Source: an optimization exercise on an open RTL-to-GDS flow (aim: small area, a short achievable clock period and few clock cycles). Production flows keep margins and buffers that such runs may drop. The RTL was checked by simulation tests, not by an equivalence proof against the original design. The series may have gaps, and a smaller design here may also do less where the tests do not look. Power is estimated from default activity; no workload was simulated.

==> flow/config.mk <==
export PLATFORM = sky130hd
export DESIGN_NAME = cpu
export DESIGN_NICKNAME = cpu
export VERILOG_FILES = /design/flow/design.v
export SDC_FILE = /design/flow/constraint.sdc
export NUM_CORES = 4
export LEC_CHECK = 0
export CAP_MARGIN = 20
export CORE_MARGIN = 2
export CORE_UTILIZATION = 40
export SLEW_MARGIN = 20
==> flow/constraint.sdc <==
create_clock -name core_clock -period 10.0 [get_ports {clk}]
set_input_delay 2.0000 -clock core_clock [delete_from_list [all_inputs] [get_ports {clk}]]
set_output_delay 2.0000 -clock core_clock [all_outputs]
set_load 0.01 [all_outputs]
==> flow/design.v <==
module alu(
    input wire [31:0]   opA,
                        opB,
    input wire [3:0]    S,     
    input wire          M,     
                        Cin,
    output reg [31:0]  DO,     
    output reg          C,     
                        V,     
                        N,     
                        Z      
);
    wire [5:0] control = {S, Cin, M};
    parameter   SET_ZERO = 6'b000010,
                NOR      = 6'b000110,
                NOTAND   = 6'b001010,
                NOT_A    = 6'b001110,
                ANDNOT   = 6'b010010,
                NOT_B    = 6'b010110,
                XOR      = 6'b011010,
                NAND     = 6'b011110,
                AND      = 6'b100010,
                XNOR     = 6'b100110,
                PASS_B   = 6'b101010,
                NOTOR    = 6'b101110,
                PASS_A   = 6'b110010,
                ORNOT    = 6'b110110,
                OR       = 6'b111010,
                SET_ONE  = 6'b111110,
                ADD      = 6'b100101,
                SUB      = 6'b011011;
    always @(*) begin
        case(control)
            SET_ZERO: {C,DO} = {1'b0, {32{1'b0}}};
            NOR:      {C,DO} = {1'b0, ~opA & ~opB};
            NOTAND:   {C,DO} = {1'b0, ~opA & opB};
            NOT_A:    {C,DO} = {1'b0, ~opA};
            ANDNOT:   {C,DO} = {1'b0, opA & ~opB};
            NOT_B:    {C,DO} = {1'b0, ~opB};
            XOR:      {C,DO} = {1'b0, opA ^ opB};
            NAND:     {C,DO} = {1'b0, ~(opA & opB)};
            AND:      {C,DO} = {1'b0, opA & opB};
            XNOR:     {C,DO} = {1'b0, ~(opA ^ opB)};
            PASS_B:   {C,DO} = {1'b0, opB};
            NOTOR:    {C,DO} = {1'b0, ~opA | opB};
            PASS_A:   {C,DO} = {1'b0, opA};
            ORNOT:    {C,DO} = {1'b0, opA | ~opB};
            OR:       {C,DO} = {1'b0, opA | opB};
            SET_ONE:  {C,DO} = {1'b0, {32{1'b1}}};
            ADD:      {C,DO} = opA + opB + Cin;
            SUB:      {C,DO} = opA + ~opB + Cin;
            default:  {C,DO} = {1'b0, {32{1'b0}}};
        endcase
    end
    always @(*) begin
        N = DO[31];
        Z = (DO == {32{1'b0}}) ? 1'b1 : 1'b0;
        V = {opA[31], opB[31], DO[31], M} == 4'b0010 || 
            {opA[31], opB[31], DO[31], M} == 4'b1100 ? 1'b1 : 1'b0;
    end
endmodule
module barrel_shifter (
    input  wire [31:0] data_in,
    input  wire [2:0]  shift_op,
    input  wire [4:0]  shift_cnt,
    output wire [31:0] data_out
);
    wire [31:0] lsr, lsl, ror, asr, asl;
    assign lsr = data_in >> shift_cnt;
    assign lsl = data_in << shift_cnt;
    assign ror = ((data_in >> shift_cnt) | (data_in << (6'd32 - shift_cnt)));
    assign asr = $signed(data_in) >>> shift_cnt;
    assign asl = lsl;
    assign data_out = (shift_op == 3'b000) ? data_in :
                      (shift_op == 3'b001) ? lsr     :
                      (shift_op == 3'b010) ? lsl     :
                      (shift_op == 3'b011) ? ror     :
                      (shift_op == 3'b100) ? asr     :
                      (shift_op == 3'b101) ? asl     :
                                             32'bx;
endmodule
module bubble(
    input wire         need_bubble_id,
    input wire         need_bubble_ex,
    output wire        bubble_en,
    output wire [31:0] bubble_instrn
);
    assign bubble_en = need_bubble_id | need_bubble_ex;
    assign bubble_instrn = 32'b000000000000_000_000_000_0010011;  
endmodule
module comparator(
    input  wire [31:0] A,
    input  wire [31:0] B,
    input  wire [2:0]  mode,    
    output reg  [31:0] result 
);
    localparam LT  = 3'b000;
    localparam LTU = 3'b001;
    localparam GE  = 3'b010;
    localparam GEU = 3'b011;
    localparam EQ  = 3'b100;
    localparam NEQ = 3'b101;
    wire lt_signed   = ($signed(A) < $signed(B));
    wire ge_signed   = ($signed(A) >= $signed(B));
    wire lt_unsigned = (A < B);
    wire ge_unsigned = (A >= B);
    wire eq          = (A == B);
    always @(*) begin
        case (mode)
            LT:   result = {31'b0, lt_signed};
            LTU:  result = {31'b0, lt_unsigned};
            GE:   result = {31'b0, ge_signed};
            GEU:  result = {31'b0, ge_unsigned};
            EQ:   result = {31'b0, eq};
            NEQ:  result = {31'b0, ~eq};
            default:  result = 32'b0;
        endcase
    end
endmodule
module forwarding(
    input wire [4:0]  rs1_addr_id,
    input wire [4:0]  rs2_addr_id,
    input wire [4:0]  rd_addr_ex,
    input wire [4:0]  rd_addr_mem,
    input wire        reg_write_en_ex,
    input wire        reg_write_en_mem,
    input wire [31:0] cal_result_ex,
    input wire [31:0] wb_data_mem,
    output reg [31:0] rs1_data_id,
    output reg [31:0] rs2_data_id,
    output reg        rs1_forward_en,
    output reg        rs2_forward_en
);
    wire [1:0] need_forward_rs1;
    wire [1:0] need_forward_rs2;
    wire rs1_match_ex  = reg_write_en_ex  && (rs1_addr_id != 5'd0) && (rd_addr_ex  != 5'd0) && (rs1_addr_id == rd_addr_ex);
    wire rs1_match_mem = reg_write_en_mem && (rs1_addr_id != 5'd0) && (rd_addr_mem != 5'd0) && (rs1_addr_id == rd_addr_mem);
    assign need_forward_rs1 = {rs1_match_mem, rs1_match_ex};
    wire rs2_match_ex  = reg_write_en_ex  && (rs2_addr_id != 5'd0) && (rd_addr_ex  != 5'd0) && (rs2_addr_id == rd_addr_ex);
    wire rs2_match_mem = reg_write_en_mem && (rs2_addr_id != 5'd0) && (rd_addr_mem != 5'd0) && (rs2_addr_id == rd_addr_mem);
    assign need_forward_rs2 = {rs2_match_mem, rs2_match_ex};
    always @(*) begin
        case (need_forward_rs1)
            2'b01: begin rs1_data_id = cal_result_ex; rs1_forward_en = 1'b1; end
            2'b10: begin rs1_data_id = wb_data_mem;   rs1_forward_en = 1'b1; end
            2'b11: begin rs1_data_id = cal_result_ex; rs1_forward_en = 1'b1; end
            default: begin rs1_data_id = 32'b0; rs1_forward_en = 1'b0; end
        endcase
    end
    always @(*) begin
        case (need_forward_rs2)
            2'b01: begin rs2_data_id = cal_result_ex; rs2_forward_en = 1'b1; end
            2'b10: begin rs2_data_id = wb_data_mem;   rs2_forward_en = 1'b1; end
            2'b11: begin rs2_data_id = cal_result_ex; rs2_forward_en = 1'b1; end
            default: begin rs2_data_id = 32'b0; rs2_forward_en = 1'b0; end
        endcase
    end
endmodule
module froze(
    input  wire        ex_is_load,
    input  wire [4:0]  rd_addr_ex,
    input  wire [4:0]  rs1_addr_id,
    input  wire [4:0]  rs2_addr_id,
    output wire        froze_if,
    output wire        froze_id,
    output wire        flush_en,
    output wire [31:0] nop_instr
);
    wire need_froze = ex_is_load && (rd_addr_ex != 5'd0) &&
                       ((rd_addr_ex == rs1_addr_id) || (rd_addr_ex == rs2_addr_id));
    assign froze_if   = need_froze;
    assign froze_id   = need_froze;
    assign flush_en = need_froze;
    assign nop_instr = 32'h00000013;
endmodule
module instruction_decoder(
    input  wire [31:0]  instruction,
    input  wire [31:0]  pc_count,
    output wire [4:0]   rd_addr,
    output wire [4:0]   rs1_addr,
    output wire [4:0]   rs2_addr,
    output reg  [31:0]  imm_value,
    output reg          use_alu,
    output reg          use_shifter,
    output reg          use_comparator,
    output reg          alu_src1,           
    output reg          alu_src2,           
    output reg  [5:0]   alu_mode,
    output reg  [2:0]   shifter_mode,
    output reg  [2:0]   comparator_mode,
    output reg          reg_write_en,
    output reg          mem_read_en,
    output reg          mem_write_en,
    output reg  [1:0]   mem_access_mode,    
    output reg          mem_read_signed,    
    output reg          is_bj               
);
wire [6:0] opcode = instruction[6:0];
wire [2:0] funct3 = instruction[14:12];
wire [6:0] funct7 = instruction[31:25];
wire [4:0] rd  = instruction[11:7];
wire [4:0] rs1 = instruction[19:15];
wire [4:0] rs2 = instruction[24:20];
wire [31:0] imm_i = {{20{instruction[31]}}, instruction[31:20]};
wire [31:0] imm_s = {{20{instruction[31]}}, instruction[31:25], instruction[11:7]};
wire [31:0] imm_b = {{19{instruction[31]}}, instruction[31], instruction[7], instruction[30:25], instruction[11:8], 1'b0};
wire [31:0] imm_u = {instruction[31:12], 12'b0};
wire [31:0] imm_j = {{11{instruction[31]}}, instruction[31], instruction[19:12], instruction[20], instruction[30:21], 1'b0};
wire R_TYPE      = (opcode == 7'b0110011);
wire I_TYPE_CALC = (opcode == 7'b0010011);
wire I_TYPE_LOAD = (opcode == 7'b0000011);
wire I_TYPE_JUMP = (opcode == 7'b1100111) && (funct3 == 3'b000);
wire I_TYPE_SYNC = (opcode == 7'b1110011);
wire I_TYPE_ENV  = (opcode == 7'b1110010) && instruction[31:20] != 12'b000000000000;
wire I_TYPE_CSR  = (opcode == 7'b1110011);
wire S_TYPE      = (opcode == 7'b0100011);
wire B_TYPE      = (opcode == 7'b1100011);
wire U_TYPE      = (opcode == 7'b0110111) || (opcode == 7'b0010111);
wire J_TYPE      = (opcode == 7'b1101111);
parameter ADD  = 10'b0000000000,   
          SUB  = 10'b0100000000,   
          OR   = 10'b0000000110,   
          AND  = 10'b0000000111,   
          XOR  = 10'b0000000100,   
          SLL  = 10'b0000000001,   
          SRL  = 10'b0000000101,   
          SRA  = 10'b0100000101,   
          SLT  = 10'b0000000010,   
          SLTU = 10'b0000000011;   
parameter ADDI = 3'b000,   
          ORI   = 3'b110,   
          ANDI  = 3'b111,   
          XORI  = 3'b100,   
          SLLI  = 7'b0000001,   
          SRLI  = 7'b0000101,   
          SRAI  = 7'b0100101,   
          SLTI  = 3'b010,   
          SLTIU = 3'b011,   
          LB   = 3'b000,   
          LH   = 3'b001,   
          LW   = 3'b010,   
          LBU  = 3'b100,   
          LHU  = 3'b101,   
          JALR  = 7'b0000000,   
          ECALL = 12'b000000000000,   
          EBREAK= 12'b000000000001,   
          FENCE = 3'b000,     
          FENCE_I = 3'b001,   
          CSRRW  = 3'b001,   
          CSRRS  = 3'b010,   
          CSRRC  = 3'b011,   
          CSRRWI = 3'b101,   
          CSRRSI = 3'b110,   
          CSRRCI = 3'b111;   
parameter SB  = 3'b000,   
          SH  = 3'b001,   
          SW  = 3'b010;   
parameter BEQ  = 3'b000,   
          BNE  = 3'b001,   
          BLT  = 3'b100,   
          BGE  = 3'b101,   
          BLTU = 3'b110,   
          BGEU = 3'b111;   
parameter LUI  = 7'b0110111,   
          AUIPC= 7'b0010111;   
parameter JAL  = 7'b1101111;   
assign rd_addr  = rd;
assign rs1_addr = rs1;
assign rs2_addr = rs2;
parameter   ALU_SET_ZERO = 6'b000010,
            ALU_NOR      = 6'b000110,
            ALU_NOTAND   = 6'b001010,
            ALU_NOT_A    = 6'b001110,
            ALU_ANDNOT   = 6'b010010,
            ALU_NOT_B    = 6'b010110,
            ALU_XOR      = 6'b011010,
            ALU_NAND     = 6'b011110,
            ALU_AND      = 6'b100010,
            ALU_XNOR     = 6'b100110,
            ALU_PASS_B   = 6'b101010,
            ALU_NOTOR    = 6'b101110,
            ALU_PASS_A   = 6'b110010,
            ALU_ORNOT    = 6'b110110,
            ALU_OR       = 6'b111010,
            ALU_SET_ONE  = 6'b111110,
            ALU_ADD      = 6'b100101,
            ALU_SUB      = 6'b011011;
parameter SHIFT_NOP = 3'b000,
          SHIFT_LSR = 3'b001,
          SHIFT_LSL = 3'b010,
          SHIFT_ROR = 3'b011,
          SHIFT_ASR = 3'b100,
          SHIFT_ASL = 3'b101;
parameter CMP_LT  = 3'b000,
          CMP_LTU = 3'b001,
          CMP_GE  = 3'b010,
          CMP_GEU = 3'b011,
          CMP_EQ  = 3'b100,
          CMP_NEQ = 3'b101;
always @(*) begin
    imm_value <= 32'b0;
    use_alu   <= 1'b0;
    use_shifter <= 1'b0;
    use_comparator <= 1'b0;
    alu_src1   <= 1'b0;
    alu_src2   <= 1'b0;
    alu_mode  <= ALU_SET_ZERO;
    shifter_mode <= SHIFT_NOP;
    comparator_mode <= 3'b000;
    reg_write_en <= 1'b0;
    mem_read_en  <= 1'b0;
    mem_write_en <= 1'b0;
    mem_access_mode <= 2'b00;
    mem_read_signed <= 1'b1;
    is_bj <= 1'b0;
    if(R_TYPE) begin
        reg_write_en <= 1'b1;
        alu_src2 <= 1'b0;  
        case({funct7, funct3})
            ADD: begin
                alu_mode <= ALU_ADD;
                use_alu  <= 1'b1;
            end 
            SUB: begin
                alu_mode <= ALU_SUB;
                use_alu  <= 1'b1;
            end
            OR: begin
                alu_mode <= ALU_OR;
                use_alu  <= 1'b1;
            end
            AND: begin
                alu_mode <= ALU_AND;
                use_alu  <= 1'b1;
            end
            XOR: begin
                alu_mode <= ALU_XOR;
                use_alu  <= 1'b1;
            end
            SLL: begin
                shifter_mode <= SHIFT_LSL;
                use_shifter  <= 1'b1;
            end
            SRL: begin
                shifter_mode <= SHIFT_LSR;
                use_shifter  <= 1'b1;
            end
            SRA: begin
                shifter_mode <= SHIFT_ASR;
                use_shifter  <= 1'b1;
            end
            SLT: begin
                comparator_mode <= CMP_LT;
                use_comparator <= 1'b1;
            end
            SLTU: begin
                comparator_mode <= CMP_LTU;
                use_comparator <= 1'b1;
            end
            default: ;
        endcase
    end else if(I_TYPE_CALC) begin
        reg_write_en <= 1'b1;
        alu_src2 <= 1'b1;  
        imm_value <= imm_i;
        case(funct3)
            ADDI: begin
                alu_mode <= ALU_ADD;
                use_alu  <= 1'b1;
            end
            ORI: begin
                alu_mode <= ALU_OR;
                use_alu  <= 1'b1;
            end
            ANDI: begin
                alu_mode <= ALU_AND;
                use_alu  <= 1'b1;
            end
            XORI: begin
                alu_mode <= ALU_XOR;
                use_alu  <= 1'b1;
            end
            SLTI: begin
                comparator_mode <= CMP_LT;
                use_comparator <= 1'b1;
            end
            SLTIU: begin
                comparator_mode <= CMP_LTU;
                use_comparator <= 1'b1;
            end
            3'b001: begin
                if({funct7, funct3} == {7'b0000000, 3'b001}) begin
                    shifter_mode <= SHIFT_LSL;
                    use_shifter  <= 1'b1;
                end
            end
            3'b101: begin
                if({funct7, funct3} == {7'b0000000, 3'b101}) begin
                    shifter_mode <= SHIFT_LSR;
                    use_shifter  <= 1'b1;
                end else if({funct7, funct3} == {7'b0100000, 3'b101}) begin
                    shifter_mode <= SHIFT_ASR;
                    use_shifter  <= 1'b1;
                end
            end
            default: ;
        endcase
    end else if(S_TYPE) begin
        use_alu <= 1'b1;
        alu_src2 <= 1'b1;  
        imm_value <= imm_s;
        alu_mode <= ALU_ADD;
        mem_write_en <= 1'b1;
        case(funct3)
            SB: mem_access_mode <= 2'b00;  
            SH: mem_access_mode <= 2'b01;  
            SW: mem_access_mode <= 2'b10;  
            default: ;
        endcase
    end else if(I_TYPE_LOAD) begin
        use_alu <= 1'b1;
        alu_src2 <= 1'b1;  
        imm_value <= imm_i;
        alu_mode <= ALU_ADD;
        mem_read_en <= 1'b1;
        reg_write_en <= 1'b1;
        case(funct3)
            LB: mem_access_mode <= 2'b00;
            LH: mem_access_mode <= 2'b01;
            LW: mem_access_mode <= 2'b10;
            LBU: begin
                mem_access_mode <= 2'b00;
                mem_read_signed <= 1'b0;
            end
            LHU: begin
                mem_access_mode <= 2'b01;
                mem_read_signed <= 1'b0;
            end
            default: ;
        endcase
    end else if(U_TYPE) begin
        case(opcode)
            LUI: begin
                reg_write_en <= 1'b1;
                imm_value <= imm_u;
                alu_src2 <= 1'b1;  
                alu_mode <= ALU_PASS_B;
                use_alu <= 1'b1;
            end
            AUIPC: begin
                reg_write_en <= 1'b1;
                imm_value <= imm_u;
                alu_src1 <= 1'b1;  
                alu_src2 <= 1'b1;  
                alu_mode <= ALU_ADD;
                use_alu <= 1'b1;
            end
            default: ; 
        endcase 
    end else if(J_TYPE) begin
        reg_write_en <= 1'b1;
        imm_value <= 32'd4;
        alu_src1 <= 1'b1;  
        alu_src2 <= 1'b1;  
        alu_mode <= ALU_ADD;
        use_alu <= 1'b1;
        is_bj <= 1'b1;
    end else if(I_TYPE_JUMP) begin
        reg_write_en <= 1'b1;
        imm_value <= 32'd4;
        alu_src1 <= 1'b1;  
        alu_src2 <= 1'b1;  
        alu_mode <= ALU_ADD;
        use_alu <= 1'b1;
        is_bj <= 1'b1;
    end else if(B_TYPE) begin
        use_comparator <= 1'b1;
        imm_value <= imm_b;
        is_bj <= 1'b1;
        case(funct3)
            BEQ: begin
                comparator_mode <= CMP_EQ;
            end
            BNE: begin
                comparator_mode <= CMP_NEQ;
            end
            BLT: begin
                comparator_mode <= CMP_LT;
            end
            BGE: begin
                comparator_mode <= CMP_GE;
            end
            BLTU: begin
                comparator_mode <= CMP_LTU;
            end
            BGEU: begin
                comparator_mode <= CMP_GEU;
            end
            default: ;
        endcase
    end
end
endmodule
module program_counter (
    input  wire         clk,
    input  wire         rstn,
    input  wire [1:0]   pc_src,   
    input  wire [31:0]  rs1,
    input  wire [31:0]  offset,
    output reg  [31:0]  pc_cnt
);
    always @(posedge clk or negedge rstn) begin
        if (!rstn) begin
            pc_cnt <= 32'b0;
        end else begin
            case (pc_src)
                2'b00: pc_cnt <= pc_cnt + 4;
                2'b01: pc_cnt <= pc_cnt + offset;
                2'b10: pc_cnt <= (rs1 + offset) & ~32'b1;
                default: pc_cnt <= pc_cnt + 4;
            endcase
        end
    end
endmodule
module reg_file(
    input  wire        clk,
    input  wire        rstn,
    input  wire        write_en,
    input  wire [4:0]  write_addr,
    input  wire [31:0] write_data,
    input  wire [4:0]  rd1_addr,
    input  wire [4:0]  rd2_addr,
    output wire [31:0] rd1_data,
    output wire [31:0] rd2_data
);
    wire [32*32-1:0] q_all;
    wire [31:0]      v_all;
    assign q_all[31:0] = 32'b0;
    assign v_all[0]    = 1'b0;
    genvar i;
    generate
        for (i = 1; i < 32; i = i + 1) begin : g_reg
            reg        valid;
            reg [31:0] q;
            wire       we = write_en && (write_addr == i);
            always @(posedge clk or negedge rstn)
                if (!rstn)
                    valid <= 1'b0;
                else if (we)
                    valid <= 1'b1;
            always @(posedge clk)
                if (we)
                    q <= write_data;
            assign q_all[32*i +: 32] = q;
            assign v_all[i] = valid;
        end
    endgenerate
    reg [31:0] r1, r2;
    integer k;
    always @(*) begin
        r1 = 32'b0;
        r2 = 32'b0;
        for (k = 1; k < 32; k = k + 1) begin
            r1 = r1 | ({32{v_all[k] & (rd1_addr == k)}} & q_all[32*k +: 32]);
            r2 = r2 | ({32{v_all[k] & (rd2_addr == k)}} & q_all[32*k +: 32]);
        end
    end
    assign rd1_data = r1;
    assign rd2_data = r2;
endmodule
module cpu(
    input  wire         clk,
    input  wire         rstn,
    output wire [31:0]  imem_addr,
    input  wire [31:0]  imem_rdata,
    output wire [31:0]  dmem_addr,
    output wire         dmem_we,
    output wire [1:0]   dmem_mode,    
    output wire [31:0]  dmem_wdata,
    input  wire [31:0]  dmem_rdata
);
    reg  [31:2] pc;
    reg         id_v;
    reg  [31:0] id_ir;
    reg  [31:2] id_pc;
    reg         ex_v;
    reg  [31:0] ex_a, ex_b, ex_sd;
    reg  [31:2] ex_alt;
    reg  [4:0]  ex_rd;
    reg         ex_wr, ex_load, ex_store, ex_br, ex_jalr, ex_pred;
    reg  [2:0]  ex_f3;
    reg         ex_fa, ex_fb, ex_fs;
    reg         ex_sub, ex_sel_sum, ex_sel_lt, ex_sel_xor, ex_sel_or, ex_sel_and;
    reg         ex_sel_sll, ex_sel_sr, ex_sra, ex_link;
    reg  [31:0] mem_res, mem_sd;
    reg  [4:0]  mem_rd;
    reg         mem_wr, mem_load, mem_store;
    reg  [2:0]  mem_f3;
    reg  [31:0] wb_raw;
    reg  [1:0]  wb_lo;
    reg  [2:0]  wb_f3;
    reg  [4:0]  wb_rd;
    reg         wb_wr;
    assign imem_addr = {pc, 2'b00};
    reg [31:0] wb_val;
    always @(*) begin : align
        reg [7:0]  by;
        reg [15:0] hw;
        case (wb_lo)
            2'b00:   by = wb_raw[7:0];
            2'b01:   by = wb_raw[15:8];
            2'b10:   by = wb_raw[23:16];
            default: by = wb_raw[31:24];
        endcase
        hw = wb_lo[1] ? wb_raw[31:16] : wb_raw[15:0];
        case (wb_f3[1:0])
            2'b00:   wb_val = {{24{~wb_f3[2] & by[7]}}, by};
            2'b01:   wb_val = {{16{~wb_f3[2] & hw[15]}}, hw};
            default: wb_val = wb_raw;
        endcase
    end
    wire [4:0] rs1 = id_ir[19:15];
    wire [4:0] rs2 = id_ir[24:20];
    wire [4:0] rd  = id_ir[11:7];
    wire [2:0] f3  = id_ir[14:12];
    wire d_jal   = id_ir[3];
    wire d_jalr  = id_ir[6] & ~id_ir[3] &  id_ir[2];
    wire d_br    = id_ir[6] & ~id_ir[2];
    wire d_u     = ~id_ir[6] & id_ir[2];
    wire d_lui   = d_u &  id_ir[5];
    wire d_auipc = d_u & ~id_ir[5];
    wire d_load  = ~id_ir[6] & ~id_ir[5] & ~id_ir[4];
    wire d_store = ~id_ir[6] &  id_ir[5] & ~id_ir[4] & ~id_ir[2];
    wire d_alu   = ~id_ir[6] &  id_ir[4] & ~id_ir[2];       
    wire d_op    = d_alu & id_ir[5];
    wire use_rs1 = ~d_u & ~d_jal;
    wire use_rs2 = d_br | d_store | d_op;
    wire reg_we  = ~d_br & ~d_store & (rd != 5'd0);
    wire [31:0] imm_i = {{20{id_ir[31]}}, id_ir[31:20]};
    wire [31:0] imm_s = {{20{id_ir[31]}}, id_ir[31:25], id_ir[11:7]};
    wire [31:0] imm_b = {{19{id_ir[31]}}, id_ir[31], id_ir[7], id_ir[30:25], id_ir[11:8], 1'b0};
    wire [31:0] imm_u = {id_ir[31:12], 12'b0};
    wire [31:0] imm_j = {{11{id_ir[31]}}, id_ir[31], id_ir[19:12], id_ir[20], id_ir[30:21], 1'b0};
    wire [31:2] id_target = id_pc + (d_jal ? imm_j[31:2] : imm_b[31:2]);
    wire        id_pred   = d_br & id_ir[31];                  
    wire [31:0] rf1, rf2;
    reg_file u_rf(
        .clk(clk), .rstn(rstn),
        .write_en(wb_wr), .write_addr(wb_rd), .write_data(wb_val),
        .rd1_addr(rs1), .rd2_addr(rs2),
        .rd1_data(rf1), .rd2_data(rf2)
    );
    wire m1 = mem_wr & (mem_rd == rs1);
    wire m2 = mem_wr & (mem_rd == rs2);
    wire w1 = wb_wr  & (wb_rd  == rs1);
    wire w2 = wb_wr  & (wb_rd  == rs2);
    wire [31:0] rv1 = m1 ? mem_res : w1 ? wb_val : rf1;
    wire [31:0] rv2 = m2 ? mem_res : w2 ? wb_val : rf2;
    wire e1 = ex_v & ex_wr & (ex_rd == rs1);
    wire e2 = ex_v & ex_wr & (ex_rd == rs2);
    wire stall = id_v & ((use_rs1 & ((e1 & ex_load) | (m1 & mem_load))) |
                         (use_rs2 & ((e2 & ex_load) | (m2 & mem_load))));
    wire [31:0] A = ex_fa ? mem_res : ex_a;
    wire [31:0] B = ex_fb ? mem_res : ex_b;
    wire [31:0] S = ex_fs ? mem_res : ex_sd;
    wire [31:0] Bx = B ^ {32{ex_sub}};
    wire [32:0] sum33 = {1'b0, A} + {1'b0, Bx} + {32'b0, ex_sub};
    wire [31:0] sum = sum33[31:0];
    wire        ltu = ~sum33[32];
    wire        lt  = (A[31] ^ B[31]) ? A[31] : sum[31];
    wire        eq  = (A == B);
    wire [31:0] a_rev;
    genvar gi;
    generate
        for (gi = 0; gi < 32; gi = gi + 1) begin : g_rev
            assign a_rev[gi] = A[31-gi];
        end
    endgenerate
    wire [31:0] sh_in = ex_sel_sll ? a_rev : A;
    wire [32:0] sh_x  = {ex_sra & A[31], sh_in};
    wire [32:0] sh_r  = $signed(sh_x) >>> B[4:0];
    wire [31:0] sh_o  = sh_r[31:0];
    wire [31:0] sh_rev;
    generate
        for (gi = 0; gi < 32; gi = gi + 1) begin : g_rev2
            assign sh_rev[gi] = sh_o[31-gi];
        end
    endgenerate
    wire [31:0] ex_res = ({32{ex_sel_sum}} & sum) |
                         ({32{ex_sel_lt}}  & {31'b0, ex_f3[0] ? ltu : lt}) |
                         ({32{ex_sel_xor}} & (A ^ B)) |
                         ({32{ex_sel_or}}  & (A | B)) |
                         ({32{ex_sel_and}} & (A & B)) |
                         ({32{ex_sel_sll}} & sh_rev) |
                         ({32{ex_sel_sr}}  & sh_o) |
                         ({32{ex_link}}    & {ex_alt, 2'b00});
    wire br_cond  = ex_f3[2] ? (ex_f3[1] ? ltu : lt) : eq;
    wire br_taken = br_cond ^ ex_f3[0];
    wire ex_redirect = ex_v & (ex_jalr | (ex_br & (br_taken ^ ex_pred)));
    wire [31:2] ex_target = ex_jalr ? sum[31:2] : ex_alt;
    wire id_redirect = id_v & (d_jal | id_pred);
    always @(posedge clk or negedge rstn) begin
        if (!rstn)
            pc <= 30'b0;
        else if (ex_redirect)
            pc <= ex_target;
        else if (stall)
            pc <= pc;
        else if (id_redirect)
            pc <= id_target;
        else
            pc <= pc + 30'd1;
    end
    always @(posedge clk or negedge rstn) begin
        if (!rstn)
            id_v <= 1'b0;
        else if (ex_redirect)
            id_v <= 1'b0;
        else if (!stall)
            id_v <= ~id_redirect;
    end
    always @(posedge clk) begin
        if (!stall) begin
            id_ir <= imem_rdata;
            id_pc <= pc;
        end
    end
    always @(posedge clk or negedge rstn) begin
        if (!rstn)
            ex_v <= 1'b0;
        else
            ex_v <= id_v & ~stall & ~ex_redirect;
    end
    wire alu_f3_0 = d_alu & (f3 == 3'b000);
    always @(posedge clk) begin
        ex_a     <= d_lui ? 32'b0 : d_auipc ? {id_pc, 2'b00} : rv1;
        ex_b     <= (d_op | d_br) ? rv2 : d_store ? imm_s : d_u ? imm_u : imm_i;
        ex_sd    <= rv2;
        ex_alt   <= (d_jal | d_jalr | id_pred) ? pc : id_target;
        ex_rd    <= rd;
        ex_wr    <= reg_we;
        ex_load  <= d_load;
        ex_store <= d_store;
        ex_br    <= d_br;
        ex_jalr  <= d_jalr;
        ex_pred  <= id_pred;
        ex_f3    <= f3;
        ex_fa    <= e1 & ~d_u;
        ex_fb    <= e2 & (d_op | d_br);
        ex_fs    <= e2;
        ex_sub   <= (d_op & id_ir[30] & (f3 == 3'b000)) | (d_alu & (f3[2:1] == 2'b01)) | d_br;
        ex_sel_sum <= alu_f3_0 | d_load | d_store | d_u;
        ex_sel_lt  <= d_alu & (f3[2:1] == 2'b01);
        ex_sel_xor <= d_alu & (f3 == 3'b100);
        ex_sel_or  <= d_alu & (f3 == 3'b110);
        ex_sel_and <= d_alu & (f3 == 3'b111);
        ex_sel_sll <= d_alu & (f3 == 3'b001);
        ex_sel_sr  <= d_alu & (f3 == 3'b101);
        ex_sra     <= id_ir[30];
        ex_link    <= d_jal | d_jalr;
    end
    always @(posedge clk or negedge rstn) begin
        if (!rstn) begin
            mem_wr    <= 1'b0;
            mem_store <= 1'b0;
        end else begin
            mem_wr    <= ex_v & ex_wr;
            mem_store <= ex_v & ex_store;
        end
    end
    always @(posedge clk) begin
        mem_res  <= ex_res;
        mem_sd   <= S;
        mem_rd   <= ex_rd;
        mem_load <= ex_load;
        mem_f3   <= ex_f3;
    end
    assign dmem_addr  = mem_res;
    assign dmem_we    = mem_store;
    assign dmem_mode  = mem_f3[1:0];
    assign dmem_wdata = mem_sd;
    always @(posedge clk or negedge rstn) begin
        if (!rstn)
            wb_wr <= 1'b0;
        else
            wb_wr <= mem_wr;
    end
    always @(posedge clk) begin
        wb_raw <= mem_load ? dmem_rdata : mem_res;
        wb_lo  <= mem_res[1:0];
        wb_f3  <= mem_load ? mem_f3 : 3'b010;
        wb_rd  <= mem_rd;
    end
endmodule
==> flow/run.sh <==
#!/bin/bash
# synth_recipe.tcl (not shown) runs the flow's synth.tcl, then flattens the netlist and writes it again
# the make line also repeats each setting of config.mk as NAME=value (left out here)
make -C /OpenROAD-flow-scripts/flow DESIGN_CONFIG=/design/flow/config.mk WORK_HOME=/design/flow/orfs CLKGATE_MAP_FILE= SYNTH_SCRIPT=/design/flow/synth_recipe.tcl finish
run_1/logic_types.png
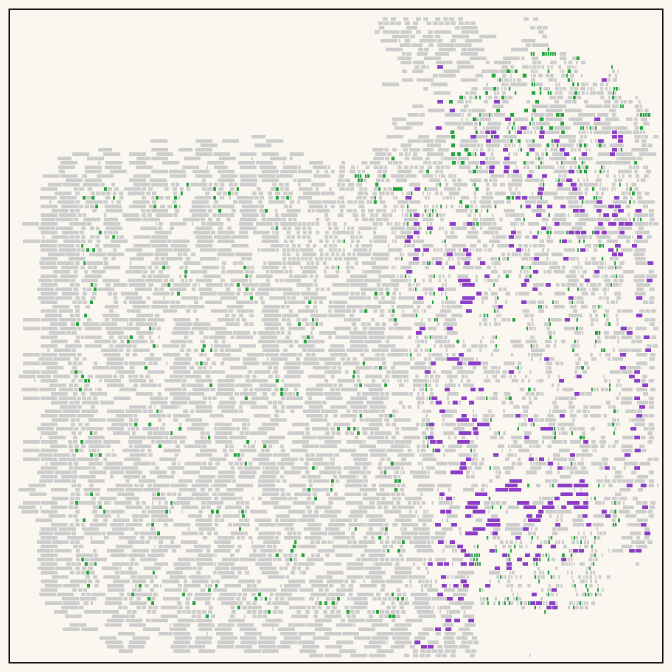
multiplexers -> purple  # cells 310, most used mux2i_1
NAND gates -> green  # cells 517, most used nand2_1, where all over the die

run_1/layer_met1.png
Supply wires on this layer in gray. Cells faint in the background.
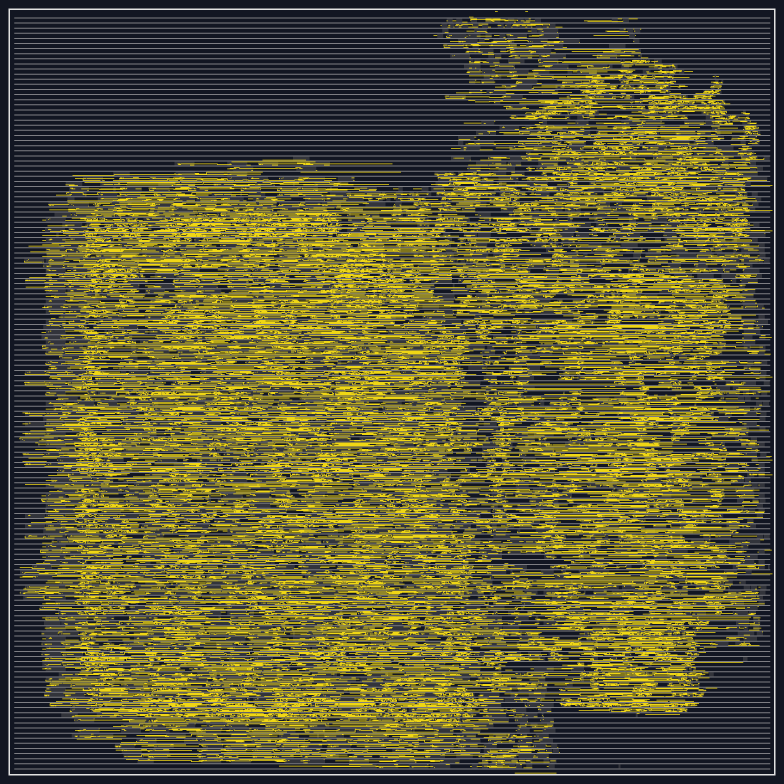
nets with wire on the layer = 5,122
share of all routed wire = 33%

run_1/metal_density.png
20 x 20 tiles, from dark purple (low) to yellow (high), scaled to the fullest tile. Values are wire area over tile area, all layers added.
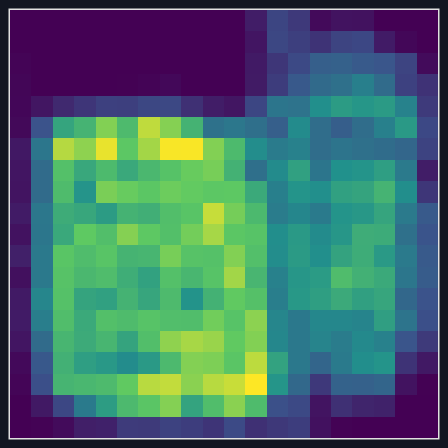
tiles over half the peak = 42%
nearly empty tiles = 15%
mean over tiles = 0.38
fullest tile = 0.94

run_1/placement.png
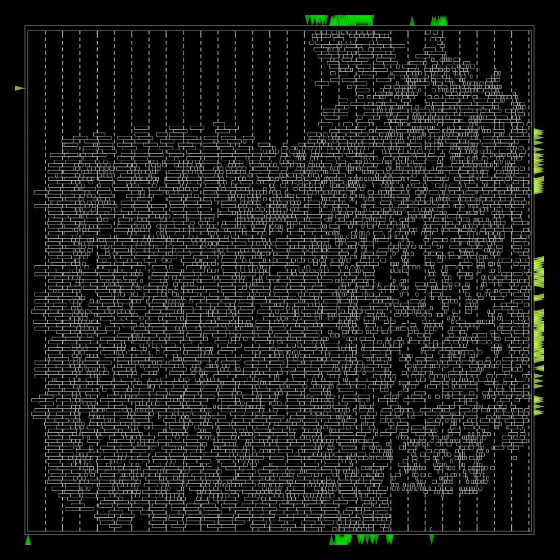
cell row count: 147
sequential fraction of total cell area: 0.520
Tapcells: 2,160
count of sequential standard cells: 1,386
Finished Core Util: 0.462

## run 1: through the flow
stage	instance area [sq um]	setup WS, ns
global placement	69300	3.65
floorplan	64900	4.94
finish	74300	3.58
CTS	74200	3.64
detailed placement	69300	3.67
global route	74300	3.44
## run 1: synth_stat cells, drive strengths merged, types with 72 or more instances
library cell | instances | area [sq um]
o21ai | 181 | 906
inv | 119 | 449
a21oi | 217 | 1090
and3 | 88 | 551
ha | 125 | 1560
nor3 | 99 | 495
edfxtp | 1052 | 31600
mux2 | 115 | 1300
a221oi | 362 | 3170
a22o | 357 | 3130
nor2 | 184 | 698
nand4 | 145 | 907
nand3 | 86 | 430
mux2i | 165 | 1660
nand2 | 238 | 893
clkbuf | 370 | 1390
a22oi | 234 | 1760
dfxtp | 268 | 5370
xnor2 | 72 | 631
## run 1: critical path: stages, from the launching register on
cell and delay, ns:
dfxtp_2 0.94, buf_4 0.48, mux2i_4 0.28, buf_4 0.35, nand2_1 0.08, and3_1 0.21
fa_1 0.47, nor2b_1 0.31, o31a_1 0.22, o31ai_1 0.14, a2111oi_0 0.93, nor3_1 0.15
nor3_1 0.24, o31ai_1 0.20, mux2i_1 0.22, nor2_4 0.14, buf_4 0.47, mux2_2 0.40
## run 1: sequential cells by signal, indices dropped and copies added, names as in the netlist, 2 cells and up
signal        count
mem_sd           32
wb_f3             3
ex_sd            32
ex_f3             3
u_rf.g.valid     31
u_rf.g.q        992
wb_raw           32
wb_lo             2
mem_res          32
pc               30
wb_rd             5
id_ir            30
ex_a             32
ex_rd             5
mem_rd            5
ex_alt           30
ex_b             32
id_pc            30
mem_f3            3
## run 1: final cells by class
class                   instances  area share
flip-flops and latches       1386       0.520
multi-input cells            3243       0.332
clock buffers                 192      0.0532
repair buffers                333      0.0392
well taps                    2160      0.0364
clock inverters                79      0.0125
inverters                     121     0.00616
diodes                         13    0.000438
## run 1: metal layers
metal / up-vias / wire length, um / track usage
met2: 5907 / 136000 / 0.561
li1: 21000 / - / -
met5: - / 495 / 0.00743
met1: 27000 / 109000 / 0.450
met3: 1875 / 51700 / 0.172
met4: 26 / 34400 / 0.299
## run 1: report_power, final
part | total (mW) | internal, mW | switching (mW) | leakage (nW)
logic | 4.51 | 1.52 | 2.99 | 11.0
registers | 8.11 | 7.22 | 0.882 | 12.6
clock network | 5.64 | 3.16 | 2.47 | 2.37
total | 18.3 | 11.9 | 6.35 | 26.0
==> notes.md, run 1 <==
| Step | Parameter | Reported |
|:---|:---|:---|
| setup path | Minimum setup slack among reg-to-reg paths | 3.58 ns |
| min path | Startpoint of the tightest hold check path | ex_load$_DFF_P_ |
| synthesis | Proportion of synthesized area in mux cells | 0.0564 |
| clocking | Maximum number of buffers from clock root to sink | 3 |
| clocking | Setup Buffers After CTS | 0 |
| cells and area | Layout net count | 5,427 |
| power and ir drop | Leakage power total | 26.0 nW |
| setup path | Path depth of the worst reg2reg path | 17 |
| synthesis | Warning count from the yosys run | 2 |
| cells and area | Most frequent standard cell in the layout excluding fill and tap cells | edfxtp_1 |
| synthesis | Fraction of the mapped netlist area in adder cells | 0.0247 |
| cells and area | Multi-input gate area in the final layout | 0.0247 sq mm |
| grt | Total global-route track usage | 0.389 |
| placed design | Total instance count after detailed placement | 7,242 |
| setup path | Startpoint of the worst register-to-register path | ex_fb$_DFF_P_ |
| timing | Final sum of negative setup slack | 0 ns |
| clocking | H-tree levels | 4 |
| floorplanning | Die boundary width | 407 um |
| run status | Run status | complete, no violations |
| placed design | Half-perimeter wire length of the detailed placement result | 198,000 um |
| power and ir drop | Maximum VDD drop | 241 uV |
| setup path | Category of the critical setup timing path | register to register |
| synthesis | Number of flops mapped to enable cells by yosys | 1,052 |
| floorplanning | Die area | 0.165 sq mm |
| synthesis | Synth Register Bits | 1,386 |
| synthesis | Flip-flop cell with the highest count after synthesis | edfxtp_1 |
| setup path | Worst endpoint data arrival time | 7.12 ns |
| setup path | CP startpoint | ex_fb$_DFF_P_ |
| drt | Initial drt markers | 12,500 |
| timing | Count of final hold-check violations | 0 |
| floorplanning | Initial Util | 0.403 |
| floorplanning | Placeable core region | 0.161 sq mm |
| min path | Count of cells along the worst hold path | 0 |
| cells and area | Ratio of cells with drive above 1 in the final layout | 0.133 |
| synthesis | Largest family of logic cells by synthesized area | compound AO/OA/AOI/OAI gates |
| drt | Detailed Route WL | 332,000 um |
| clocking | Skew-Pair Late Insertion Delay | 0.83 ns |
| drt | Total via count after detailed routing | 55,800 |
| setup path | Crit path capture type | register |
| synthesis | Post-Synthesis Cell Area | 0.0649 sq mm |
| synthesis | Number of different library cells in the post-synthesis netlist | 82 |
| placed design | RePlAce Congestion | 1.05 |
| floorplanning | Die H | 407 um |
Testbench counts for the RTL of run 1, summed over its fixed seeds: cycles 45,361.
run_1/io_fan.png
Scale bar: 100 um.
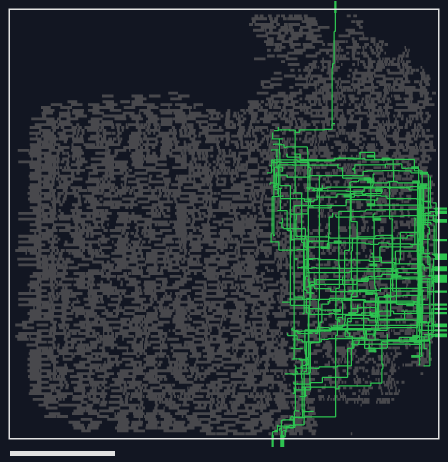

## Run 2: what changed since run 1
--- a/flow/design.v
+++ b/flow/design.v
@@ -589,7 +589,6 @@
     reg  [4:0]  ex_rd;
     reg         ex_wr, ex_load, ex_store, ex_br, ex_jalr, ex_pred;
     reg  [2:0]  ex_f3;
-    reg         ex_fa, ex_fb, ex_fs;
     reg         ex_sub, ex_sel_sum, ex_sel_lt, ex_sel_xor, ex_sel_or, ex_sel_and;
     reg         ex_sel_sll, ex_sel_sr, ex_sra, ex_link;
     reg  [31:0] mem_res, mem_sd;
@@ -660,9 +659,9 @@
     wire e2 = ex_v & ex_wr & (ex_rd == rs2);
     wire stall = id_v & ((use_rs1 & ((e1 & ex_load) | (m1 & mem_load))) |
                          (use_rs2 & ((e2 & ex_load) | (m2 & mem_load))));
-    wire [31:0] A = ex_fa ? mem_res : ex_a;
-    wire [31:0] B = ex_fb ? mem_res : ex_b;
-    wire [31:0] S = ex_fs ? mem_res : ex_sd;
+    wire [31:0] A = ex_a;
+    wire [31:0] B = ex_b;
+    wire [31:0] S = ex_sd;
     wire [31:0] Bx = B ^ {32{ex_sub}};
     wire [32:0] sum33 = {1'b0, A} + {1'b0, Bx} + {32'b0, ex_sub};
     wire [31:0] sum = sum33[31:0];
@@ -733,9 +732,10 @@
     end
     wire alu_f3_0 = d_alu & (f3 == 3'b000);
     always @(posedge clk) begin
-        ex_a     <= d_lui ? 32'b0 : d_auipc ? {id_pc, 2'b00} : rv1;
-        ex_b     <= (d_op | d_br) ? rv2 : d_store ? imm_s : d_u ? imm_u : imm_i;
-        ex_sd    <= rv2;
+        ex_a     <= (e1 & ~d_u) ? ex_res : d_lui ? 32'b0 : d_auipc ? {id_pc, 2'b00} : rv1;
+        ex_b     <= (e2 & (d_op | d_br)) ? ex_res :
+                    (d_op | d_br) ? rv2 : d_store ? imm_s : d_u ? imm_u : imm_i;
+        ex_sd    <= e2 ? ex_res : rv2;
         ex_alt   <= (d_jal | d_jalr | id_pred) ? pc : id_target;
         ex_rd    <= rd;
         ex_wr    <= reg_we;
@@ -745,9 +745,6 @@
         ex_jalr  <= d_jalr;
         ex_pred  <= id_pred;
         ex_f3    <= f3;
-        ex_fa    <= e1 & ~d_u;
-        ex_fb    <= e2 & (d_op | d_br);
-        ex_fs    <= e2;
         ex_sub   <= (d_op & id_ir[30] & (f3 == 3'b000)) | (d_alu & (f3[2:1] == 2'b01)) | d_br;
         ex_sel_sum <= alu_f3_0 | d_load | d_store | d_u;
         ex_sel_lt  <= d_alu & (f3[2:1] == 2'b01);
--- a/flow/config.mk
+++ b/flow/config.mk
@@ -7,5 +7,6 @@
 export LEC_CHECK = 0
 export CAP_MARGIN = 20
 export CORE_MARGIN = 2
-export CORE_UTILIZATION = 40
+export CORE_UTILIZATION = 60
+export SETUP_SLACK_MARGIN = 5
 export SLEW_MARGIN = 20
run_2/io_fan.png
Scale bar: 100 um.
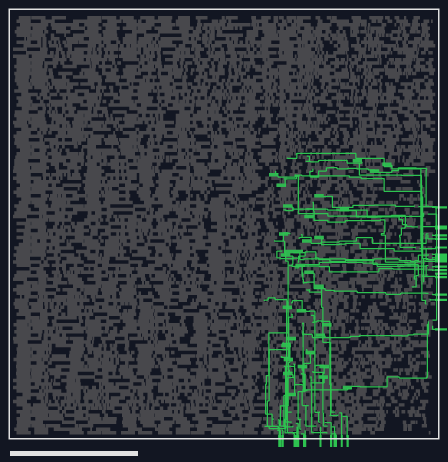
dmem_addr -> green  # bits 32, direction output, edge 18 right, 14 bottom, end cells 32, buffers 32, wire 4,400 um

==> run 2 against run 1 <==
Against the previous run: combinational power grew 4%; sequential share of layout area grew 0.38 points; worst hold slack lost 0.069 ns; wire length shrank 5.9%; first-iteration DRC count grew 9.4%; die area shrank 33%; count of clock-buffer cells in the layout shrank 11; maximum frequency grew 23%; final cell count shrank 7.5%; largest cell class unchanged.
==> notes.md, run 2 <==
| Step | Parameter | Reported | vs previous |
|:---|:---|:---|:---|
| run status | Run status | complete, no violations |  |
| setup path | Path depth of the worst reg2reg path | 10 | -7 |
| placed design | Half-perimeter wire length of the detailed placement result | 188,000 um | -5.2% |
| timing | Count of final hold-check violations | 0 | unchanged |
| drt | Total via count after detailed routing | 58,300 | +4.4% |
| grt | Total global-route track usage | 0.547 | +0.158 |
| min path | Count of cells along the worst hold path | 0 | unchanged |
| floorplanning | Initial Util | 0.607 | +0.204 |
| setup path | CP bufs+invs | 1 | -2 |
| synthesis | Flip-flop cell with the highest count after synthesis | edfxtp_1 |  |
| drt | Initial drt markers | 13,700 | +9.4% |
| clocking | Maximum number of buffers from clock root to sink | 3 | unchanged |
| setup path | Cells traversed along the worst timing path | nor3b_1 > and3_2 > buf_4 > a221oi_1 > nand3_1 > nor3_1 > a31oi_1 > mux2i_1 > o21a_1 > o32ai_1 |  |
| power and ir drop | Switching Power | 6.39 mW | +0.60% |
| synthesis | Post-Synthesis Cell Area | 0.0653 sq mm | +0.58% |
| floorplanning | Placeable core region | 0.108 sq mm | -33% |
| setup path | Biggest cell delay along the critical path | 0.91 ns | -0.03 ns |
| setup path | Worst endpoint data arrival time | 5.84 ns | -1.28 ns |
| power and ir drop | Proportion of power drawn by flip-flops and latches | 0.446 | +0.002 |
| cells and area | Ratio of cells with drive above 1 in the final layout | 0.130 | -0.00363 |
| timing | Final sum of negative setup slack | 0 ns | unchanged |
| drt | Metal1 wirelength | 93,600 um | -14% |
| min path | Startpoint of the tightest hold check path | ex_sd[30]$_DFF_P_ |  |
| setup path | Minimum setup slack among reg-to-reg paths | 4.76 ns | +1.18 ns |
| placed design | RePlAce Congestion | 1.10 | +4.7% |
| power and ir drop | Design internal power | 11.8 mW | -0.53% |
| drt | Detailed Route WL | 312,000 um | -5.9% |
| synthesis | Warning count from the yosys run | 2 | unchanged |
| power and ir drop | Combinational share of power | 0.258 | +0.011 |
| synthesis | Number of flops mapped to enable cells by yosys | 1,052 | unchanged |
| setup path | Crit. path cell count | 10 | -7 |
| synthesis | Most frequently used cell type in the post-synthesis netlist | edfxtp_1 |  |
| cells and area | Final cell area excluding filler cells | 0.0736 sq mm | -0.90% |
| power and ir drop | Leakage power total | 25.9 nW | -0.50% |
| cells and area | Max reg flops | 992 | unchanged |
| clocking | Skew-Pair Late Insertion Delay | 0.82 ns | about the same |
| timing | Slack of the critical path | 4.76 ns | +1.18 ns |
| clocking | H-tree levels | 4 | unchanged |
| setup path | Crit-path leading delay family | compound AO/OA/AOI/OAI gates |  |
| floorplanning | Die area | 0.111 sq mm | -33% |
| cells and area | Finished Core Util | 0.685 | +0.223 |
| setup path | Startpoint of the worst register-to-register path | id_ir[20]$_DFFE_PN_ |  |
Testbench counts for the RTL of run 2, summed over its fixed seeds: cycles 45,361.
run_2/placement.png
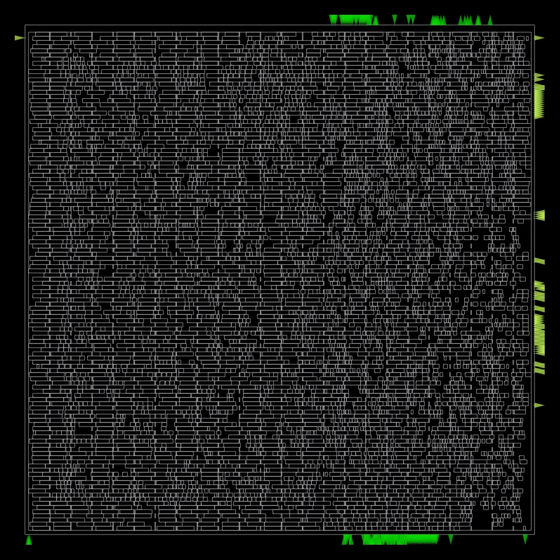
Fillers: 7,876
cell row count: 120

-- run 2: worst max path at each step --
stage                         endpoint  slack [ns]
floorplan           pc[18]$_DFFE_PN0P_        5.54
global placement    pc[21]$_DFFE_PN0P_        4.34
detailed placement  pc[21]$_DFFE_PN0P_        4.33
CTS                 pc[21]$_DFFE_PN0P_        5.06
global route          ex_b[16]$_DFF_P_        4.98
finish                ex_b[16]$_DFF_P_        4.76
-- run 2: kinds of logic (layout without fill, tap and decap cells) --
logic type,count (synthesis),count (layout),synth area share
compound gates,1777,1777,0.203
xor+xnor,115,115,0.0154
fa+ha+maj,127,127,0.0246
buf+inv,590,757,0.0345
flops,1383,1383,0.591
mux,209,209,0.0424
other cells,1,25,0.0000575
simple gates,1165,1165,0.0891
-- run 2: power by group through the flow --
stage | sequential [mW] | clock (mW) | combinational [mW]
final | 8.13 | 5.39 | 4.70
after global routing | 8.10 | 5.57 | 4.86
after CTS | 8.05 | 5.34 | 4.42
after detailed placement | 8.16 | 0 | 4.40
after global placement | 8.16 | 0 | 4.34
after floorplan | 7.72 | 0 | 2.50
-- run 2: per-layer routing --
layer	vias to the layer above	global-route usage
met2	6956	0.748
met5	-	0.0126
met3	2394	0.285
met1	27300	0.620
li1	21600	-
met4	37	0.482
-- run 2: repair_timing --
item,CTS,global route
buffers inserted,0,10
endpoints found under the setup margin,26,4
resized for setup,6,3
pin swaps,1,0
-- run 2: final cells by class --
type                            count  area (sq um)  area share
Sequential cell                  1383         38600       0.524
Multi-Input combinational cell   3395         25000       0.340
Clock buffer                      181          3780      0.0514
Timing Repair Buffer              353          3070      0.0416
Tap cell                         1403          1760      0.0238
Clock inverter                     78           851      0.0116
Inverter                          145           546     0.00741
Antenna cell                       23          57.6    0.000782
run_2/metal_density.png
33 x 33 tiles, from dark purple (low) to yellow (high), scaled to the fullest tile. Values are wire area over tile area, all layers added.
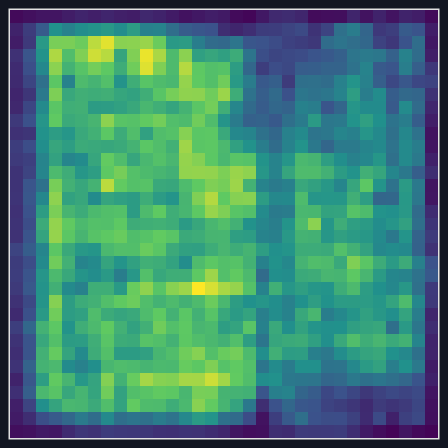

## Run 3: what changed since run 2
--- a/flow/design.v
+++ b/flow/design.v
@@ -79,14 +79,22 @@
                       (shift_op == 3'b101) ? asl     :
                                              32'bx;
 endmodule
-module bubble(
-    input wire         need_bubble_id,
-    input wire         need_bubble_ex,
-    output wire        bubble_en,
-    output wire [31:0] bubble_instrn
+module sel3(
+    input  wire sa, a,
+    input  wire sb, b,
+    input  wire sc, c,
+    output wire y
 );
-    assign bubble_en = need_bubble_id | need_bubble_ex;
-    assign bubble_instrn = 32'b000000000000_000_000_000_0010011;  
+    assign y = (sa & a) | (sb & b) | (sc & c);
+endmodule
+module sel4(
+    input  wire sa, a,
+    input  wire sb, b,
+    input  wire sc, c,
+    input  wire sd, d,
+    output wire y
+);
+    assign y = (sa & a) | (sb & b) | (sc & c) | (sd & d);
 endmodule
 module comparator(
     input  wire [31:0] A,
@@ -522,6 +530,30 @@
         end
     end
 endmodule
+module rf_aoi222(input wire [2:0] s, input wire [2:0] d, output wire y_n);
+    assign y_n = ~|(s & d);
+endmodule
+module rf_rdbit(input wire [31:1] sel, input wire [31:1] d, output wire y);
+    wire [10:0] n;
+    genvar j;
+    generate
+        for (j = 0; j < 10; j = j + 1) begin : g_a
+            rf_aoi222 u(.s(sel[3*j+3:3*j+1]), .d(d[3*j+3:3*j+1]), .y_n(n[j]));
+        end
+    endgenerate
+    assign n[10] = ~(sel[31] & d[31]);
+    wire [2:0] g;
+    rf_nand4 u_g0(.a(n[3:0]),  .y(g[0]));
+    rf_nand4 u_g1(.a(n[7:4]),  .y(g[1]));
+    rf_nand4 u_g2(.a({1'b1, n[10:8]}), .y(g[2]));
+    rf_or3   u_o(.a(g), .y(y));
+endmodule
+module rf_nand4(input wire [3:0] a, output wire y);
+    assign y = ~&a;
+endmodule
+module rf_or3(input wire [2:0] a, output wire y);
+    assign y = |a;
+endmodule
 module reg_file(
     input  wire        clk,
     input  wire        rstn,
@@ -555,18 +587,22 @@
             assign v_all[i] = valid;
         end
     endgenerate
-    reg [31:0] r1, r2;
-    integer k;
-    always @(*) begin
-        r1 = 32'b0;
-        r2 = 32'b0;
-        for (k = 1; k < 32; k = k + 1) begin
-            r1 = r1 | ({32{v_all[k] & (rd1_addr == k)}} & q_all[32*k +: 32]);
-            r2 = r2 | ({32{v_all[k] & (rd2_addr == k)}} & q_all[32*k +: 32]);
+    wire [31:1] sel1, sel2;
+    genvar b;
+    generate
+        for (i = 1; i < 32; i = i + 1) begin : g_sel
+            assign sel1[i] = v_all[i] & (rd1_addr == i);
+            assign sel2[i] = v_all[i] & (rd2_addr == i);
         end
-    end
-    assign rd1_data = r1;
-    assign rd2_data = r2;
+        for (b = 0; b < 32; b = b + 1) begin : g_bit
+            wire [31:1] col;
+            for (i = 1; i < 32; i = i + 1) begin : g_col
+                assign col[i] = q_all[32*i + b];
+            end
+            rf_rdbit u_r1(.sel(sel1), .d(col), .y(rd1_data[b]));
+            rf_rdbit u_r2(.sel(sel2), .d(col), .y(rd2_data[b]));
+        end
+    endgenerate
 endmodule
 module cpu(
     input  wire         clk,
@@ -579,10 +615,14 @@
     output wire [31:0]  dmem_wdata,
     input  wire [31:0]  dmem_rdata
 );
-    reg  [31:2] pc;
+    reg  [11:2] fpc;         
     reg         id_v;
     reg  [31:0] id_ir;
-    reg  [31:2] id_pc;
+    reg  [31:2] id_pc;       
+    reg         id_pred;     
+    reg  [11:2] id_tlo;      
+    reg         id_tc;       
+    reg  [7:0]  id_offh;     
     reg         ex_v;
     reg  [31:0] ex_a, ex_b, ex_sd;
     reg  [31:2] ex_alt;
@@ -600,7 +640,7 @@
     reg  [2:0]  wb_f3;
     reg  [4:0]  wb_rd;
     reg         wb_wr;
-    assign imem_addr = {pc, 2'b00};
+    assign imem_addr = {20'b0, fpc, 2'b00};
     reg [31:0] wb_val;
     always @(*) begin : align
         reg [7:0]  by;
@@ -640,8 +680,6 @@
     wire [31:0] imm_b = {{19{id_ir[31]}}, id_ir[31], id_ir[7], id_ir[30:25], id_ir[11:8], 1'b0};
     wire [31:0] imm_u = {id_ir[31:12], 12'b0};
     wire [31:0] imm_j = {{11{id_ir[31]}}, id_ir[31], id_ir[19:12], id_ir[20], id_ir[30:21], 1'b0};
-    wire [31:2] id_target = id_pc + (d_jal ? imm_j[31:2] : imm_b[31:2]);
-    wire        id_pred   = d_br & id_ir[31];                  
     wire [31:0] rf1, rf2;
     reg_file u_rf(
         .clk(clk), .rstn(rstn),
@@ -653,8 +691,6 @@
     wire m2 = mem_wr & (mem_rd == rs2);
     wire w1 = wb_wr  & (wb_rd  == rs1);
     wire w2 = wb_wr  & (wb_rd  == rs2);
-    wire [31:0] rv1 = m1 ? mem_res : w1 ? wb_val : rf1;
-    wire [31:0] rv2 = m2 ? mem_res : w2 ? wb_val : rf2;
     wire e1 = ex_v & ex_wr & (ex_rd == rs1);
     wire e2 = ex_v & ex_wr & (ex_rd == rs2);
     wire stall = id_v & ((use_rs1 & ((e1 & ex_load) | (m1 & mem_load))) |
@@ -663,10 +699,10 @@
     wire [31:0] B = ex_b;
     wire [31:0] S = ex_sd;
     wire [31:0] Bx = B ^ {32{ex_sub}};
-    wire [32:0] sum33 = {1'b0, A} + {1'b0, Bx} + {32'b0, ex_sub};
-    wire [31:0] sum = sum33[31:0];
-    wire        ltu = ~sum33[32];
-    wire        lt  = (A[31] ^ B[31]) ? A[31] : sum[31];
+    wire [32:0] sum33 = {A, 1'b1} + {Bx, ex_sub};
+    wire [31:0] sum = sum33[32:1];
+    wire        ltu = A < B;
+    wire        lt  = $signed(A) < $signed(B);
     wire        eq  = (A == B);
     wire [31:0] a_rev;
     genvar gi;
@@ -685,30 +721,59 @@
             assign sh_rev[gi] = sh_o[31-gi];
         end
     endgenerate
-    wire [31:0] ex_res = ({32{ex_sel_sum}} & sum) |
-                         ({32{ex_sel_lt}}  & {31'b0, ex_f3[0] ? ltu : lt}) |
+    wire [31:0] ex_oth = ({32{ex_sel_lt}}  & {31'b0, ex_f3[0] ? ltu : lt}) |
                          ({32{ex_sel_xor}} & (A ^ B)) |
                          ({32{ex_sel_or}}  & (A | B)) |
                          ({32{ex_sel_and}} & (A & B)) |
                          ({32{ex_sel_sll}} & sh_rev) |
                          ({32{ex_sel_sr}}  & sh_o) |
                          ({32{ex_link}}    & {ex_alt, 2'b00});
+    wire [31:0] ex_res = ({32{ex_sel_sum}} & sum) | ex_oth;
     wire br_cond  = ex_f3[2] ? (ex_f3[1] ? ltu : lt) : eq;
     wire br_taken = br_cond ^ ex_f3[0];
     wire ex_redirect = ex_v & (ex_jalr | (ex_br & (br_taken ^ ex_pred)));
-    wire [31:2] ex_target = ex_jalr ? sum[31:2] : ex_alt;
-    wire id_redirect = id_v & (d_jal | id_pred);
+    reg  r_redir, r_jalr;
+    always @(posedge clk or negedge rstn) begin
+        if (!rstn)
+            r_redir <= 1'b0;
+        else
+            r_redir <= ex_redirect;
+    end
+    always @(posedge clk)
+        r_jalr <= ex_jalr;
+    wire [31:2] r_target = r_jalr ? mem_sd[31:2] : mem_res[31:2];
+    wire [11:0] jalr_lo = ex_a[11:0] + ex_b[11:0];
+    wire [11:2] ex_ftarget = ex_jalr ? jalr_lo[11:2] : ex_alt[11:2];
+    wire [31:0] f_ir    = imem_rdata;
+    wire        f_jal   = f_ir[3];
+    wire        f_br    = f_ir[6] & ~f_ir[2];
+    wire        f_pred  = f_jal | (f_br & f_ir[31]);        
+    wire [10:0] f_tb    = {1'b0, fpc} + {1'b0, f_ir[7], f_ir[30:25], f_ir[11:9]};
+    wire [10:0] f_tj    = {1'b0, fpc} + {1'b0, f_ir[20], f_ir[30:22]};
+    wire [10:0] f_t     = f_jal ? f_tj : f_tb;
     always @(posedge clk or negedge rstn) begin
         if (!rstn)
-            pc <= 30'b0;
+            fpc <= 10'b0;
         else if (ex_redirect)
-            pc <= ex_target;
+            fpc <= ex_ftarget;
         else if (stall)
-            pc <= pc;
-        else if (id_redirect)
-            pc <= id_target;
+            fpc <= fpc;
+        else if (f_pred)
+            fpc <= f_t[9:0];
         else
-            pc <= pc + 30'd1;
+            fpc <= fpc + 10'd1;
+    end
+    wire [31:2] id_link = id_pc + 30'd1;
+    wire [20:0] id_thi  = {id_pc[31:12], 1'b1} + {{12{id_ir[31]}}, id_offh, id_tc};
+    wire [31:2] id_tgt  = {id_thi[20:1], id_tlo};
+    wire        id_taken = d_jal | id_pred;
+    always @(posedge clk or negedge rstn) begin
+        if (!rstn)
+            id_pc <= 30'b0;
+        else if (r_redir)
+            id_pc <= r_target;
+        else if (id_v & ~stall)
+            id_pc <= id_taken ? id_tgt : id_link;
     end
     always @(posedge clk or negedge rstn) begin
         if (!rstn)
@@ -716,12 +781,15 @@
         else if (ex_redirect)
             id_v <= 1'b0;
         else if (!stall)
-            id_v <= ~id_redirect;
+            id_v <= 1'b1;
     end
     always @(posedge clk) begin
         if (!stall) begin
-            id_ir <= imem_rdata;
-            id_pc <= pc;
+            id_ir   <= imem_rdata;
+            id_pred <= f_br & f_pred;
+            id_tlo  <= f_t[9:0];
+            id_tc   <= f_t[10];
+            id_offh <= f_jal ? f_ir[19:12] : {8{f_ir[31]}};
         end
     end
     always @(posedge clk or negedge rstn) begin
@@ -730,13 +798,39 @@
         else
             ex_v <= id_v & ~stall & ~ex_redirect;
     end
+    wire        a_rs  = ~d_u;
+    wire        b_rs  = d_op | d_br;
+    wire        a_ex  = e1 & a_rs;
+    wire        a_rf  = ~e1 & a_rs & ~m1 & ~w1;
+    wire        a_o   = ~a_ex & ~a_rf;
+    wire [31:0] a_oth = (a_rs & m1) ? mem_res : (a_rs & w1) ? wb_val :
+                        d_auipc ? {id_pc, 2'b00} : 32'b0;
+    wire        b_ex  = e2 & b_rs;
+    wire        b_rf  = ~e2 & b_rs & ~m2 & ~w2;
+    wire        b_o   = ~b_ex & ~b_rf;
+    wire [31:0] b_oth = (b_rs & m2) ? mem_res : (b_rs & w2) ? wb_val :
+                        d_store ? imm_s : d_u ? imm_u : imm_i;
+    wire        s_rf  = ~e2 & ~m2 & ~w2;
+    wire        s_o   = ~e2 & ~s_rf;
+    wire [31:0] s_oth = m2 ? mem_res : wb_val;
+    wire [31:0] ex_a_d, ex_b_d, ex_sd_d;
+    genvar gk;
+    generate
+        for (gk = 0; gk < 32; gk = gk + 1) begin : g_opsel
+            sel4 u_a(.sa(a_ex & ex_sel_sum), .a(sum[gk]), .sb(a_ex), .b(ex_oth[gk]),
+                     .sc(a_rf), .c(rf1[gk]), .sd(a_o), .d(a_oth[gk]), .y(ex_a_d[gk]));
+            sel4 u_b(.sa(b_ex & ex_sel_sum), .a(sum[gk]), .sb(b_ex), .b(ex_oth[gk]),
+                     .sc(b_rf), .c(rf2[gk]), .sd(b_o), .d(b_oth[gk]), .y(ex_b_d[gk]));
+            sel4 u_s(.sa(e2 & ex_sel_sum),   .a(sum[gk]), .sb(e2),   .b(ex_oth[gk]),
+                     .sc(s_rf), .c(rf2[gk]), .sd(s_o), .d(s_oth[gk]), .y(ex_sd_d[gk]));
+        end
+    endgenerate
     wire alu_f3_0 = d_alu & (f3 == 3'b000);
     always @(posedge clk) begin
-        ex_a     <= (e1 & ~d_u) ? ex_res : d_lui ? 32'b0 : d_auipc ? {id_pc, 2'b00} : rv1;
-        ex_b     <= (e2 & (d_op | d_br)) ? ex_res :
-                    (d_op | d_br) ? rv2 : d_store ? imm_s : d_u ? imm_u : imm_i;
-        ex_sd    <= e2 ? ex_res : rv2;
-        ex_alt   <= (d_jal | d_jalr | id_pred) ? pc : id_target;
+        ex_a     <= ex_a_d;
+        ex_b     <= ex_b_d;
+        ex_sd    <= ex_sd_d;
+        ex_alt   <= (d_br & ~id_pred) ? id_tgt : id_link;
         ex_rd    <= rd;
         ex_wr    <= reg_we;
         ex_load  <= d_load;
@@ -754,7 +848,7 @@
         ex_sel_sll <= d_alu & (f3 == 3'b001);
         ex_sel_sr  <= d_alu & (f3 == 3'b101);
         ex_sra     <= id_ir[30];
-        ex_link    <= d_jal | d_jalr;
+        ex_link    <= d_jal | d_jalr | d_br;      
     end
     always @(posedge clk or negedge rstn) begin
         if (!rstn) begin
@@ -767,7 +861,7 @@
     end
     always @(posedge clk) begin
         mem_res  <= ex_res;
-        mem_sd   <= S;
+        mem_sd   <= ex_jalr ? {sum[31:2], 2'b00} : S;
         mem_rd   <= ex_rd;
         mem_load <= ex_load;
         mem_f3   <= ex_f3;
==> flow/flow/run.sh (new file) <==
#!/bin/bash
# The standard layout (standard.sh, unchanged synthesis), with a stronger
# setup repair: repair_timing aims for 6.5 ns of slack at the design's 10 ns
# clock and may resize cells across footprints. Ports get buf_2 buffers.
# Each ORFS step writes its own log under orfs/logs/; make's output goes to flow.log.
set -o pipefail
bash standard.sh SETUP_SLACK_MARGIN=6.5 MATCH_CELL_FOOTPRINT=0 \
    "BUFFER_PORTS_ARGS=-buffer_cell sky130_fd_sc_hd__buf_2" finish > flow.log 2>&1
==> flow/standard.sh (new file) <==
#!/bin/bash
# synth_recipe.tcl (not shown) runs the flow's synth.tcl, then flattens the netlist and writes it again
# the make line also repeats each setting of config.mk as NAME=value (left out here)
make -C /OpenROAD-flow-scripts/flow DESIGN_CONFIG=/design/flow/config.mk WORK_HOME=/design/flow/orfs CLKGATE_MAP_FILE= SYNTH_SCRIPT=/design/flow/synth_recipe.tcl "${@:-finish}"
--- a/flow/config.mk
+++ b/flow/config.mk
@@ -7,6 +7,8 @@
 export LEC_CHECK = 0
 export CAP_MARGIN = 20
 export CORE_MARGIN = 2
-export CORE_UTILIZATION = 60
+export CORE_UTILIZATION = 55
 export SETUP_SLACK_MARGIN = 5
 export SLEW_MARGIN = 20
+export SYNTH_HIERARCHICAL = 1
+export SYNTH_MINIMUM_KEEP_SIZE = 0
removed: flow/run.sh
run_3/metal_density.png
35 x 35 tiles, from dark purple (low) to yellow (high), scaled to the fullest tile. Values are wire area over tile area, all layers added.
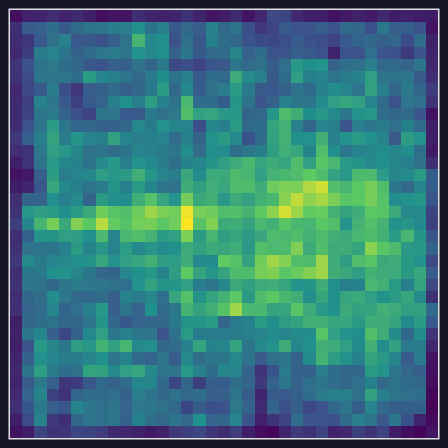
wire length per cell after detailed routing: 39.9 um
Detailed Route WL: 288,000 um
total via count after detailed routing: 55,400

==> run 3 against run 2 <==
Against the previous run: final cell count up 3.6%; largest cell class unchanged; via count decreased by 4.9%; sequential share of layout area down 1.2 points; clock power up 0.7%; still clean; setup slack improved by 1.6 ns; combinational power is about 10% higher.
==> notes.md, run 3 <==
| Step | Parameter | Reported | vs previous |
|:---|:---|:---|:---|
| cells and area | Count of sequential standard cells | 1,385 | +0.14% |
| cells and area | Clock buffer instance count of the final layout | 184 | +1.7% |
| timing | Post-Route Hold Slack | 0.390 ns |  |
| clocking | Maximum number of buffers from clock root to sink | 3 | unchanged |
| setup path | Path depth of the worst reg2reg path | 9 | -1 |
| cells and area | Clock tree cell share of total cell area | 0.0623 | -0.000646 |
| grt | Number of antenna violations at the first check in global routing | 21 |  |
| cells and area | Share of cell area taken by multi-input logic gates | 0.354 | +0.0145 |
| drt | Initial drt markers | 11,500 | -16% |
| setup path | Worst endpoint data arrival time | 4.38 ns | -1.46 ns |
| grt | Vias in the first global route | 50,800 |  |
| cells and area | Non-clock buffering overhead in the final layout | 0.0385 | -0.00312 |
| cells and area | Area Overhead vs Synth | 15.6% |  |
| run status | Run status | complete, no violations |  |
| timing | Final sum of negative setup slack | 0 ns | unchanged |
| cells and area | Fillers | 9,162 | +16% |
| synthesis | Number of flops mapped to enable cells by yosys | 1,042 | -0.95% |
| timing | Worst Skew | 0.0270 ns |  |
| floorplanning | Tapcells | 1,536 | +9.5% |
| cells and area | Most frequent standard cell in the layout excluding fill and tap cells | edfxtp_1 |  |
| synthesis | Most instantiated cells after synthesis | 1,042 x edfxtp_1, 652 x a222oi_1, 457 x nand2_1 |  |
| cells and area | Ratio of cells with drive above 1 in the final layout | 0.186 | +0.0567 |
| cells and area | Multi-In Gates | 3,490 | +2.8% |
| timing | Share of the cycle needed by the critical path after routing | 0.367 |  |
| clocking | Clock-pin slew of the registers on the worst-case setup and hold paths | 0.07 ns |  |
| setup path | Critical path capture point | fpc[11]$_DFFE_PN0P_ |  |
| cells and area | Max reg flops | 992 | unchanged |
| synthesis | Synth Register Bits | 1,385 |  |
| clocking | H-tree levels | 4 | unchanged |
| placed design | Number of buffer cells added on primary ports | 140 |  |
| setup path | Minimum setup slack among reg-to-reg paths | 6.38 ns | +1.62 ns |
| synthesis | Number of different library cells in the post-synthesis netlist | 93 |  |
| cells and area | Footprint of the flip-flops and latches | 0.0387 sq mm | +0.39% |
| min path | Min-Delay Path Class | register to register |  |
| cells and area | Largest register by flop count | u_rf.g.q |  |
| cells and area | Non-clock inverter count | 149 | +2.8% |
| clocking | CTS root buffer | clkbuf_16 |  |
| clocking | Number of buffers inserted for hold repair after clock tree synthesis | 0 |  |
| setup path | Startpoint of the worst register-to-register path | id_ir[20]$_DFFE_PN_ |  |
| cells and area | Largest cell class by area | registers |  |
| drt | DRC | 0 |  |
| floorplanning | IO Count | 165 |  |
| setup path | Crit path capture type | register |  |
| setup path | Category of the critical setup timing path | primary input to register |  |
| cells and area | Layout net count | 5,783 |  |
| cells and area | Final cell area excluding filler cells | 0.0757 sq mm | +2.7% |
| power and ir drop | Leakage power total | 26.8 nW | +3.6% |
| setup path | Critical path fanouts, max | 5 |  |
| clocking | Clock tree from TritonCTS | yes |  |
| timing | Time the worst path needs with I/O delays and setup | 3.67 ns |  |
| grt | Total global-route track usage | 0.459 | -0.0879 |
| floorplanning | Cell row count | 126 | +5.0% |
| cells and area | Multi-input gate area in the final layout | 0.0268 sq mm | +7.1% |
| placed design | Half-perimeter wire length of the detailed placement result | 180,000 um | -4.0% |
| timing | Count of final hold-check violations | 0 | unchanged |
| clocking | Skew-Pair Late Insertion Delay | 0.82 ns | about the same |
| synthesis | Post-Synthesis Cell Area | 0.0655 sq mm | +0.29% |
| cells and area | Most used cells in the layout excluding fill and tap cells | 1,042 x edfxtp_1, 652 x a222oi_1, 455 x nand2_1 |  |
| timing | Max_slew headroom | 0.213 |  |
| synthesis | Flip-flop cell with the highest count after synthesis | edfxtp_1 |  |
| floorplanning | Die area | 0.122 sq mm | +9.3% |
| cells and area | Buffers, non-clock | 384 | +8.8% |
| synthesis | Warning count from the yosys run | 8 | +6 |
| drt | TritonRoute pass-1 iters | 13 |  |
| clocking | Number of buffers added by the clock tree synthesis step | 147 |  |
| timing | Highest clock frequency the design can meet | 272 MHz |  |
| cells and area | Antenna Diode Count | 2 | -91% |
| synthesis | Synth top area cells | edfxtp_1 48%, a222oi_1 10%, dfxtp_1 8.1% |  |
| timing | Transition time at the pin with the least slew margin | 1.18 ns |  |
| floorplanning | Initial Util | 0.554 | -0.0528 |
| setup path | Worst r2r dst | ex_b[3]$_DFF_P_ |  |
| cells and area | Sequential fraction of total cell area | 0.512 | -0.0119 |
| placed design | RePlAce Congestion | 1.08 | -1.9% |
| drt | Residual antenna-violating net count after detailed routing | 0 |  |
| floorplanning | Placeable core region | 0.118 sq mm | +9.8% |
| timing | # setup viols final | 0 |  |
| synthesis | Most frequently used cell type in the post-synthesis netlist | edfxtp_1 |  |
| clocking | CTS sink count | 1,385 |  |
Testbench counts for the RTL of run 3, summed over its fixed seeds: cycles 42,196.
run_3/io_fan.png
Scale bar: 100 um.
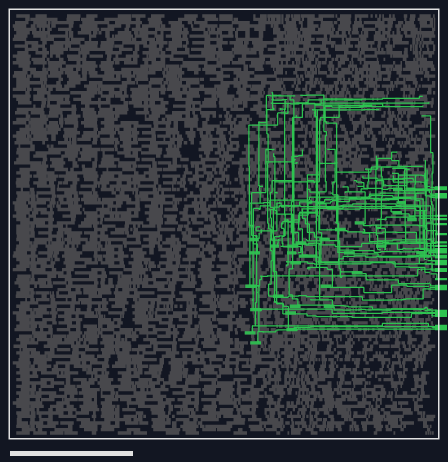
dmem_addr -> green  # bits 32, direction output, edge right, end cells 32, buffers 36, wire 8,330 um

-- run 3: power by group --
group          leakage, nW  switching, mW  internal [mW]
logic                 11.9           3.47           1.70
clock network         2.30           2.38           3.05
registers             12.6           1.08           7.33
-- run 3: through the flow --
step / util / worst slack [ns] / cells
2_1_floorplan: - / 5.83 / 5213
3_3_place_gp: 0.584 / 5.13 / 6855
3_5_place_dp: 0.584 / 5.08 / 6855
4_1_cts: 0.632 / 6.41 / 7172
5_1_grt: 0.641 / 6.19 / 7212
6_report: 0.641 / 6.33 / 7214
-- run 3: cells by family (layout without fill, tap and decap cells) --
logic type                 Yosys count  in the layout  share of synthesized area
and+or+nand+nor                   1277           1278                     0.0964
muxes                              183            183                     0.0383
AOI/OAI and AO/OA                 1628           1629                      0.199
buffers and inverters              340            801                     0.0219
xor gates and xnor gates           154            154                     0.0206
other                               65             88                    0.00373
adders and majority gates          160            160                     0.0308
DFF                               1385           1385                      0.589
-- run 3: critical path, cell delays in order --
cell and delay [ns]:
buf_12 0.10, mux2i_4 0.33, inv_2 0.09, ha_4 0.23, a21oi_4 0.15, o211ai_1 0.16, o41ai_2 0.40, o21ai_1 0.14
xor2_1 0.22, nor2_1 0.06, a31oi_1 0.16, o22ai_1 0.10, a221oi_2 0.24
-- run 3: how the worst min path moves through the flow --
stage / start / end / slack [ns] / cells past startpoint
final: ex_load$_DFF_P_ / mem_load$_DFF_P_ / 0.39 / 0
after global routing: ex_load$_DFF_P_ / mem_load$_DFF_P_ / 0.39 / 0
after floorplan: ex_jalr$_DFF_P_ / r_jalr$_DFF_P_ / 0.33 / 0
after CTS: ex_load$_DFF_P_ / mem_load$_DFF_P_ / 0.38 / 0
after global placement: ex_load$_DFF_P_ / mem_load$_DFF_P_ / 0.37 / 0
after detailed placement: ex_load$_DFF_P_ / mem_load$_DFF_P_ / 0.37 / 0
-- run 3: metal layers --
layer | track usage | part of all wire | vias to the layer above
li1 | - | - | 22400
met1 | 0.555 | 0.33 | 27000
met2 | 0.661 | 0.42 | 4914
met3 | 0.159 | 0.15 | 1098
met4 | 0.378 | 0.10 | 16
met5 | 0.00920 | 0.0013 | -
-- run 3: what timing repair did --
action,CTS,global route
setup buffers,45,31
endpoints found under the setup margin,316,280
gates cloned,4,7
resized for setup,154,173
pin swaps,21,55
run_3/worst_path.png
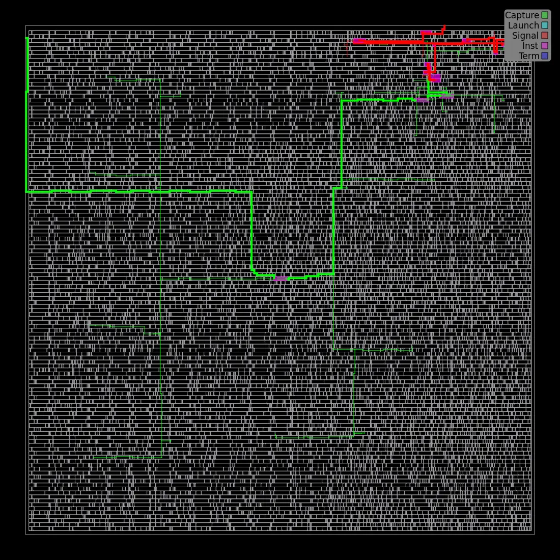

## Run 4: what changed since run 3
==> flow/flow/run.sh (replaced) <==
#!/bin/bash
# The standard layout (standard.sh, unchanged synthesis), with a stronger
# setup repair: repair_timing aims for 6.7 ns of slack at the design's 10 ns
# clock and may resize cells across footprints. Ports get buf_2 buffers.
# Each ORFS step writes its own log under orfs/logs/; make's output goes to flow.log.
set -o pipefail
bash standard.sh SETUP_SLACK_MARGIN=6.7 MATCH_CELL_FOOTPRINT=0 \
    "BUFFER_PORTS_ARGS=-buffer_cell sky130_fd_sc_hd__buf_2" finish > flow.log 2>&1
run_4/worst_path.png
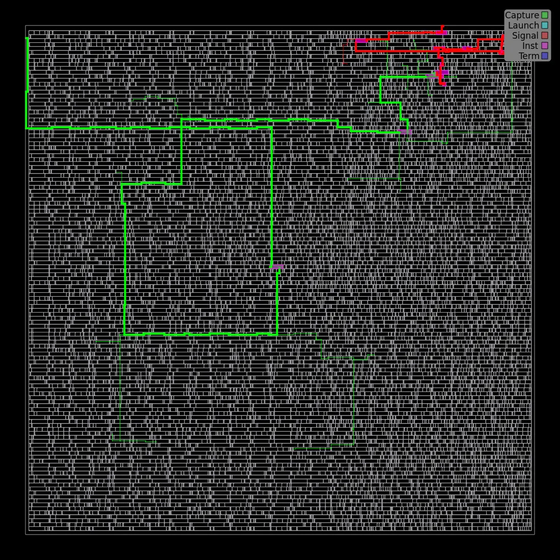
Finished Core Util: 0.665
fin cells: 7,364
time the worst path needs with I/O delays and setup: 3.64 ns
final sum of negative setup slack: 0 ns

==> run 4 against run 3 <==
Against the previous run: cell area up 3.9%; combinational power up 15%; flip-flop and latch count unchanged; count of clock-buffer cells in the layout up 11; sequential power down 2%; via count up 2.6%; first-iteration DRC count up 13%; wire length up 4.1%; critical path depth unchanged; die area unchanged; sequential share of layout area down 1.8 points; clock skew up 0.050 ns; critical path type unchanged.
==> notes.md, run 4 <==
| Step | Parameter | Reported | vs previous |
|:---|:---|:---|:---|
| run status | Run status | complete, no violations |  |
| drt | Detailed Route WL | 300,000 um | +4.1% |
| clocking | Number of buffers added by the clock tree synthesis step | 145 | -1.4% |
| timing | Post-Route Hold Slack | 0.374 ns | -0.0159 ns |
| drt | Wire length per cell after detailed routing | 40.7 um | +2.0% |
| synthesis | Post-Synthesis Cell Area | 0.0655 sq mm | unchanged |
| placed design | Number of buffer cells added on primary ports | 140 | unchanged |
| clocking | H-tree levels | 4 | unchanged |
| cells and area | Most frequent standard cell in the layout excluding fill and tap cells | edfxtp_1 |  |
| grt | Most used routing layer | met2 |  |
| setup path | Crit path capture type | register |  |
| grt | Met1 Usage GRT | 0.567 | +0.0123 |
| cells and area | Max reg flops | 992 | unchanged |
| setup path | Startpoint of the worst register-to-register path | id_ir[16]$_DFFE_PN_ |  |
| grt | Vias in the first global route | 51,300 | +0.85% |
| synthesis | Synth top area cells | edfxtp_1 48%, a222oi_1 10%, dfxtp_1 8.1% |  |
| synthesis | Most frequently used cell type in the post-synthesis netlist | edfxtp_1 |  |
| drt | Metal1 wirelength | 97,200 um | +3.2% |
| drt | Initial drt markers | 12,900 | +13% |
| timing | Highest clock frequency the design can meet | 274 MHz | +0.75% |
| drt | Wire length on met3 | 45,700 um | +6.9% |
| timing | Count of final hold-check violations | 0 | unchanged |
| drt | Total via count after detailed routing | 56,900 | +2.6% |
| timing | Transition time at the pin with the least slew margin | 1.23 ns | +0.0502 ns |
| synthesis | Most instantiated cells after synthesis | 1,042 x edfxtp_1, 652 x a222oi_1, 457 x nand2_1 |  |
| grt | Number of antenna violations at the first check in global routing | 12 | -43% |
| clocking | Skew-Pair Late Insertion Delay | 0.81 ns | about the same |
| floorplanning | IO Count | 165 | unchanged |
| clocking | Maximum number of buffers from clock root to sink | 3 | unchanged |
| grt | Total global-route track usage | 0.462 | +0.00318 |
| floorplanning | Initial Util | 0.554 | unchanged |
| clocking | Number of buffers inserted for hold repair after clock tree synthesis | 0 | unchanged |
| cells and area | Largest register by flop count | u_rf.g.q |  |
| synthesis | Number of different library cells in the post-synthesis netlist | 93 | unchanged |
| placed design | Half-perimeter wire length of the detailed placement result | 181,000 um | +0.48% |
| placed design | Total instance count after detailed placement | 6,859 | +0.058% |
| clocking | CTS sink count | 1,385 | unchanged |
| clocking | Clock tree from TritonCTS | yes |  |
| drt | Routed wl met2 | 125,000 um | +4.0% |
| setup path | Worst endpoint data arrival time | 4.35 ns | -0.03 ns |
| timing | # setup viols final | 0 | unchanged |
| setup path | Biggest cell delay along the critical path | 0.37 ns | -0.03 ns |
| min path | Min-Delay Path Class | register to register |  |
| setup path | Library cell contributing the largest single delay on the critical path | o41ai_2 |  |
| synthesis | Synth Register Bits | 1,385 | unchanged |
| drt | Residual antenna-violating net count after detailed routing | 0 | unchanged |
| placed design | RePlAce Congestion | 1.10 | +2.6% |
| drt | Highest metal layer used by the detailed router | met5 |  |
| floorplanning | Die boundary width | 349 um |  |
| clocking | Clock-pin slew of the registers on the worst-case setup and hold paths | 0.06 ns | about the same |
| synthesis | Warning count from the yosys run | 8 | unchanged |
| drt | DRC | 0 | unchanged |
| power and ir drop | Leakage power total | 27.8 nW | +3.8% |
| synthesis | Number of flops mapped to enable cells by yosys | 1,042 | unchanged |
| clocking | CTS root buffer | clkbuf_16 |  |
| synthesis | Flip-flop cell with the highest count after synthesis | edfxtp_1 |  |
| cells and area | Area Overhead vs Synth | 20.0% |  |
| min path | Startpoint of the tightest hold check path | ex_load$_DFF_P_ |  |
| drt | TritonRoute pass-1 iters | 13 | unchanged |
| setup path | Critical path fanouts, max | 6 | +1 |
| floorplanning | Placeable core region | 0.118 sq mm | unchanged |
| timing | Worst Skew | 0.0768 ns | +0.0499 ns |
| setup path | Cells traversed along the worst timing path | buf_12 > mux2i_4 > inv_2 > ha_4 > a21oi_4 > o211ai_1 > o41ai_2 > o21ai_1 > xor2_1 > nor2_1 > a31oi_1 > o22ai_1 > a221oi_1 |  |
| cells and area | Layout net count | 5,924 | +2.4% |
| timing | Max_slew headroom | 0.171 | -0.0422 |
| timing | Share of the cycle needed by the critical path after routing | 0.364 | -0.00275 |
| setup path | Category of the critical setup timing path | primary input to register |  |
| grt | Global Route met3 Usage | 0.151 | -0.00836 |
| cells and area | Most used cells in the layout excluding fill and tap cells | 1,042 x edfxtp_1, 652 x a222oi_1, 452 x nand2_1 |  |
run_4/placement.png
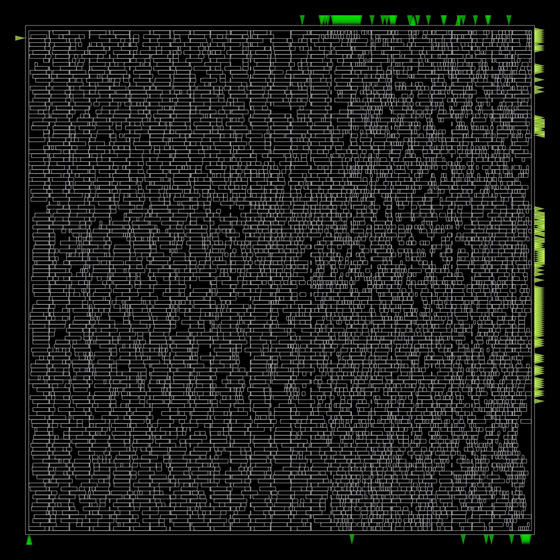
sequential fraction of total cell area: 0.494
cell row count: 126
Tapcells: 1,536

## run 4: through the flow
step | instance area, sq um | power, mW | utilization | worst slack, ns
final | 78600 | 19.6 | 0.665 | 6.36
after global routing | 78500 | 19.9 | 0.665 | 6.21
after CTS | 76000 | 18.8 | 0.643 | 6.40
after detailed placement | 69000 | 12.9 | 0.584 | 5.12
after global placement | 69000 | 12.9 | 0.584 | 5.15
after floorplan | 65700 | 10.5 | - | 5.83
## run 4: final timing paths
| kind | to | slack, ns | depth (start not counted) |
|---|---|---|---|
| max reg2reg | ex_a[10]$_DFF_P_ | 6.54 | 10 |
| min reg2reg | mem_load$_DFF_P_ | 0.37 | 0 |
| min in group asynchronous | id_pc[2]$_DFFE_PN0P_ | 1.05 | 1 |
| max | fpc[11]$_DFFE_PN0P_ | 6.36 | 13 |
| max in group asynchronous | u_rf.g_reg[28].valid$_DFFE_PN0P_ | 7.65 | 2 |
| min | mem_load$_DFF_P_ | 0.37 | 0 |
## run 4: power by group
part | internal, mW | switching (mW)
combinational | 2.07 | 3.88
sequential | 7.34 | 0.903
clock | 3.08 | 2.33
total | 12.5 | 7.11
## run 4: critical path, delay by kind of cell
family / cells / cell delay, ns
multiplexers: 1 / 0.33
adder cells (fa/ha/maj): 1 / 0.23
buffers and inverters: 2 / 0.19
AND/OR/NAND/NOR: 1 / 0.06
AO/OA/AOI/OAI: 7 / 1.33
XOR/XNOR: 1 / 0.20
## run 4: timing repair
action                     CTS  global route
gates resized for setup    332           359
setup endpoints to repair  683           440
buffers inserted           126            67
cloned                       3            30
pin swaps                   75           145
## run 4: layout make-up
type	instances	area (sq um)
clock buffers	195	4040
clock inverters	70	686
diodes	12	30.0
well taps	1536	1920
repair inverters	6	40.0
multi-input cells	3489	27500
repair buffers	526	4960
flip-flops and latches	1385	38800
inverters	145	576
fillers	8929	39500
## run 4: logic make-up after synthesis
| family | Yosys count | synth area share |
|---|---|---|
| flops | 1385 | 0.589 |
| buf+inv | 340 | 0.0219 |
| fa+ha+maj | 160 | 0.0308 |
| simple gates | 1277 | 0.0964 |
| compound gates | 1628 | 0.199 |
| other cells | 65 | 0.00373 |
| xor+xnor | 154 | 0.0206 |
| mux | 183 | 0.0383 |
## run 4: Yosys stat by module (local to each module, per instance)
module	flip-flops and latches	times used
reg_file	1023	1
rf_rdbit	0	64
rf_nand4	0	192
rf_or3	0	64
cpu	362	1
sel4	0	96
rf_aoi222	0	640
run_4/layer_met1.png
Supply wires on this layer in gray. Cells faint in the background.
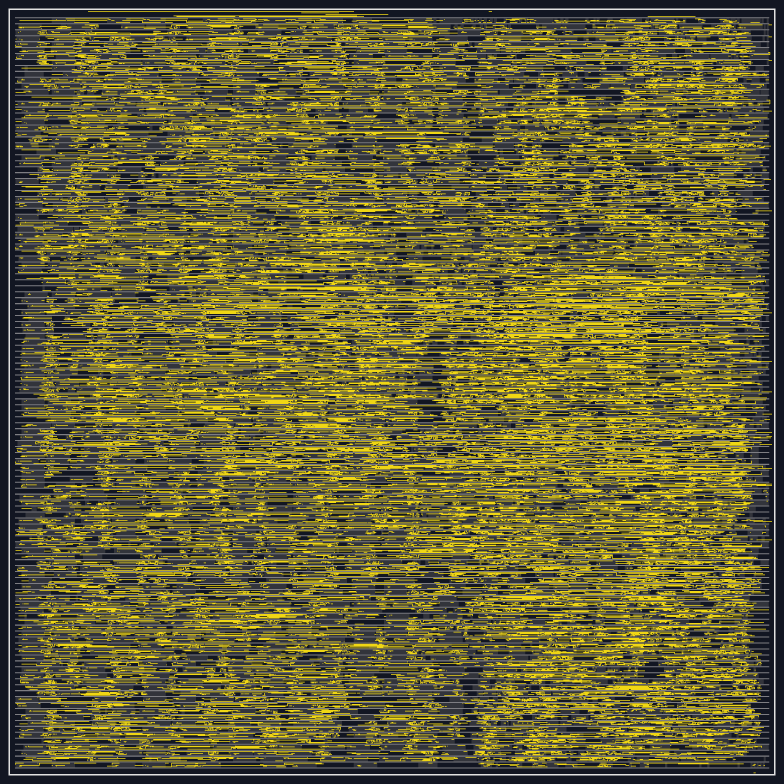

## Run 5: what changed since run 4
==> flow/flow/run.sh (replaced) <==
#!/bin/bash
# The standard layout (standard.sh, unchanged synthesis), with:
# - buf_2 port buffers;
# - clock tree sink clusters of up to 30 flip-flops within 60 um, and no
#   dummy loads.
# Each ORFS step writes its own log under orfs/logs/; make's output goes to flow.log.
set -o pipefail
bash standard.sh SETUP_SLACK_MARGIN=6.5 MATCH_CELL_FOOTPRINT=0 \
    "BUFFER_PORTS_ARGS=-buffer_cell sky130_fd_sc_hd__buf_2" \
    "CTS_ARGS=-sink_clustering_enable -repair_clock_nets -sink_clustering_size 30 -sink_clustering_max_diameter 60 -dont_use_dummy_load" \
    finish > flow.log 2>&1
run_5/layer_met1.png
Supply wires on this layer in gray. Cells faint in the background.
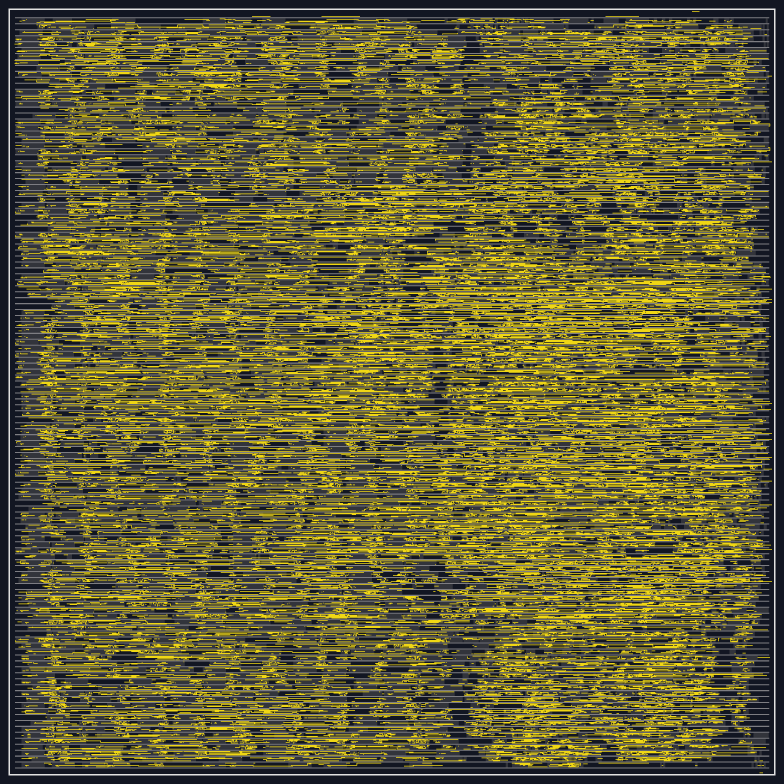
Detailed Route WL: 289,000 um
total via count after detailed routing: 55,400
met1 Usage GRT: 0.549

==> run 5 against run 4 <==
Against the previous run: critical path depth unchanged; maximum frequency decreased by 2.1%; sequential power increased by 2%; final cell count decreased by 4.0%; largest cell class unchanged; largest power group unchanged.
==> notes.md, run 5 <==
| Step | Parameter | Reported | vs previous |
|:---|:---|:---|:---|
| cells and area | Largest cell class by area | registers |  |
| timing | # setup viols final | 0 | unchanged |
| timing | Count of final hold-check violations | 0 | unchanged |
| drt | Residual antenna-violating net count after detailed routing | 0 | unchanged |
| placed design | RePlAce Congestion | 1.08 | -2.5% |
| setup path | Category of the critical setup timing path | primary input to register |  |
| drt | Wire length per cell after detailed routing | 40.9 um | +0.40% |
| cells and area | Clock tree cell share of total cell area | 0.0369 | -0.0233 |
| power and ir drop | Proportion of power drawn by flip-flops and latches | 0.483 | +0.062 |
| drt | Initial drt markers | 11,500 | -11% |
| synthesis | Post-Synthesis Cell Area | 0.0655 sq mm | unchanged |
| cells and area | Fin cells | 7,069 | -4.0% |
| clocking | Skew-Pair Late Insertion Delay | 0.79 ns | -0.02 ns |
| min path | Min-Delay Path Class | register to register |  |
| cells and area | Count of sequential standard cells | 1,385 | unchanged |
| timing | Worst Skew | 0.128 ns | +0.0512 ns |
| clocking | Maximum number of buffers from clock root to sink | 3 | unchanged |
| grt | Total global-route track usage | 0.457 | -0.00486 |
| cells and area | Antenna Diode Count | 13 | +1 |
| grt | Overflow left after global routing | 0 |  |
| cells and area | Area Overhead vs Synth | 12.9% |  |
| synthesis | Warning count from the yosys run | 8 | unchanged |
| cells and area | Max reg flops | 992 | unchanged |
| floorplanning | Initial Util | 0.554 | unchanged |
| clocking | Clock tree from TritonCTS | yes |  |
| synthesis | Number of different library cells in the post-synthesis netlist | 93 | unchanged |
| synthesis | Flip-flop cell with the highest count after synthesis | edfxtp_1 |  |
| grt | Vias in the first global route | 50,500 | -1.6% |
| power and ir drop | Switching Power | 6.49 mW | -8.7% |
| clocking | Clock-pin slew of the registers on the worst-case setup and hold paths | 0.09 ns | +0.03 ns |
| cells and area | Share of cell area taken by multi-input logic gates | 0.364 | +0.0138 |
| cells and area | Footprint of the flip-flops and latches | 0.0387 sq mm | -0.37% |
| clocking | H-tree levels | 3 | -1 |
| min path | Startpoint of the tightest hold check path | ex_f3[2]$_DFF_P_ |  |
| placed design | Number of buffer cells added on primary ports | 140 | unchanged |
| timing | Transition time at the pin with the least slew margin | 1.21 ns | -0.0208 ns |
| setup path | Minimum setup slack among reg-to-reg paths | 6.35 ns | -0.19 ns |
| timing | Final sum of negative setup slack | 0 ns | unchanged |
| synthesis | Most instantiated cells after synthesis | 1,042 x edfxtp_1, 652 x a222oi_1, 457 x nand2_1 |  |
| drt | Highest metal layer used by the detailed router | met5 |  |
| floorplanning | Placeable core region | 0.118 sq mm | unchanged |
| power and ir drop | Part of the power in the clock network | 0.219 | -0.057 |
| setup path | Worst r2r dst | ex_a[16]$_DFF_P_ |  |
| power and ir drop | Design internal power | 10.9 mW | -13% |
| cells and area | Multi-input gate area in the final layout | 0.0269 sq mm | -2.2% |
| setup path | Critical path capture point | fpc[11]$_DFFE_PN0P_ |  |
| drt | Metal1 wirelength | 94,600 um | -2.8% |
| timing | Max_slew headroom | 0.193 | +0.0217 |
| timing | Pins Over Slew Limit | 0 |  |
| clocking | CTS sink count | 1,385 | unchanged |
| drt | TritonRoute pass-1 iters | 14 | +1 |
| cells and area | Non-clock buffering overhead in the final layout | 0.0411 | -0.0220 |
| drt | Wire length on met3 | 42,600 um | -6.6% |
| synthesis | Synth top area cells | edfxtp_1 48%, a222oi_1 10%, dfxtp_1 8.1% |  |
| run status | Run status | complete, no violations |  |
| clocking | Number of buffers added by the clock tree synthesis step | 109 | -25% |
| setup path | Startpoint of the worst register-to-register path | id_ir[17]$_DFFE_PN_ |  |
| min path | Count of cells along the worst hold path | 0 | unchanged |
| setup path | Crit path capture type | register |  |
| cells and area | Most used cells in the layout excluding fill and tap cells | 1,042 x edfxtp_1, 652 x a222oi_1, 455 x nand2_1 |  |
| drt | Routed wl met2 | 121,000 um | -3.1% |
| cells and area | Multi-In Gates | 3,491 | +0.057% |
| floorplanning | Tapcells | 1,536 | unchanged |
| clocking | CTS root buffer | clkbuf_16 |  |
| floorplanning | IO Count | 165 | unchanged |
| setup path | Worst endpoint data arrival time | 4.37 ns | +0.02 ns |
| timing | Highest clock frequency the design can meet | 269 MHz | -2.1% |
| synthesis | Most frequently used cell type in the post-synthesis netlist | edfxtp_1 |  |
| cells and area | Sequential fraction of total cell area | 0.523 | +0.0293 |
| cells and area | Largest register by flop count | u_rf.g.q |  |
| timing | Time the worst path needs with I/O delays and setup | 3.72 ns | +0.0779 ns |
| min path | Endpoint of the worst hold path | mem_f3[2]$_DFF_P_ |  |
| power and ir drop | Switching Share | 0.373 | +0.0102 |
| drt | DRC | 0 | unchanged |
| setup path | Required @ worst endpoint | 10.65 ns |  |
| cells and area | Non-clock inverter count | 152 | +0.66% |
| cells and area | Most frequent standard cell in the layout excluding fill and tap cells | edfxtp_1 |  |
| timing | Share of the cycle needed by the critical path after routing | 0.372 | +0.00779 |
| setup path | Path depth of the worst reg2reg path | 9 | -1 |
| placed design | Half-perimeter wire length of the detailed placement result | 180,000 um | -0.47% |
| floorplanning | Cell row count | 126 | unchanged |
| grt | Number of antenna violations at the first check in global routing | 16 | +4 |
| synthesis | Synth Register Bits | 1,385 | unchanged |
| cells and area | Buffers, non-clock | 383 | -27% |
| floorplanning | Die area | 0.122 sq mm |  |
| cells and area | Layout net count | 5,748 | -3.0% |
| floorplanning | Die boundary width | 349 um | unchanged |
| placed design | Total instance count after detailed placement | 6,855 | -0.058% |
| cells and area | Fillers | 9,314 | +4.3% |
| power and ir drop | Leakage power total | 25.9 nW | -7.0% |
| setup path | Critical path fanouts, max | 5 | -1 |
| cells and area | Clock buffer instance count of the final layout | 109 | -44% |
| synthesis | Number of flops mapped to enable cells by yosys | 1,042 | unchanged |
| power and ir drop | Combinational share of power | 0.298 | -0.005 |
run_5/metal_density.png
35 x 35 tiles, from dark purple (low) to yellow (high), scaled to the fullest tile. Values are wire area over tile area, all layers added.
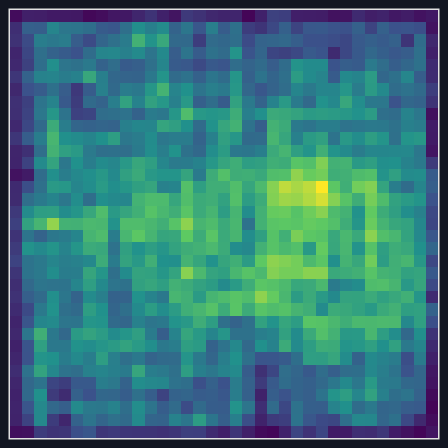
mean over tiles = 0.44
fullest tile = 1.0
tiles over half the peak = 37%
nearly empty tiles = 0.30%

==> run 5: metal layers <==
| layer | global-route usage | up-vias |
|---|---|---|
| li1 | - | 22200 |
| met1 | 0.549 | 27000 |
| met2 | 0.663 | 4983 |
| met3 | 0.162 | 1147 |
| met4 | 0.375 | 6 |
| met5 | 0 | - |
==> run 5: stage by stage <==
step / total power, mW / instance area, sq um / util / hold WS (ns) / setup WS, ns
2_1_floorplan: 10.5 / 65700 / - / 0.329 / 5.83
3_3_place_gp: 12.9 / 69000 / 0.584 / 0.373 / 5.13
3_5_place_dp: 12.9 / 69000 / 0.584 / 0.367 / 5.08
4_1_cts: 16.8 / 72700 / 0.616 / 0.302 / 6.35
5_1_grt: 17.8 / 73900 / 0.626 / 0.293 / 6.12
6_report: 17.4 / 73900 / 0.626 / 0.320 / 6.28
==> run 5: cells by family (layout without fill, tap and decap cells) <==
family                     Yosys count  in the layout  share of synthesized area
buffers and inverters              340            644                     0.0219
and+or+nand+nor                   1277           1279                     0.0964
muxes                              183            183                     0.0383
xor gates and xnor gates           154            154                     0.0206
adders and majority gates          160            160                     0.0308
AOI/OAI and AO/OA                 1628           1629                      0.199
DFF                               1385           1385                      0.589
other                               65             99                    0.00373
==> run 5: critical path: stages <==
cell	delay (ns)
buf_12	0.10
mux2i_4	0.33
inv_2	0.08
ha_4	0.23
a21oi_4	0.15
o211ai_1	0.16
o41ai_2	0.42
o21ai_1	0.14
xor2_1	0.22
nor2_1	0.06
a31oi_1	0.16
o22ai_1	0.10
a221oi_2	0.23
==> run 5: what timing repair did <==
action	CTS	global route
cloned	8	9
gates resized for setup	141	224
endpoints found under the setup margin	356	320
hold buffers	0	0
buffers inserted	46	29
pin swaps	27	68
==> run 5: per-module statistics from Yosys, one instance, submodules excluded <==
module     times used  cells  cell area, sq um  flops+latches
rf_aoi222         640      1              10.0              0
reg_file            1   1208             31700           1023
rf_nand4          192      1              6.26              0
sel4               96      3              18.8              0
rf_rdbit           64      2              7.51              0
cpu                 1   2672             23400            362
rf_or3             64      1              6.26              0
==> run 5: power by group through the flow <==
| stage | combinational [mW] | sequential (mW) | clock, mW |
|---|---|---|---|
| floorplan | 2.71 | 7.81 | 0 |
| global placement | 4.50 | 8.38 | 0 |
| detailed placement | 4.56 | 8.38 | 0 |
| CTS | 4.76 | 8.26 | 3.82 |
| global route | 5.38 | 8.36 | 4.02 |
| finish | 5.18 | 8.40 | 3.82 |
run_5/placement.png
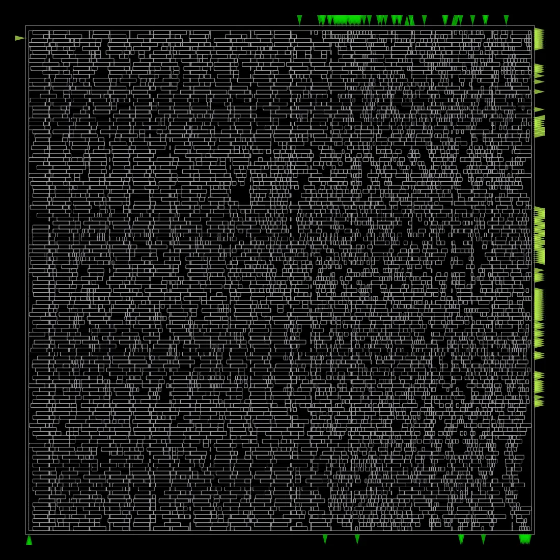

## Run 6: what changed since run 5
--- a/flow/flow/run.sh
+++ b/flow/flow/run.sh
@@ -5,7 +5,7 @@
 #   dummy loads.
 # Each ORFS step writes its own log under orfs/logs/; make's output goes to flow.log.
 set -o pipefail
-bash standard.sh SETUP_SLACK_MARGIN=6.5 MATCH_CELL_FOOTPRINT=0 \
+bash standard.sh SETUP_SLACK_MARGIN=6.7 MATCH_CELL_FOOTPRINT=0 \
     "BUFFER_PORTS_ARGS=-buffer_cell sky130_fd_sc_hd__buf_2" \
     "CTS_ARGS=-sink_clustering_enable -repair_clock_nets -sink_clustering_size 30 -sink_clustering_max_diameter 60 -dont_use_dummy_load" \
     finish > flow.log 2>&1
run_6/placement.png
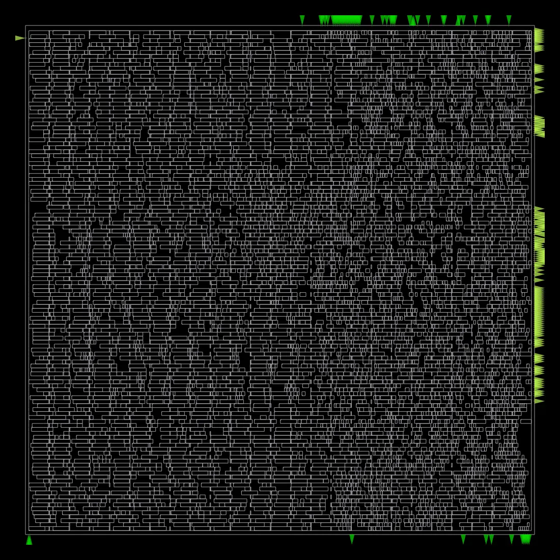
sequential fraction of total cell area: 0.507
Finished Core Util: 0.648
fin cells: 7,228
placeable core region: 0.118 sq mm
count of sequential standard cells: 1,385

==> run 6 against run 5 <==
Against the previous run: still clean; maximum frequency down 0.40%; die area unchanged; sequential share of layout area down 1.7 points; synthesized area unchanged; total power up 3.5%; non-clock buffer count up 159; clock power up 3%; sequential power down 2%; flip-flop and latch count unchanged; synthesized cell count unchanged; combinational power up 12%; cell area up 3.6%.
==> notes.md, run 6 <==
| Step | Parameter | Reported | vs previous |
|:---|:---|:---|:---|
| cells and area | Most used cells in the layout excluding fill and tap cells | 1,042 x edfxtp_1, 652 x a222oi_1, 453 x nand2_1 |  |
| setup path | Required @ worst endpoint | 10.62 ns | -0.03 ns |
| min path | Min-Delay Path Class | register to register |  |
| timing | Pins Over Slew Limit | 0 | unchanged |
| floorplanning | Die area | 0.122 sq mm | unchanged |
| run status | Run status | complete, no violations |  |
| grt | Total global-route track usage | 0.464 | +0.00633 |
| clocking | Maximum number of buffers from clock root to sink | 3 | unchanged |
| cells and area | Multi-In Gates | 3,491 | unchanged |
| placed design | Number of buffer cells added on primary ports | 140 | unchanged |
| cells and area | Layout net count | 5,911 | +2.8% |
| placed design | Total instance count after detailed placement | 6,859 | +0.058% |
| floorplanning | Cell row count | 126 | unchanged |
| power and ir drop | Leakage power total | 27.0 nW | +4.2% |
| cells and area | Clock tree cell share of total cell area | 0.0369 | about the same |
| grt | Overflow left after global routing | 0 | unchanged |
| grt | Vias in the first global route | 50,800 | +0.65% |
| cells and area | Multi-input gate area in the final layout | 0.0274 sq mm | +2.0% |
| drt | Total via count after detailed routing | 56,600 | +2.2% |
| timing | Slack of the critical path | 6.26 ns | -0.0150 ns |
| cells and area | Clock buffer instance count of the final layout | 113 | +3.7% |
| placed design | Cell Area, Placed | 0.0690 sq mm | about the same |
| setup path | Critical path fanouts, max | 6 | +1 |
| setup path | Minimum setup slack among reg-to-reg paths | 6.32 ns | -0.03 ns |
| drt | DRC | 0 | unchanged |
| power and ir drop | Final total power | 18.0 mW | +3.5% |
| timing | Max_slew headroom | 0.134 | -0.0588 |
| setup path | Category of the critical setup timing path | primary input to register |  |
| drt | TritonRoute pass-1 iters | 13 | -1 |
| cells and area | Max reg flops | 992 | unchanged |
| setup path | Crit path capture type | register |  |
| synthesis | Post-Synthesis Cell Area | 0.0655 sq mm | unchanged |
| setup path | Worst r2r dst | ex_a[10]$_DFF_P_ |  |
| cells and area | Non-clock buffering overhead in the final layout | 0.0646 | +0.0235 |
| drt | Detailed Route WL | 301,000 um | +4.0% |
| floorplanning | Tapcells | 1,536 | unchanged |
| grt | Met2 global-route usage | 0.674 | +0.0111 |
| cells and area | Buffers, non-clock | 542 | +42% |
| timing | Post-Route Hold Slack | 0.367 ns | +0.0469 ns |
| floorplanning | Initial Util | 0.554 | unchanged |
| placed design | RePlAce Congestion | 1.10 | +2.6% |
| clocking | Skew-Pair Late Insertion Delay | 0.79 ns | about the same |
| synthesis | Number of flops mapped to enable cells by yosys | 1,042 | unchanged |
| timing | # setup viols final | 0 | unchanged |
| floorplanning | Die boundary width | 349 um | unchanged |
| cells and area | Final cell area excluding filler cells | 0.0766 sq mm | +3.6% |
| setup path | Startpoint of the worst register-to-register path | id_ir[16]$_DFFE_PN_ |  |
| timing | Time the worst path needs with I/O delays and setup | 3.74 ns | +0.0150 ns |
| grt | Global Route met3 Usage | 0.160 | -0.00176 |
| clocking | Number of buffers added by the clock tree synthesis step | 113 | +3.7% |
| synthesis | Warning count from the yosys run | 8 | unchanged |
| cells and area | Antenna Diode Count | 9 | -4 |
| clocking | Clock-pin slew of the registers on the worst-case setup and hold paths | 0.09 ns | about the same |
run_6/logic_types.png
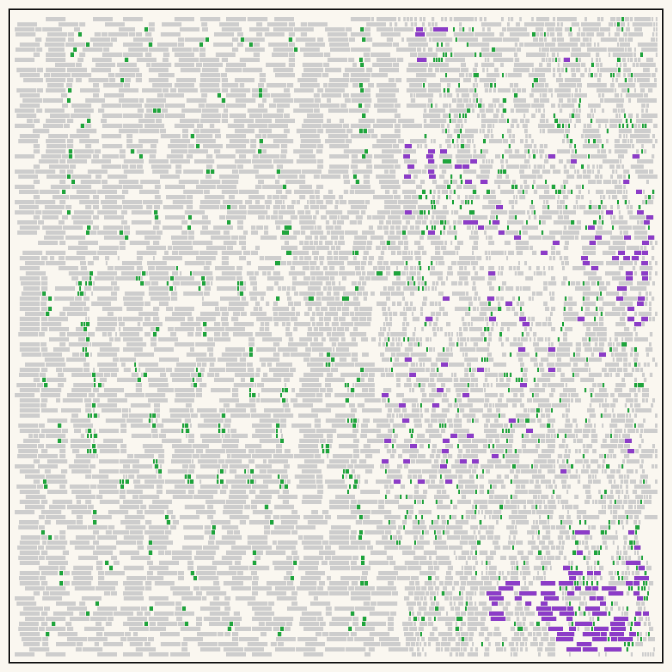
NAND gates -> green  # cells 744, most used nand2_1, where all over the die
multiplexers -> purple  # cells 183, most used mux2_2

-- run 6: cell counts after synthesis --
Identical to the previous run, type by type.
-- run 6: cell families (layout without fill, tap and decap cells) --
logic type,Yosys count,in the layout,share of synthesized area
xor gates and xnor gates,154,154,0.0206
AOI/OAI and AO/OA,1628,1629,0.199
adders and majority gates,160,160,0.0308
DFF,1385,1385,0.589
muxes,183,183,0.0383
other,65,95,0.00373
and+or+nand+nor,1277,1279,0.0964
buffers and inverters,340,807,0.0219
-- run 6: worst min-delay path by stage --
stage                     slack (ns)           endpoint  depth (start not counted)              from
after floorplan                 0.33     r_jalr$_DFF_P_                          0   ex_jalr$_DFF_P_
after global placement          0.36   mem_load$_DFF_P_                          0   ex_load$_DFF_P_
after detailed placement        0.36   mem_load$_DFF_P_                          0   ex_load$_DFF_P_
after CTS                       0.37  mem_rd[0]$_DFF_P_                          0  ex_rd[0]$_DFF_P_
after global routing            0.37  mem_rd[0]$_DFF_P_                          0  ex_rd[0]$_DFF_P_
final                           0.37  mem_rd[0]$_DFF_P_                          0  ex_rd[0]$_DFF_P_
-- run 6: Yosys stat by module (local to each module, per instance) --
| module | cell area (sq um) | cells inside | flops+latches |
|---|---|---|---|
| rf_aoi222 | 10.0 | 1 | 0 |
| rf_or3 | 6.26 | 1 | 0 |
| rf_rdbit | 7.51 | 2 | 0 |
| reg_file | 31700 | 1208 | 1023 |
| rf_nand4 | 6.26 | 1 | 0 |
| sel4 | 18.8 | 3 | 0 |
| cpu | 23400 | 2672 | 362 |
-- run 6: layer usage --
layer,wire (um),vias up
li1,-,22500
met1,97700,27700
met2,125000,5104
met3,45400,1239
met4,32000,14
met5,489,-
-- run 6: where the power goes --
group          switching (mW)  internal (mW)
sequential              0.933           7.33
combinational            3.85           1.97
clock                    1.96           1.97
total                    6.74           11.3
-- run 6: critical path, cell delays in order --
cell      delay [ns]
buf_12          0.10
mux2i_4         0.31
inv_2           0.09
ha_4            0.23
a21oi_4         0.15
o211ai_1        0.16
o41ai_2         0.39
o21ai_1         0.12
xor2_1          0.20
nor2_1          0.06
a31oi_1         0.16
o22ai_1         0.11
a221oi_2        0.25
-- run 6: what timing repair did --
action / 4_1_cts / 5_1_grt
setup endpoints to repair: 682 / 388
hold buffers: 0 / 0
resized for setup: 327 / 332
buffers inserted: 115 / 94
pin swaps: 92 / 164
gates cloned: 9 / 27
run_6/metal_density.png
35 x 35 tiles, from dark purple (low) to yellow (high), scaled to the fullest tile. Values are wire area over tile area, all layers added.
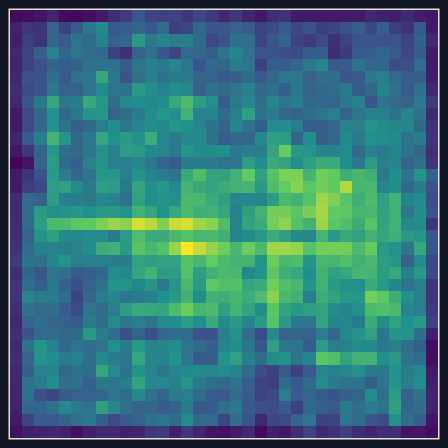

## Run 7: what changed since run 6
--- a/flow/design.v
+++ b/flow/design.v
@@ -509,26 +509,12 @@
     end
 end
 endmodule
-module program_counter (
-    input  wire         clk,
-    input  wire         rstn,
-    input  wire [1:0]   pc_src,   
-    input  wire [31:0]  rs1,
-    input  wire [31:0]  offset,
-    output reg  [31:0]  pc_cnt
+module fetch_add(
+    input  wire [9:0]  a,
+    input  wire [9:0]  b,
+    output wire [10:0] s
 );
-    always @(posedge clk or negedge rstn) begin
-        if (!rstn) begin
-            pc_cnt <= 32'b0;
-        end else begin
-            case (pc_src)
-                2'b00: pc_cnt <= pc_cnt + 4;
-                2'b01: pc_cnt <= pc_cnt + offset;
-                2'b10: pc_cnt <= (rs1 + offset) & ~32'b1;
-                default: pc_cnt <= pc_cnt + 4;
-            endcase
-        end
-    end
+    assign s = {1'b0, a} + {1'b0, b};
 endmodule
 module rf_aoi222(input wire [2:0] s, input wire [2:0] d, output wire y_n);
     assign y_n = ~|(s & d);
@@ -748,8 +734,9 @@
     wire        f_jal   = f_ir[3];
     wire        f_br    = f_ir[6] & ~f_ir[2];
     wire        f_pred  = f_jal | (f_br & f_ir[31]);        
-    wire [10:0] f_tb    = {1'b0, fpc} + {1'b0, f_ir[7], f_ir[30:25], f_ir[11:9]};
-    wire [10:0] f_tj    = {1'b0, fpc} + {1'b0, f_ir[20], f_ir[30:22]};
+    wire [10:0] f_tb, f_tj;
+    fetch_add u_fab(.a(fpc), .b({f_ir[7], f_ir[30:25], f_ir[11:9]}), .s(f_tb));
+    fetch_add u_faj(.a(fpc), .b({f_ir[20], f_ir[30:22]}), .s(f_tj));
     wire [10:0] f_t     = f_jal ? f_tj : f_tb;
     always @(posedge clk or negedge rstn) begin
         if (!rstn)
--- a/flow/flow/run.sh
+++ b/flow/flow/run.sh
@@ -5,7 +5,7 @@
 #   dummy loads.
 # Each ORFS step writes its own log under orfs/logs/; make's output goes to flow.log.
 set -o pipefail
-bash standard.sh SETUP_SLACK_MARGIN=6.7 MATCH_CELL_FOOTPRINT=0 \
+bash standard.sh SETUP_SLACK_MARGIN=6.5 MATCH_CELL_FOOTPRINT=0 \
     "BUFFER_PORTS_ARGS=-buffer_cell sky130_fd_sc_hd__buf_2" \
     "CTS_ARGS=-sink_clustering_enable -repair_clock_nets -sink_clustering_size 30 -sink_clustering_max_diameter 60 -dont_use_dummy_load" \
     finish > flow.log 2>&1
run_7/metal_density.png
35 x 35 tiles, from dark purple (low) to yellow (high), scaled to the fullest tile. Values are wire area over tile area, all layers added.
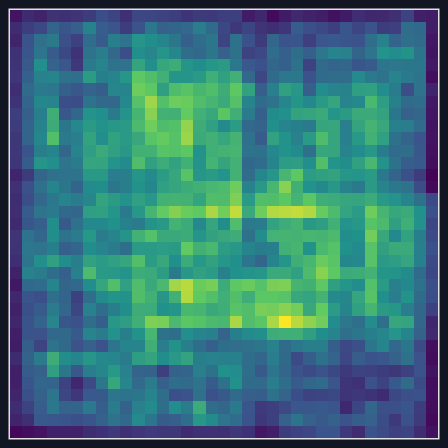
nearly empty tiles = 0.10%
fullest tile = 1.1
tiles over half the peak = 36%
densest ninth of the die = middle

==> run 7 against run 6 <==
Against the previous run: clock skew rose by 0.0025 ns; worst hold slack worse by 0.017 ns; critical path depth shrank 4.
==> notes.md, run 7 <==
| Step | Parameter | Reported | vs previous |
|:---|:---|:---|:---|
| min path | Min-Delay Path Class | register to register |  |
| setup path | Library cell contributing the largest single delay on the critical path | a22oi_2 |  |
| grt | Overflow left after global routing | 0 | unchanged |
| cells and area | Most used cells in the layout excluding fill and tap cells | 1,042 x edfxtp_1, 649 x a222oi_1, 482 x nand2_1 |  |
| drt | Detailed Route WL | 304,000 um | +1.2% |
| timing | Time the worst path needs with I/O delays and setup | 3.96 ns | +0.220 ns |
| power and ir drop | Switching Power | 6.75 mW | +0.20% |
| timing | Highest clock frequency the design can meet | 253 MHz |  |
| clocking | Maximum number of buffers from clock root to sink | 3 | unchanged |
| setup path | Required @ worst endpoint | 10.52 ns | -0.10 ns |
| floorplanning | Die H | 350 um |  |
| power and ir drop | Combinational share of power | 0.313 | -0.010 |
| setup path | Cells traversed along the worst timing path | buf_12 > buf_4 > xor2_1 > nor4_4 > and2_4 > nor2_2 > buf_4 > a22oi_2 > nand2_1 |  |
| timing | Unrepaired setup endpoints after global routing | yes |  |
| floorplanning | Die area | 0.123 sq mm | +0.78% |
| synthesis | Most frequently used cell type in the post-synthesis netlist | edfxtp_1 |  |
| setup path | Biggest cell delay along the critical path | 0.91 ns | +0.52 ns |
| run status | Run status | complete, no violations |  |
| timing | Share of the cycle needed by the critical path after routing | 0.396 |  |
| synthesis | Post-Synthesis Cell Area | 0.0660 sq mm | +0.79% |
| power and ir drop | Power in the clock group | 3.89 mW | -1% |
| synthesis | Register area share after synthesis | 0.584 |  |
| drt | Total via count after detailed routing | 57,000 | +0.80% |
| clocking | CTS sink count | 1,385 |  |
| synthesis | Flip-flop cell with the highest count after synthesis | edfxtp_1 |  |
| cells and area | Area Overhead vs Synth | 14.4% |  |
| setup path | CP bufs+invs | 3 | +1 |
| grt | Vias in the first global route | 50,600 | -0.43% |
| clocking | Number of buffers added by the clock tree synthesis step | 110 | -2.7% |
| timing | Max_slew headroom | 0.0753 | -0.0584 |
| placed design | Total instance count after detailed placement | 6,991 | +1.9% |
| power and ir drop | Final total power | 17.8 mW | -1.1% |
| power and ir drop | Ratio of total power to cell area | 236 mW/mm^2 |  |
| grt | Total global-route track usage | 0.456 | -0.00762 |
| timing | Transition time at the pin with the least slew margin | 1.38 ns |  |
| timing | Slack of the critical path | 6.04 ns | -0.220 ns |
| setup path | Category of the critical setup timing path | register to register |  |
| timing | # setup viols final | 0 | unchanged |
| power and ir drop | Design internal power | 11.1 mW | -1.9% |
| setup path | Critical path fanouts, max | 28 | +22 |
| setup path | Crit-path leading delay family | simple AND/OR/NAND/NOR gates |  |
| synthesis | Number of different library cells in the post-synthesis netlist | 91 |  |
| drt | DRC | 0 | unchanged |
| synthesis | Synth Register Bits | 1,385 |  |
| cells and area | Layout net count | 5,880 | -0.52% |
| cells and area | Final cell area excluding filler cells | 0.0755 sq mm | -1.4% |
| drt | Wire length per cell after detailed routing | 41.8 um |  |
| synthesis | Gate Count Post-Synth | 5,271 |  |
| power and ir drop | Part of the power in the clock network | 0.218 | about the same |
| power and ir drop | Maximum VDD drop | 177 uV |  |
| power and ir drop | Flip-flop and latch power | 8.34 mW | +0.8% |
| synthesis | Most instantiated cells after synthesis | 1,042 x edfxtp_1, 649 x a222oi_1, 486 x nand2_1 |  |
| drt | TritonRoute pass-1 iters | 13 | unchanged |
| cells and area | Multi-input gate area in the final layout | 0.0277 sq mm | +0.99% |
| power and ir drop | Proportion of power drawn by flip-flops and latches | 0.469 | +0.010 |
| placed design | Half-perimeter wire length of the detailed placement result | 182,000 um |  |
| drt | Residual antenna-violating net count after detailed routing | 0 |  |
| placed design | RePlAce Congestion | 1.07 | -2.9% |
| timing | Final sum of negative setup slack | 0 ns |  |
| clocking | Clock-pin slew of the registers on the worst-case setup and hold paths | 0.07 ns | -0.02 ns |
| timing | Pins Over Slew Limit | 0 | unchanged |
| drt | Number of vias per cell | 7.84 |  |
| placed design | Number of buffer cells added on primary ports | 140 | unchanged |
| timing | Count of final hold-check violations | 0 |  |
| cells and area | Ratio of cells with drive above 1 in the final layout | 0.184 |  |
| clocking | Skew-Pair Late Insertion Delay | 0.81 ns | +0.02 ns |
| drt | Initial drt markers | 12,600 |  |
| placed design | Cell Area, Placed | 0.0695 sq mm | +0.69% |
| cells and area | Max reg flops | 992 | unchanged |
| floorplanning | Initial Util | 0.552 | -0.00225 |
| cells and area | Most frequent standard cell in the layout excluding fill and tap cells | edfxtp_1 |  |
| job | Max-cap violations | 0 |  |
| timing | Worst Skew | 0.117 ns |  |
| synthesis | Warning count from the yosys run | 8 | unchanged |
| timing | Post-Route Hold Slack | 0.350 ns | -0.0166 ns |
| power and ir drop | Dominant power group | registers |  |
| synthesis | Number of flops mapped to enable cells by yosys | 1,042 | unchanged |
| floorplanning | IO Count | 165 |  |
| cells and area | Footprint of the flip-flops and latches | 0.0386 sq mm |  |
| power and ir drop | Power dissipated in combinational cells | 5.58 mW | -4.1% |
| floorplanning | Die boundary width | 350 um | +0.39% |
| power and ir drop | Leakage power total | 26.5 nW | -1.7% |
| setup path | Crit path capture type | register |  |
| floorplanning | Placeable core region | 0.119 sq mm | +1.2% |
| power and ir drop | Switching Share | 0.379 | +0.00506 |
| setup path | Most common cell type on the critical path | buf_4 |  |
Testbench counts for the RTL of run 7, summed over its fixed seeds: cycles 42,196.
run_7/placement.png
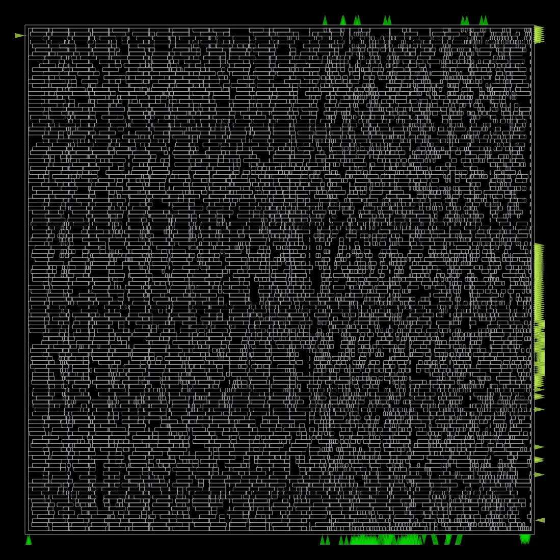
fin cells: 7,269
Finished Core Util: 0.632
sequential fraction of total cell area: 0.512
Tapcells: 1,612
cell row count: 127

==> run 7: cell families (layout without fill, tap and decap cells) <==
| group | count (synthesis) | after routing | share of synthesized area |
|---|---|---|---|
| xor gates and xnor gates | 165 | 165 | 0.0219 |
| other | 65 | 102 | 0.00370 |
| adders and majority gates | 171 | 171 | 0.0328 |
| DFF | 1385 | 1385 | 0.584 |
| buffers and inverters | 342 | 674 | 0.0219 |
| AOI/OAI and AO/OA | 1659 | 1660 | 0.202 |
| and+or+nand+nor | 1291 | 1307 | 0.0959 |
| muxes | 193 | 193 | 0.0380 |
==> run 7: routing by layer <==
layer / wire (um) / track usage / up-vias
met4: 32400 / 0.367 / 26
met2: 126000 / 0.670 / 5233
met1: 97600 / 0.558 / 27900
li1: - / - / 22600
met5: 479 / 0.0184 / -
met3: 47100 / 0.136 / 1290
==> run 7: area by class of cell <==
cell class	count	share of cell area
timing repair inverter	4	0.000265
inverter	133	0.00688
tap	1612	0.0267
timing repair buffer	427	0.0500
antenna	16	0.000531
clock buffer	110	0.0365
multi-input combinational	3582	0.367
sequential	1385	0.512
==> run 7: path summary, 6_finish.rpt <==
| path | endpoint | startpoint | cells after the start | slack [ns] |
|---|---|---|---|---|
| worst min register to register | mem_load$_DFF_P_ | ex_load$_DFF_P_ | 0 | 0.35 |
| max in group asynchronous | u_rf.g_reg[2].valid$_DFFE_PN0P_ | rstn | 2 | 7.49 |
| worst max register to register | ex_a[16]$_DFF_P_ | id_ir[15]$_DFFE_PN_ | 9 | 6.04 |
| worst min-delay path | mem_load$_DFF_P_ | ex_load$_DFF_P_ | 0 | 0.35 |
| worst max-delay path | ex_a[16]$_DFF_P_ | id_ir[15]$_DFFE_PN_ | 9 | 6.04 |
| min in group asynchronous | fpc[5]$_DFFE_PN0P_ | rstn | 1 | 1.19 |
==> run 7: Yosys stat by module, one instance, submodules excluded <==
module / cell area [sq um] / copies in the design / cells
cpu: 23100 / 1 / 2649
fetch_add: 427 / 2 / 51
reg_file: 31700 / 1 / 1208
rf_aoi222: 10.0 / 640 / 1
rf_nand4: 6.26 / 192 / 1
rf_or3: 6.26 / 64 / 1
rf_rdbit: 7.51 / 64 / 2
sel4: 18.8 / 96 / 3
==> run 7: repair_timing <==
item                       4_1_cts  5_1_grt
pin swaps                       31      134
setup endpoints to repair      330      364
buffers inserted                22       91
gates resized for setup        154      282
cloned                           5       32
hold buffers                     0        0

==> layout pictures side by side <==
Gate-type map.
Plate I
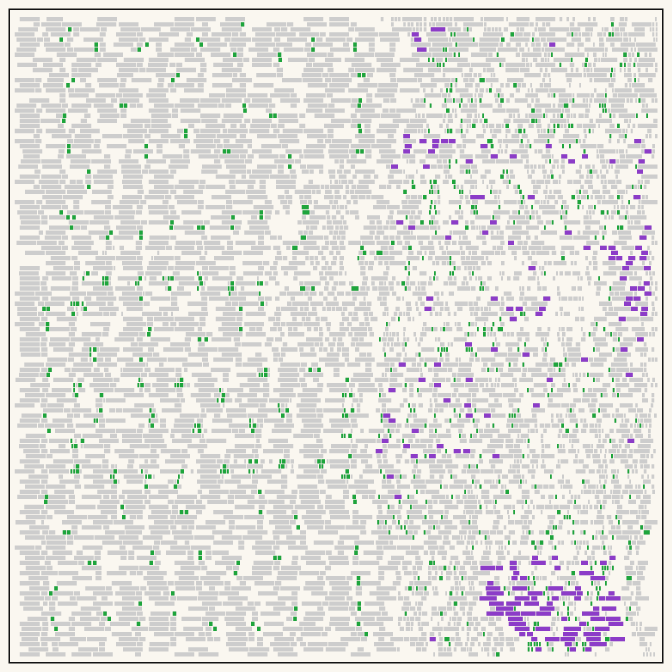
Plate II
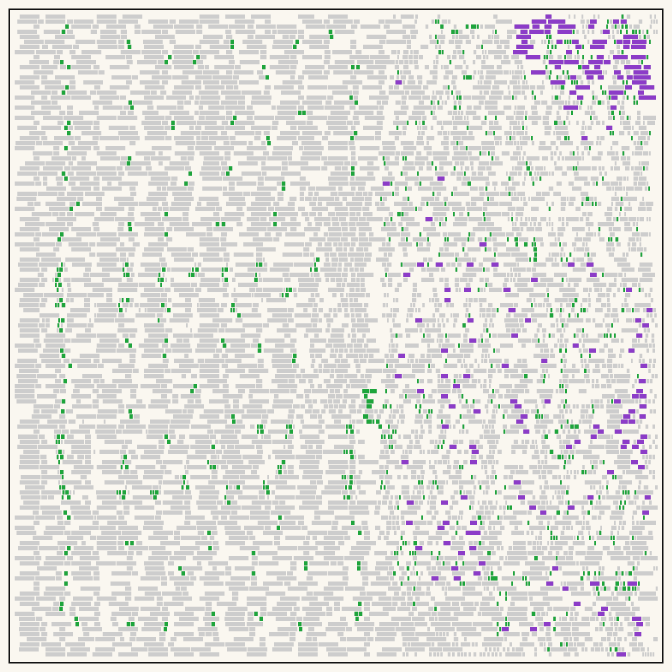
Plate III
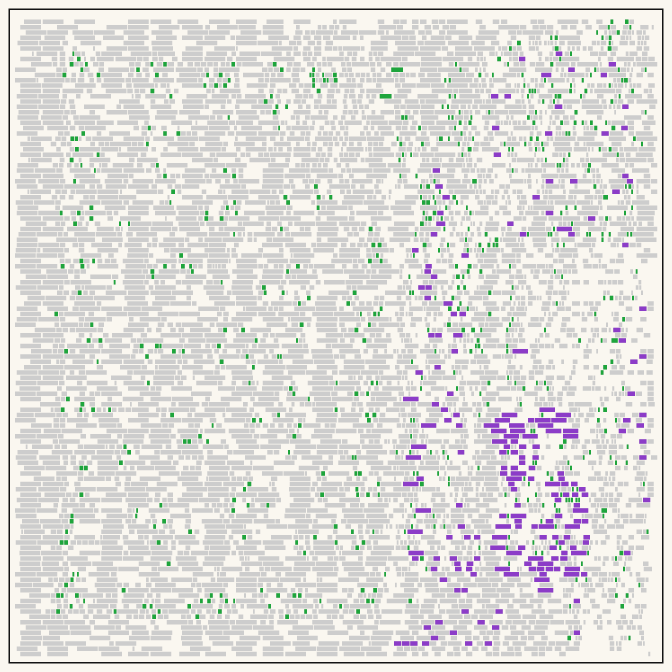
Plate I -> run 5
Plate III -> run 2
Plate II -> run 7

Key to Plate II:
multiplexers -> purple  # cells 193, most used mux2_2
NAND gates -> green  # cells 767, most used nand2_1, where all over the die


==> notes/layouts.md <==
Pictures saved along the way, in no particular order.

Nets reached from selected ports.
Scale bar: 100 um.
picture 1
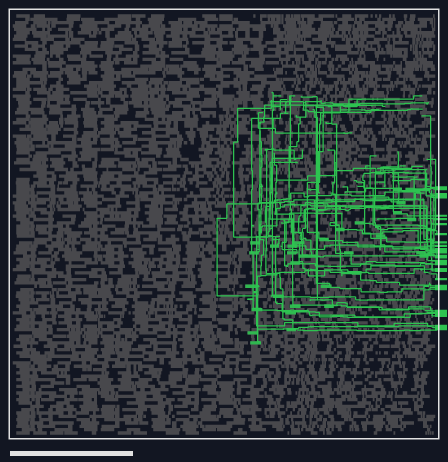
picture 2
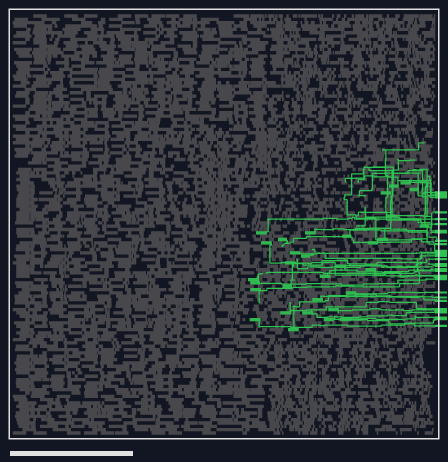
Picture 2 is run 6.
Picture 1 is run 5.

Key to picture 1:
dmem_addr -> green  # bits 32, direction output, edge right, end cells 32, buffers 36, wire 8,770 um

## re-timing with driven ports
The flow's constraints put no driver on any port. The routed layouts listed below were extracted and timed again, unchanged, in two steps. Step 1 (the two cells are an assumption about what drives the block):
set clk [get_ports {clk}]
set_driving_cell -lib_cell sky130_fd_sc_hd__clkbuf_16 $clk
set_driving_cell -lib_cell sky130_fd_sc_hd__buf_2 [delete_from_list [all_inputs] $clk]
Step 2, shift: input delay + t, output delay - t, t = (earliest + latest rising clock arrival at the registers) / 2. This alone moves slack from input paths to output paths. a / b / c = ideal / step 1 / step 2; a / b = the first two.
run	shift t [ns]	setup WS [ns]	worst setup path at the end	slew at the worst register clock pin (ns)	pins driven straight from the clock port
run 1	0.889	3.578 / 3.578 / 3.578	register to register	0.07 / 0.07	1
run 2	0.869	4.760 / 4.760 / 4.760	register to register	0.07 / 0.07	1
run 3	0.879	6.329 / 6.333 / 5.454	input to register	0.07 / 0.07	1
run 4	0.849	6.357 / 6.372 / 5.524	input to register	0.07 / 0.07	1
run 5	0.797	6.279 / 6.281 / 5.484	input to register	0.11 / 0.11	1
run 6	0.810	6.264 / 6.280 / 5.470	input to register	0.09 / 0.09	1
run 7	0.821	6.044 / 6.044 / 5.583	input to register	0.11 / 0.11	1
After both steps setup and hold are still met in every run listed. The setup slack of run 3, which loses most, moves by +0.004 ns with the drivers and by -0.875 ns with both steps.
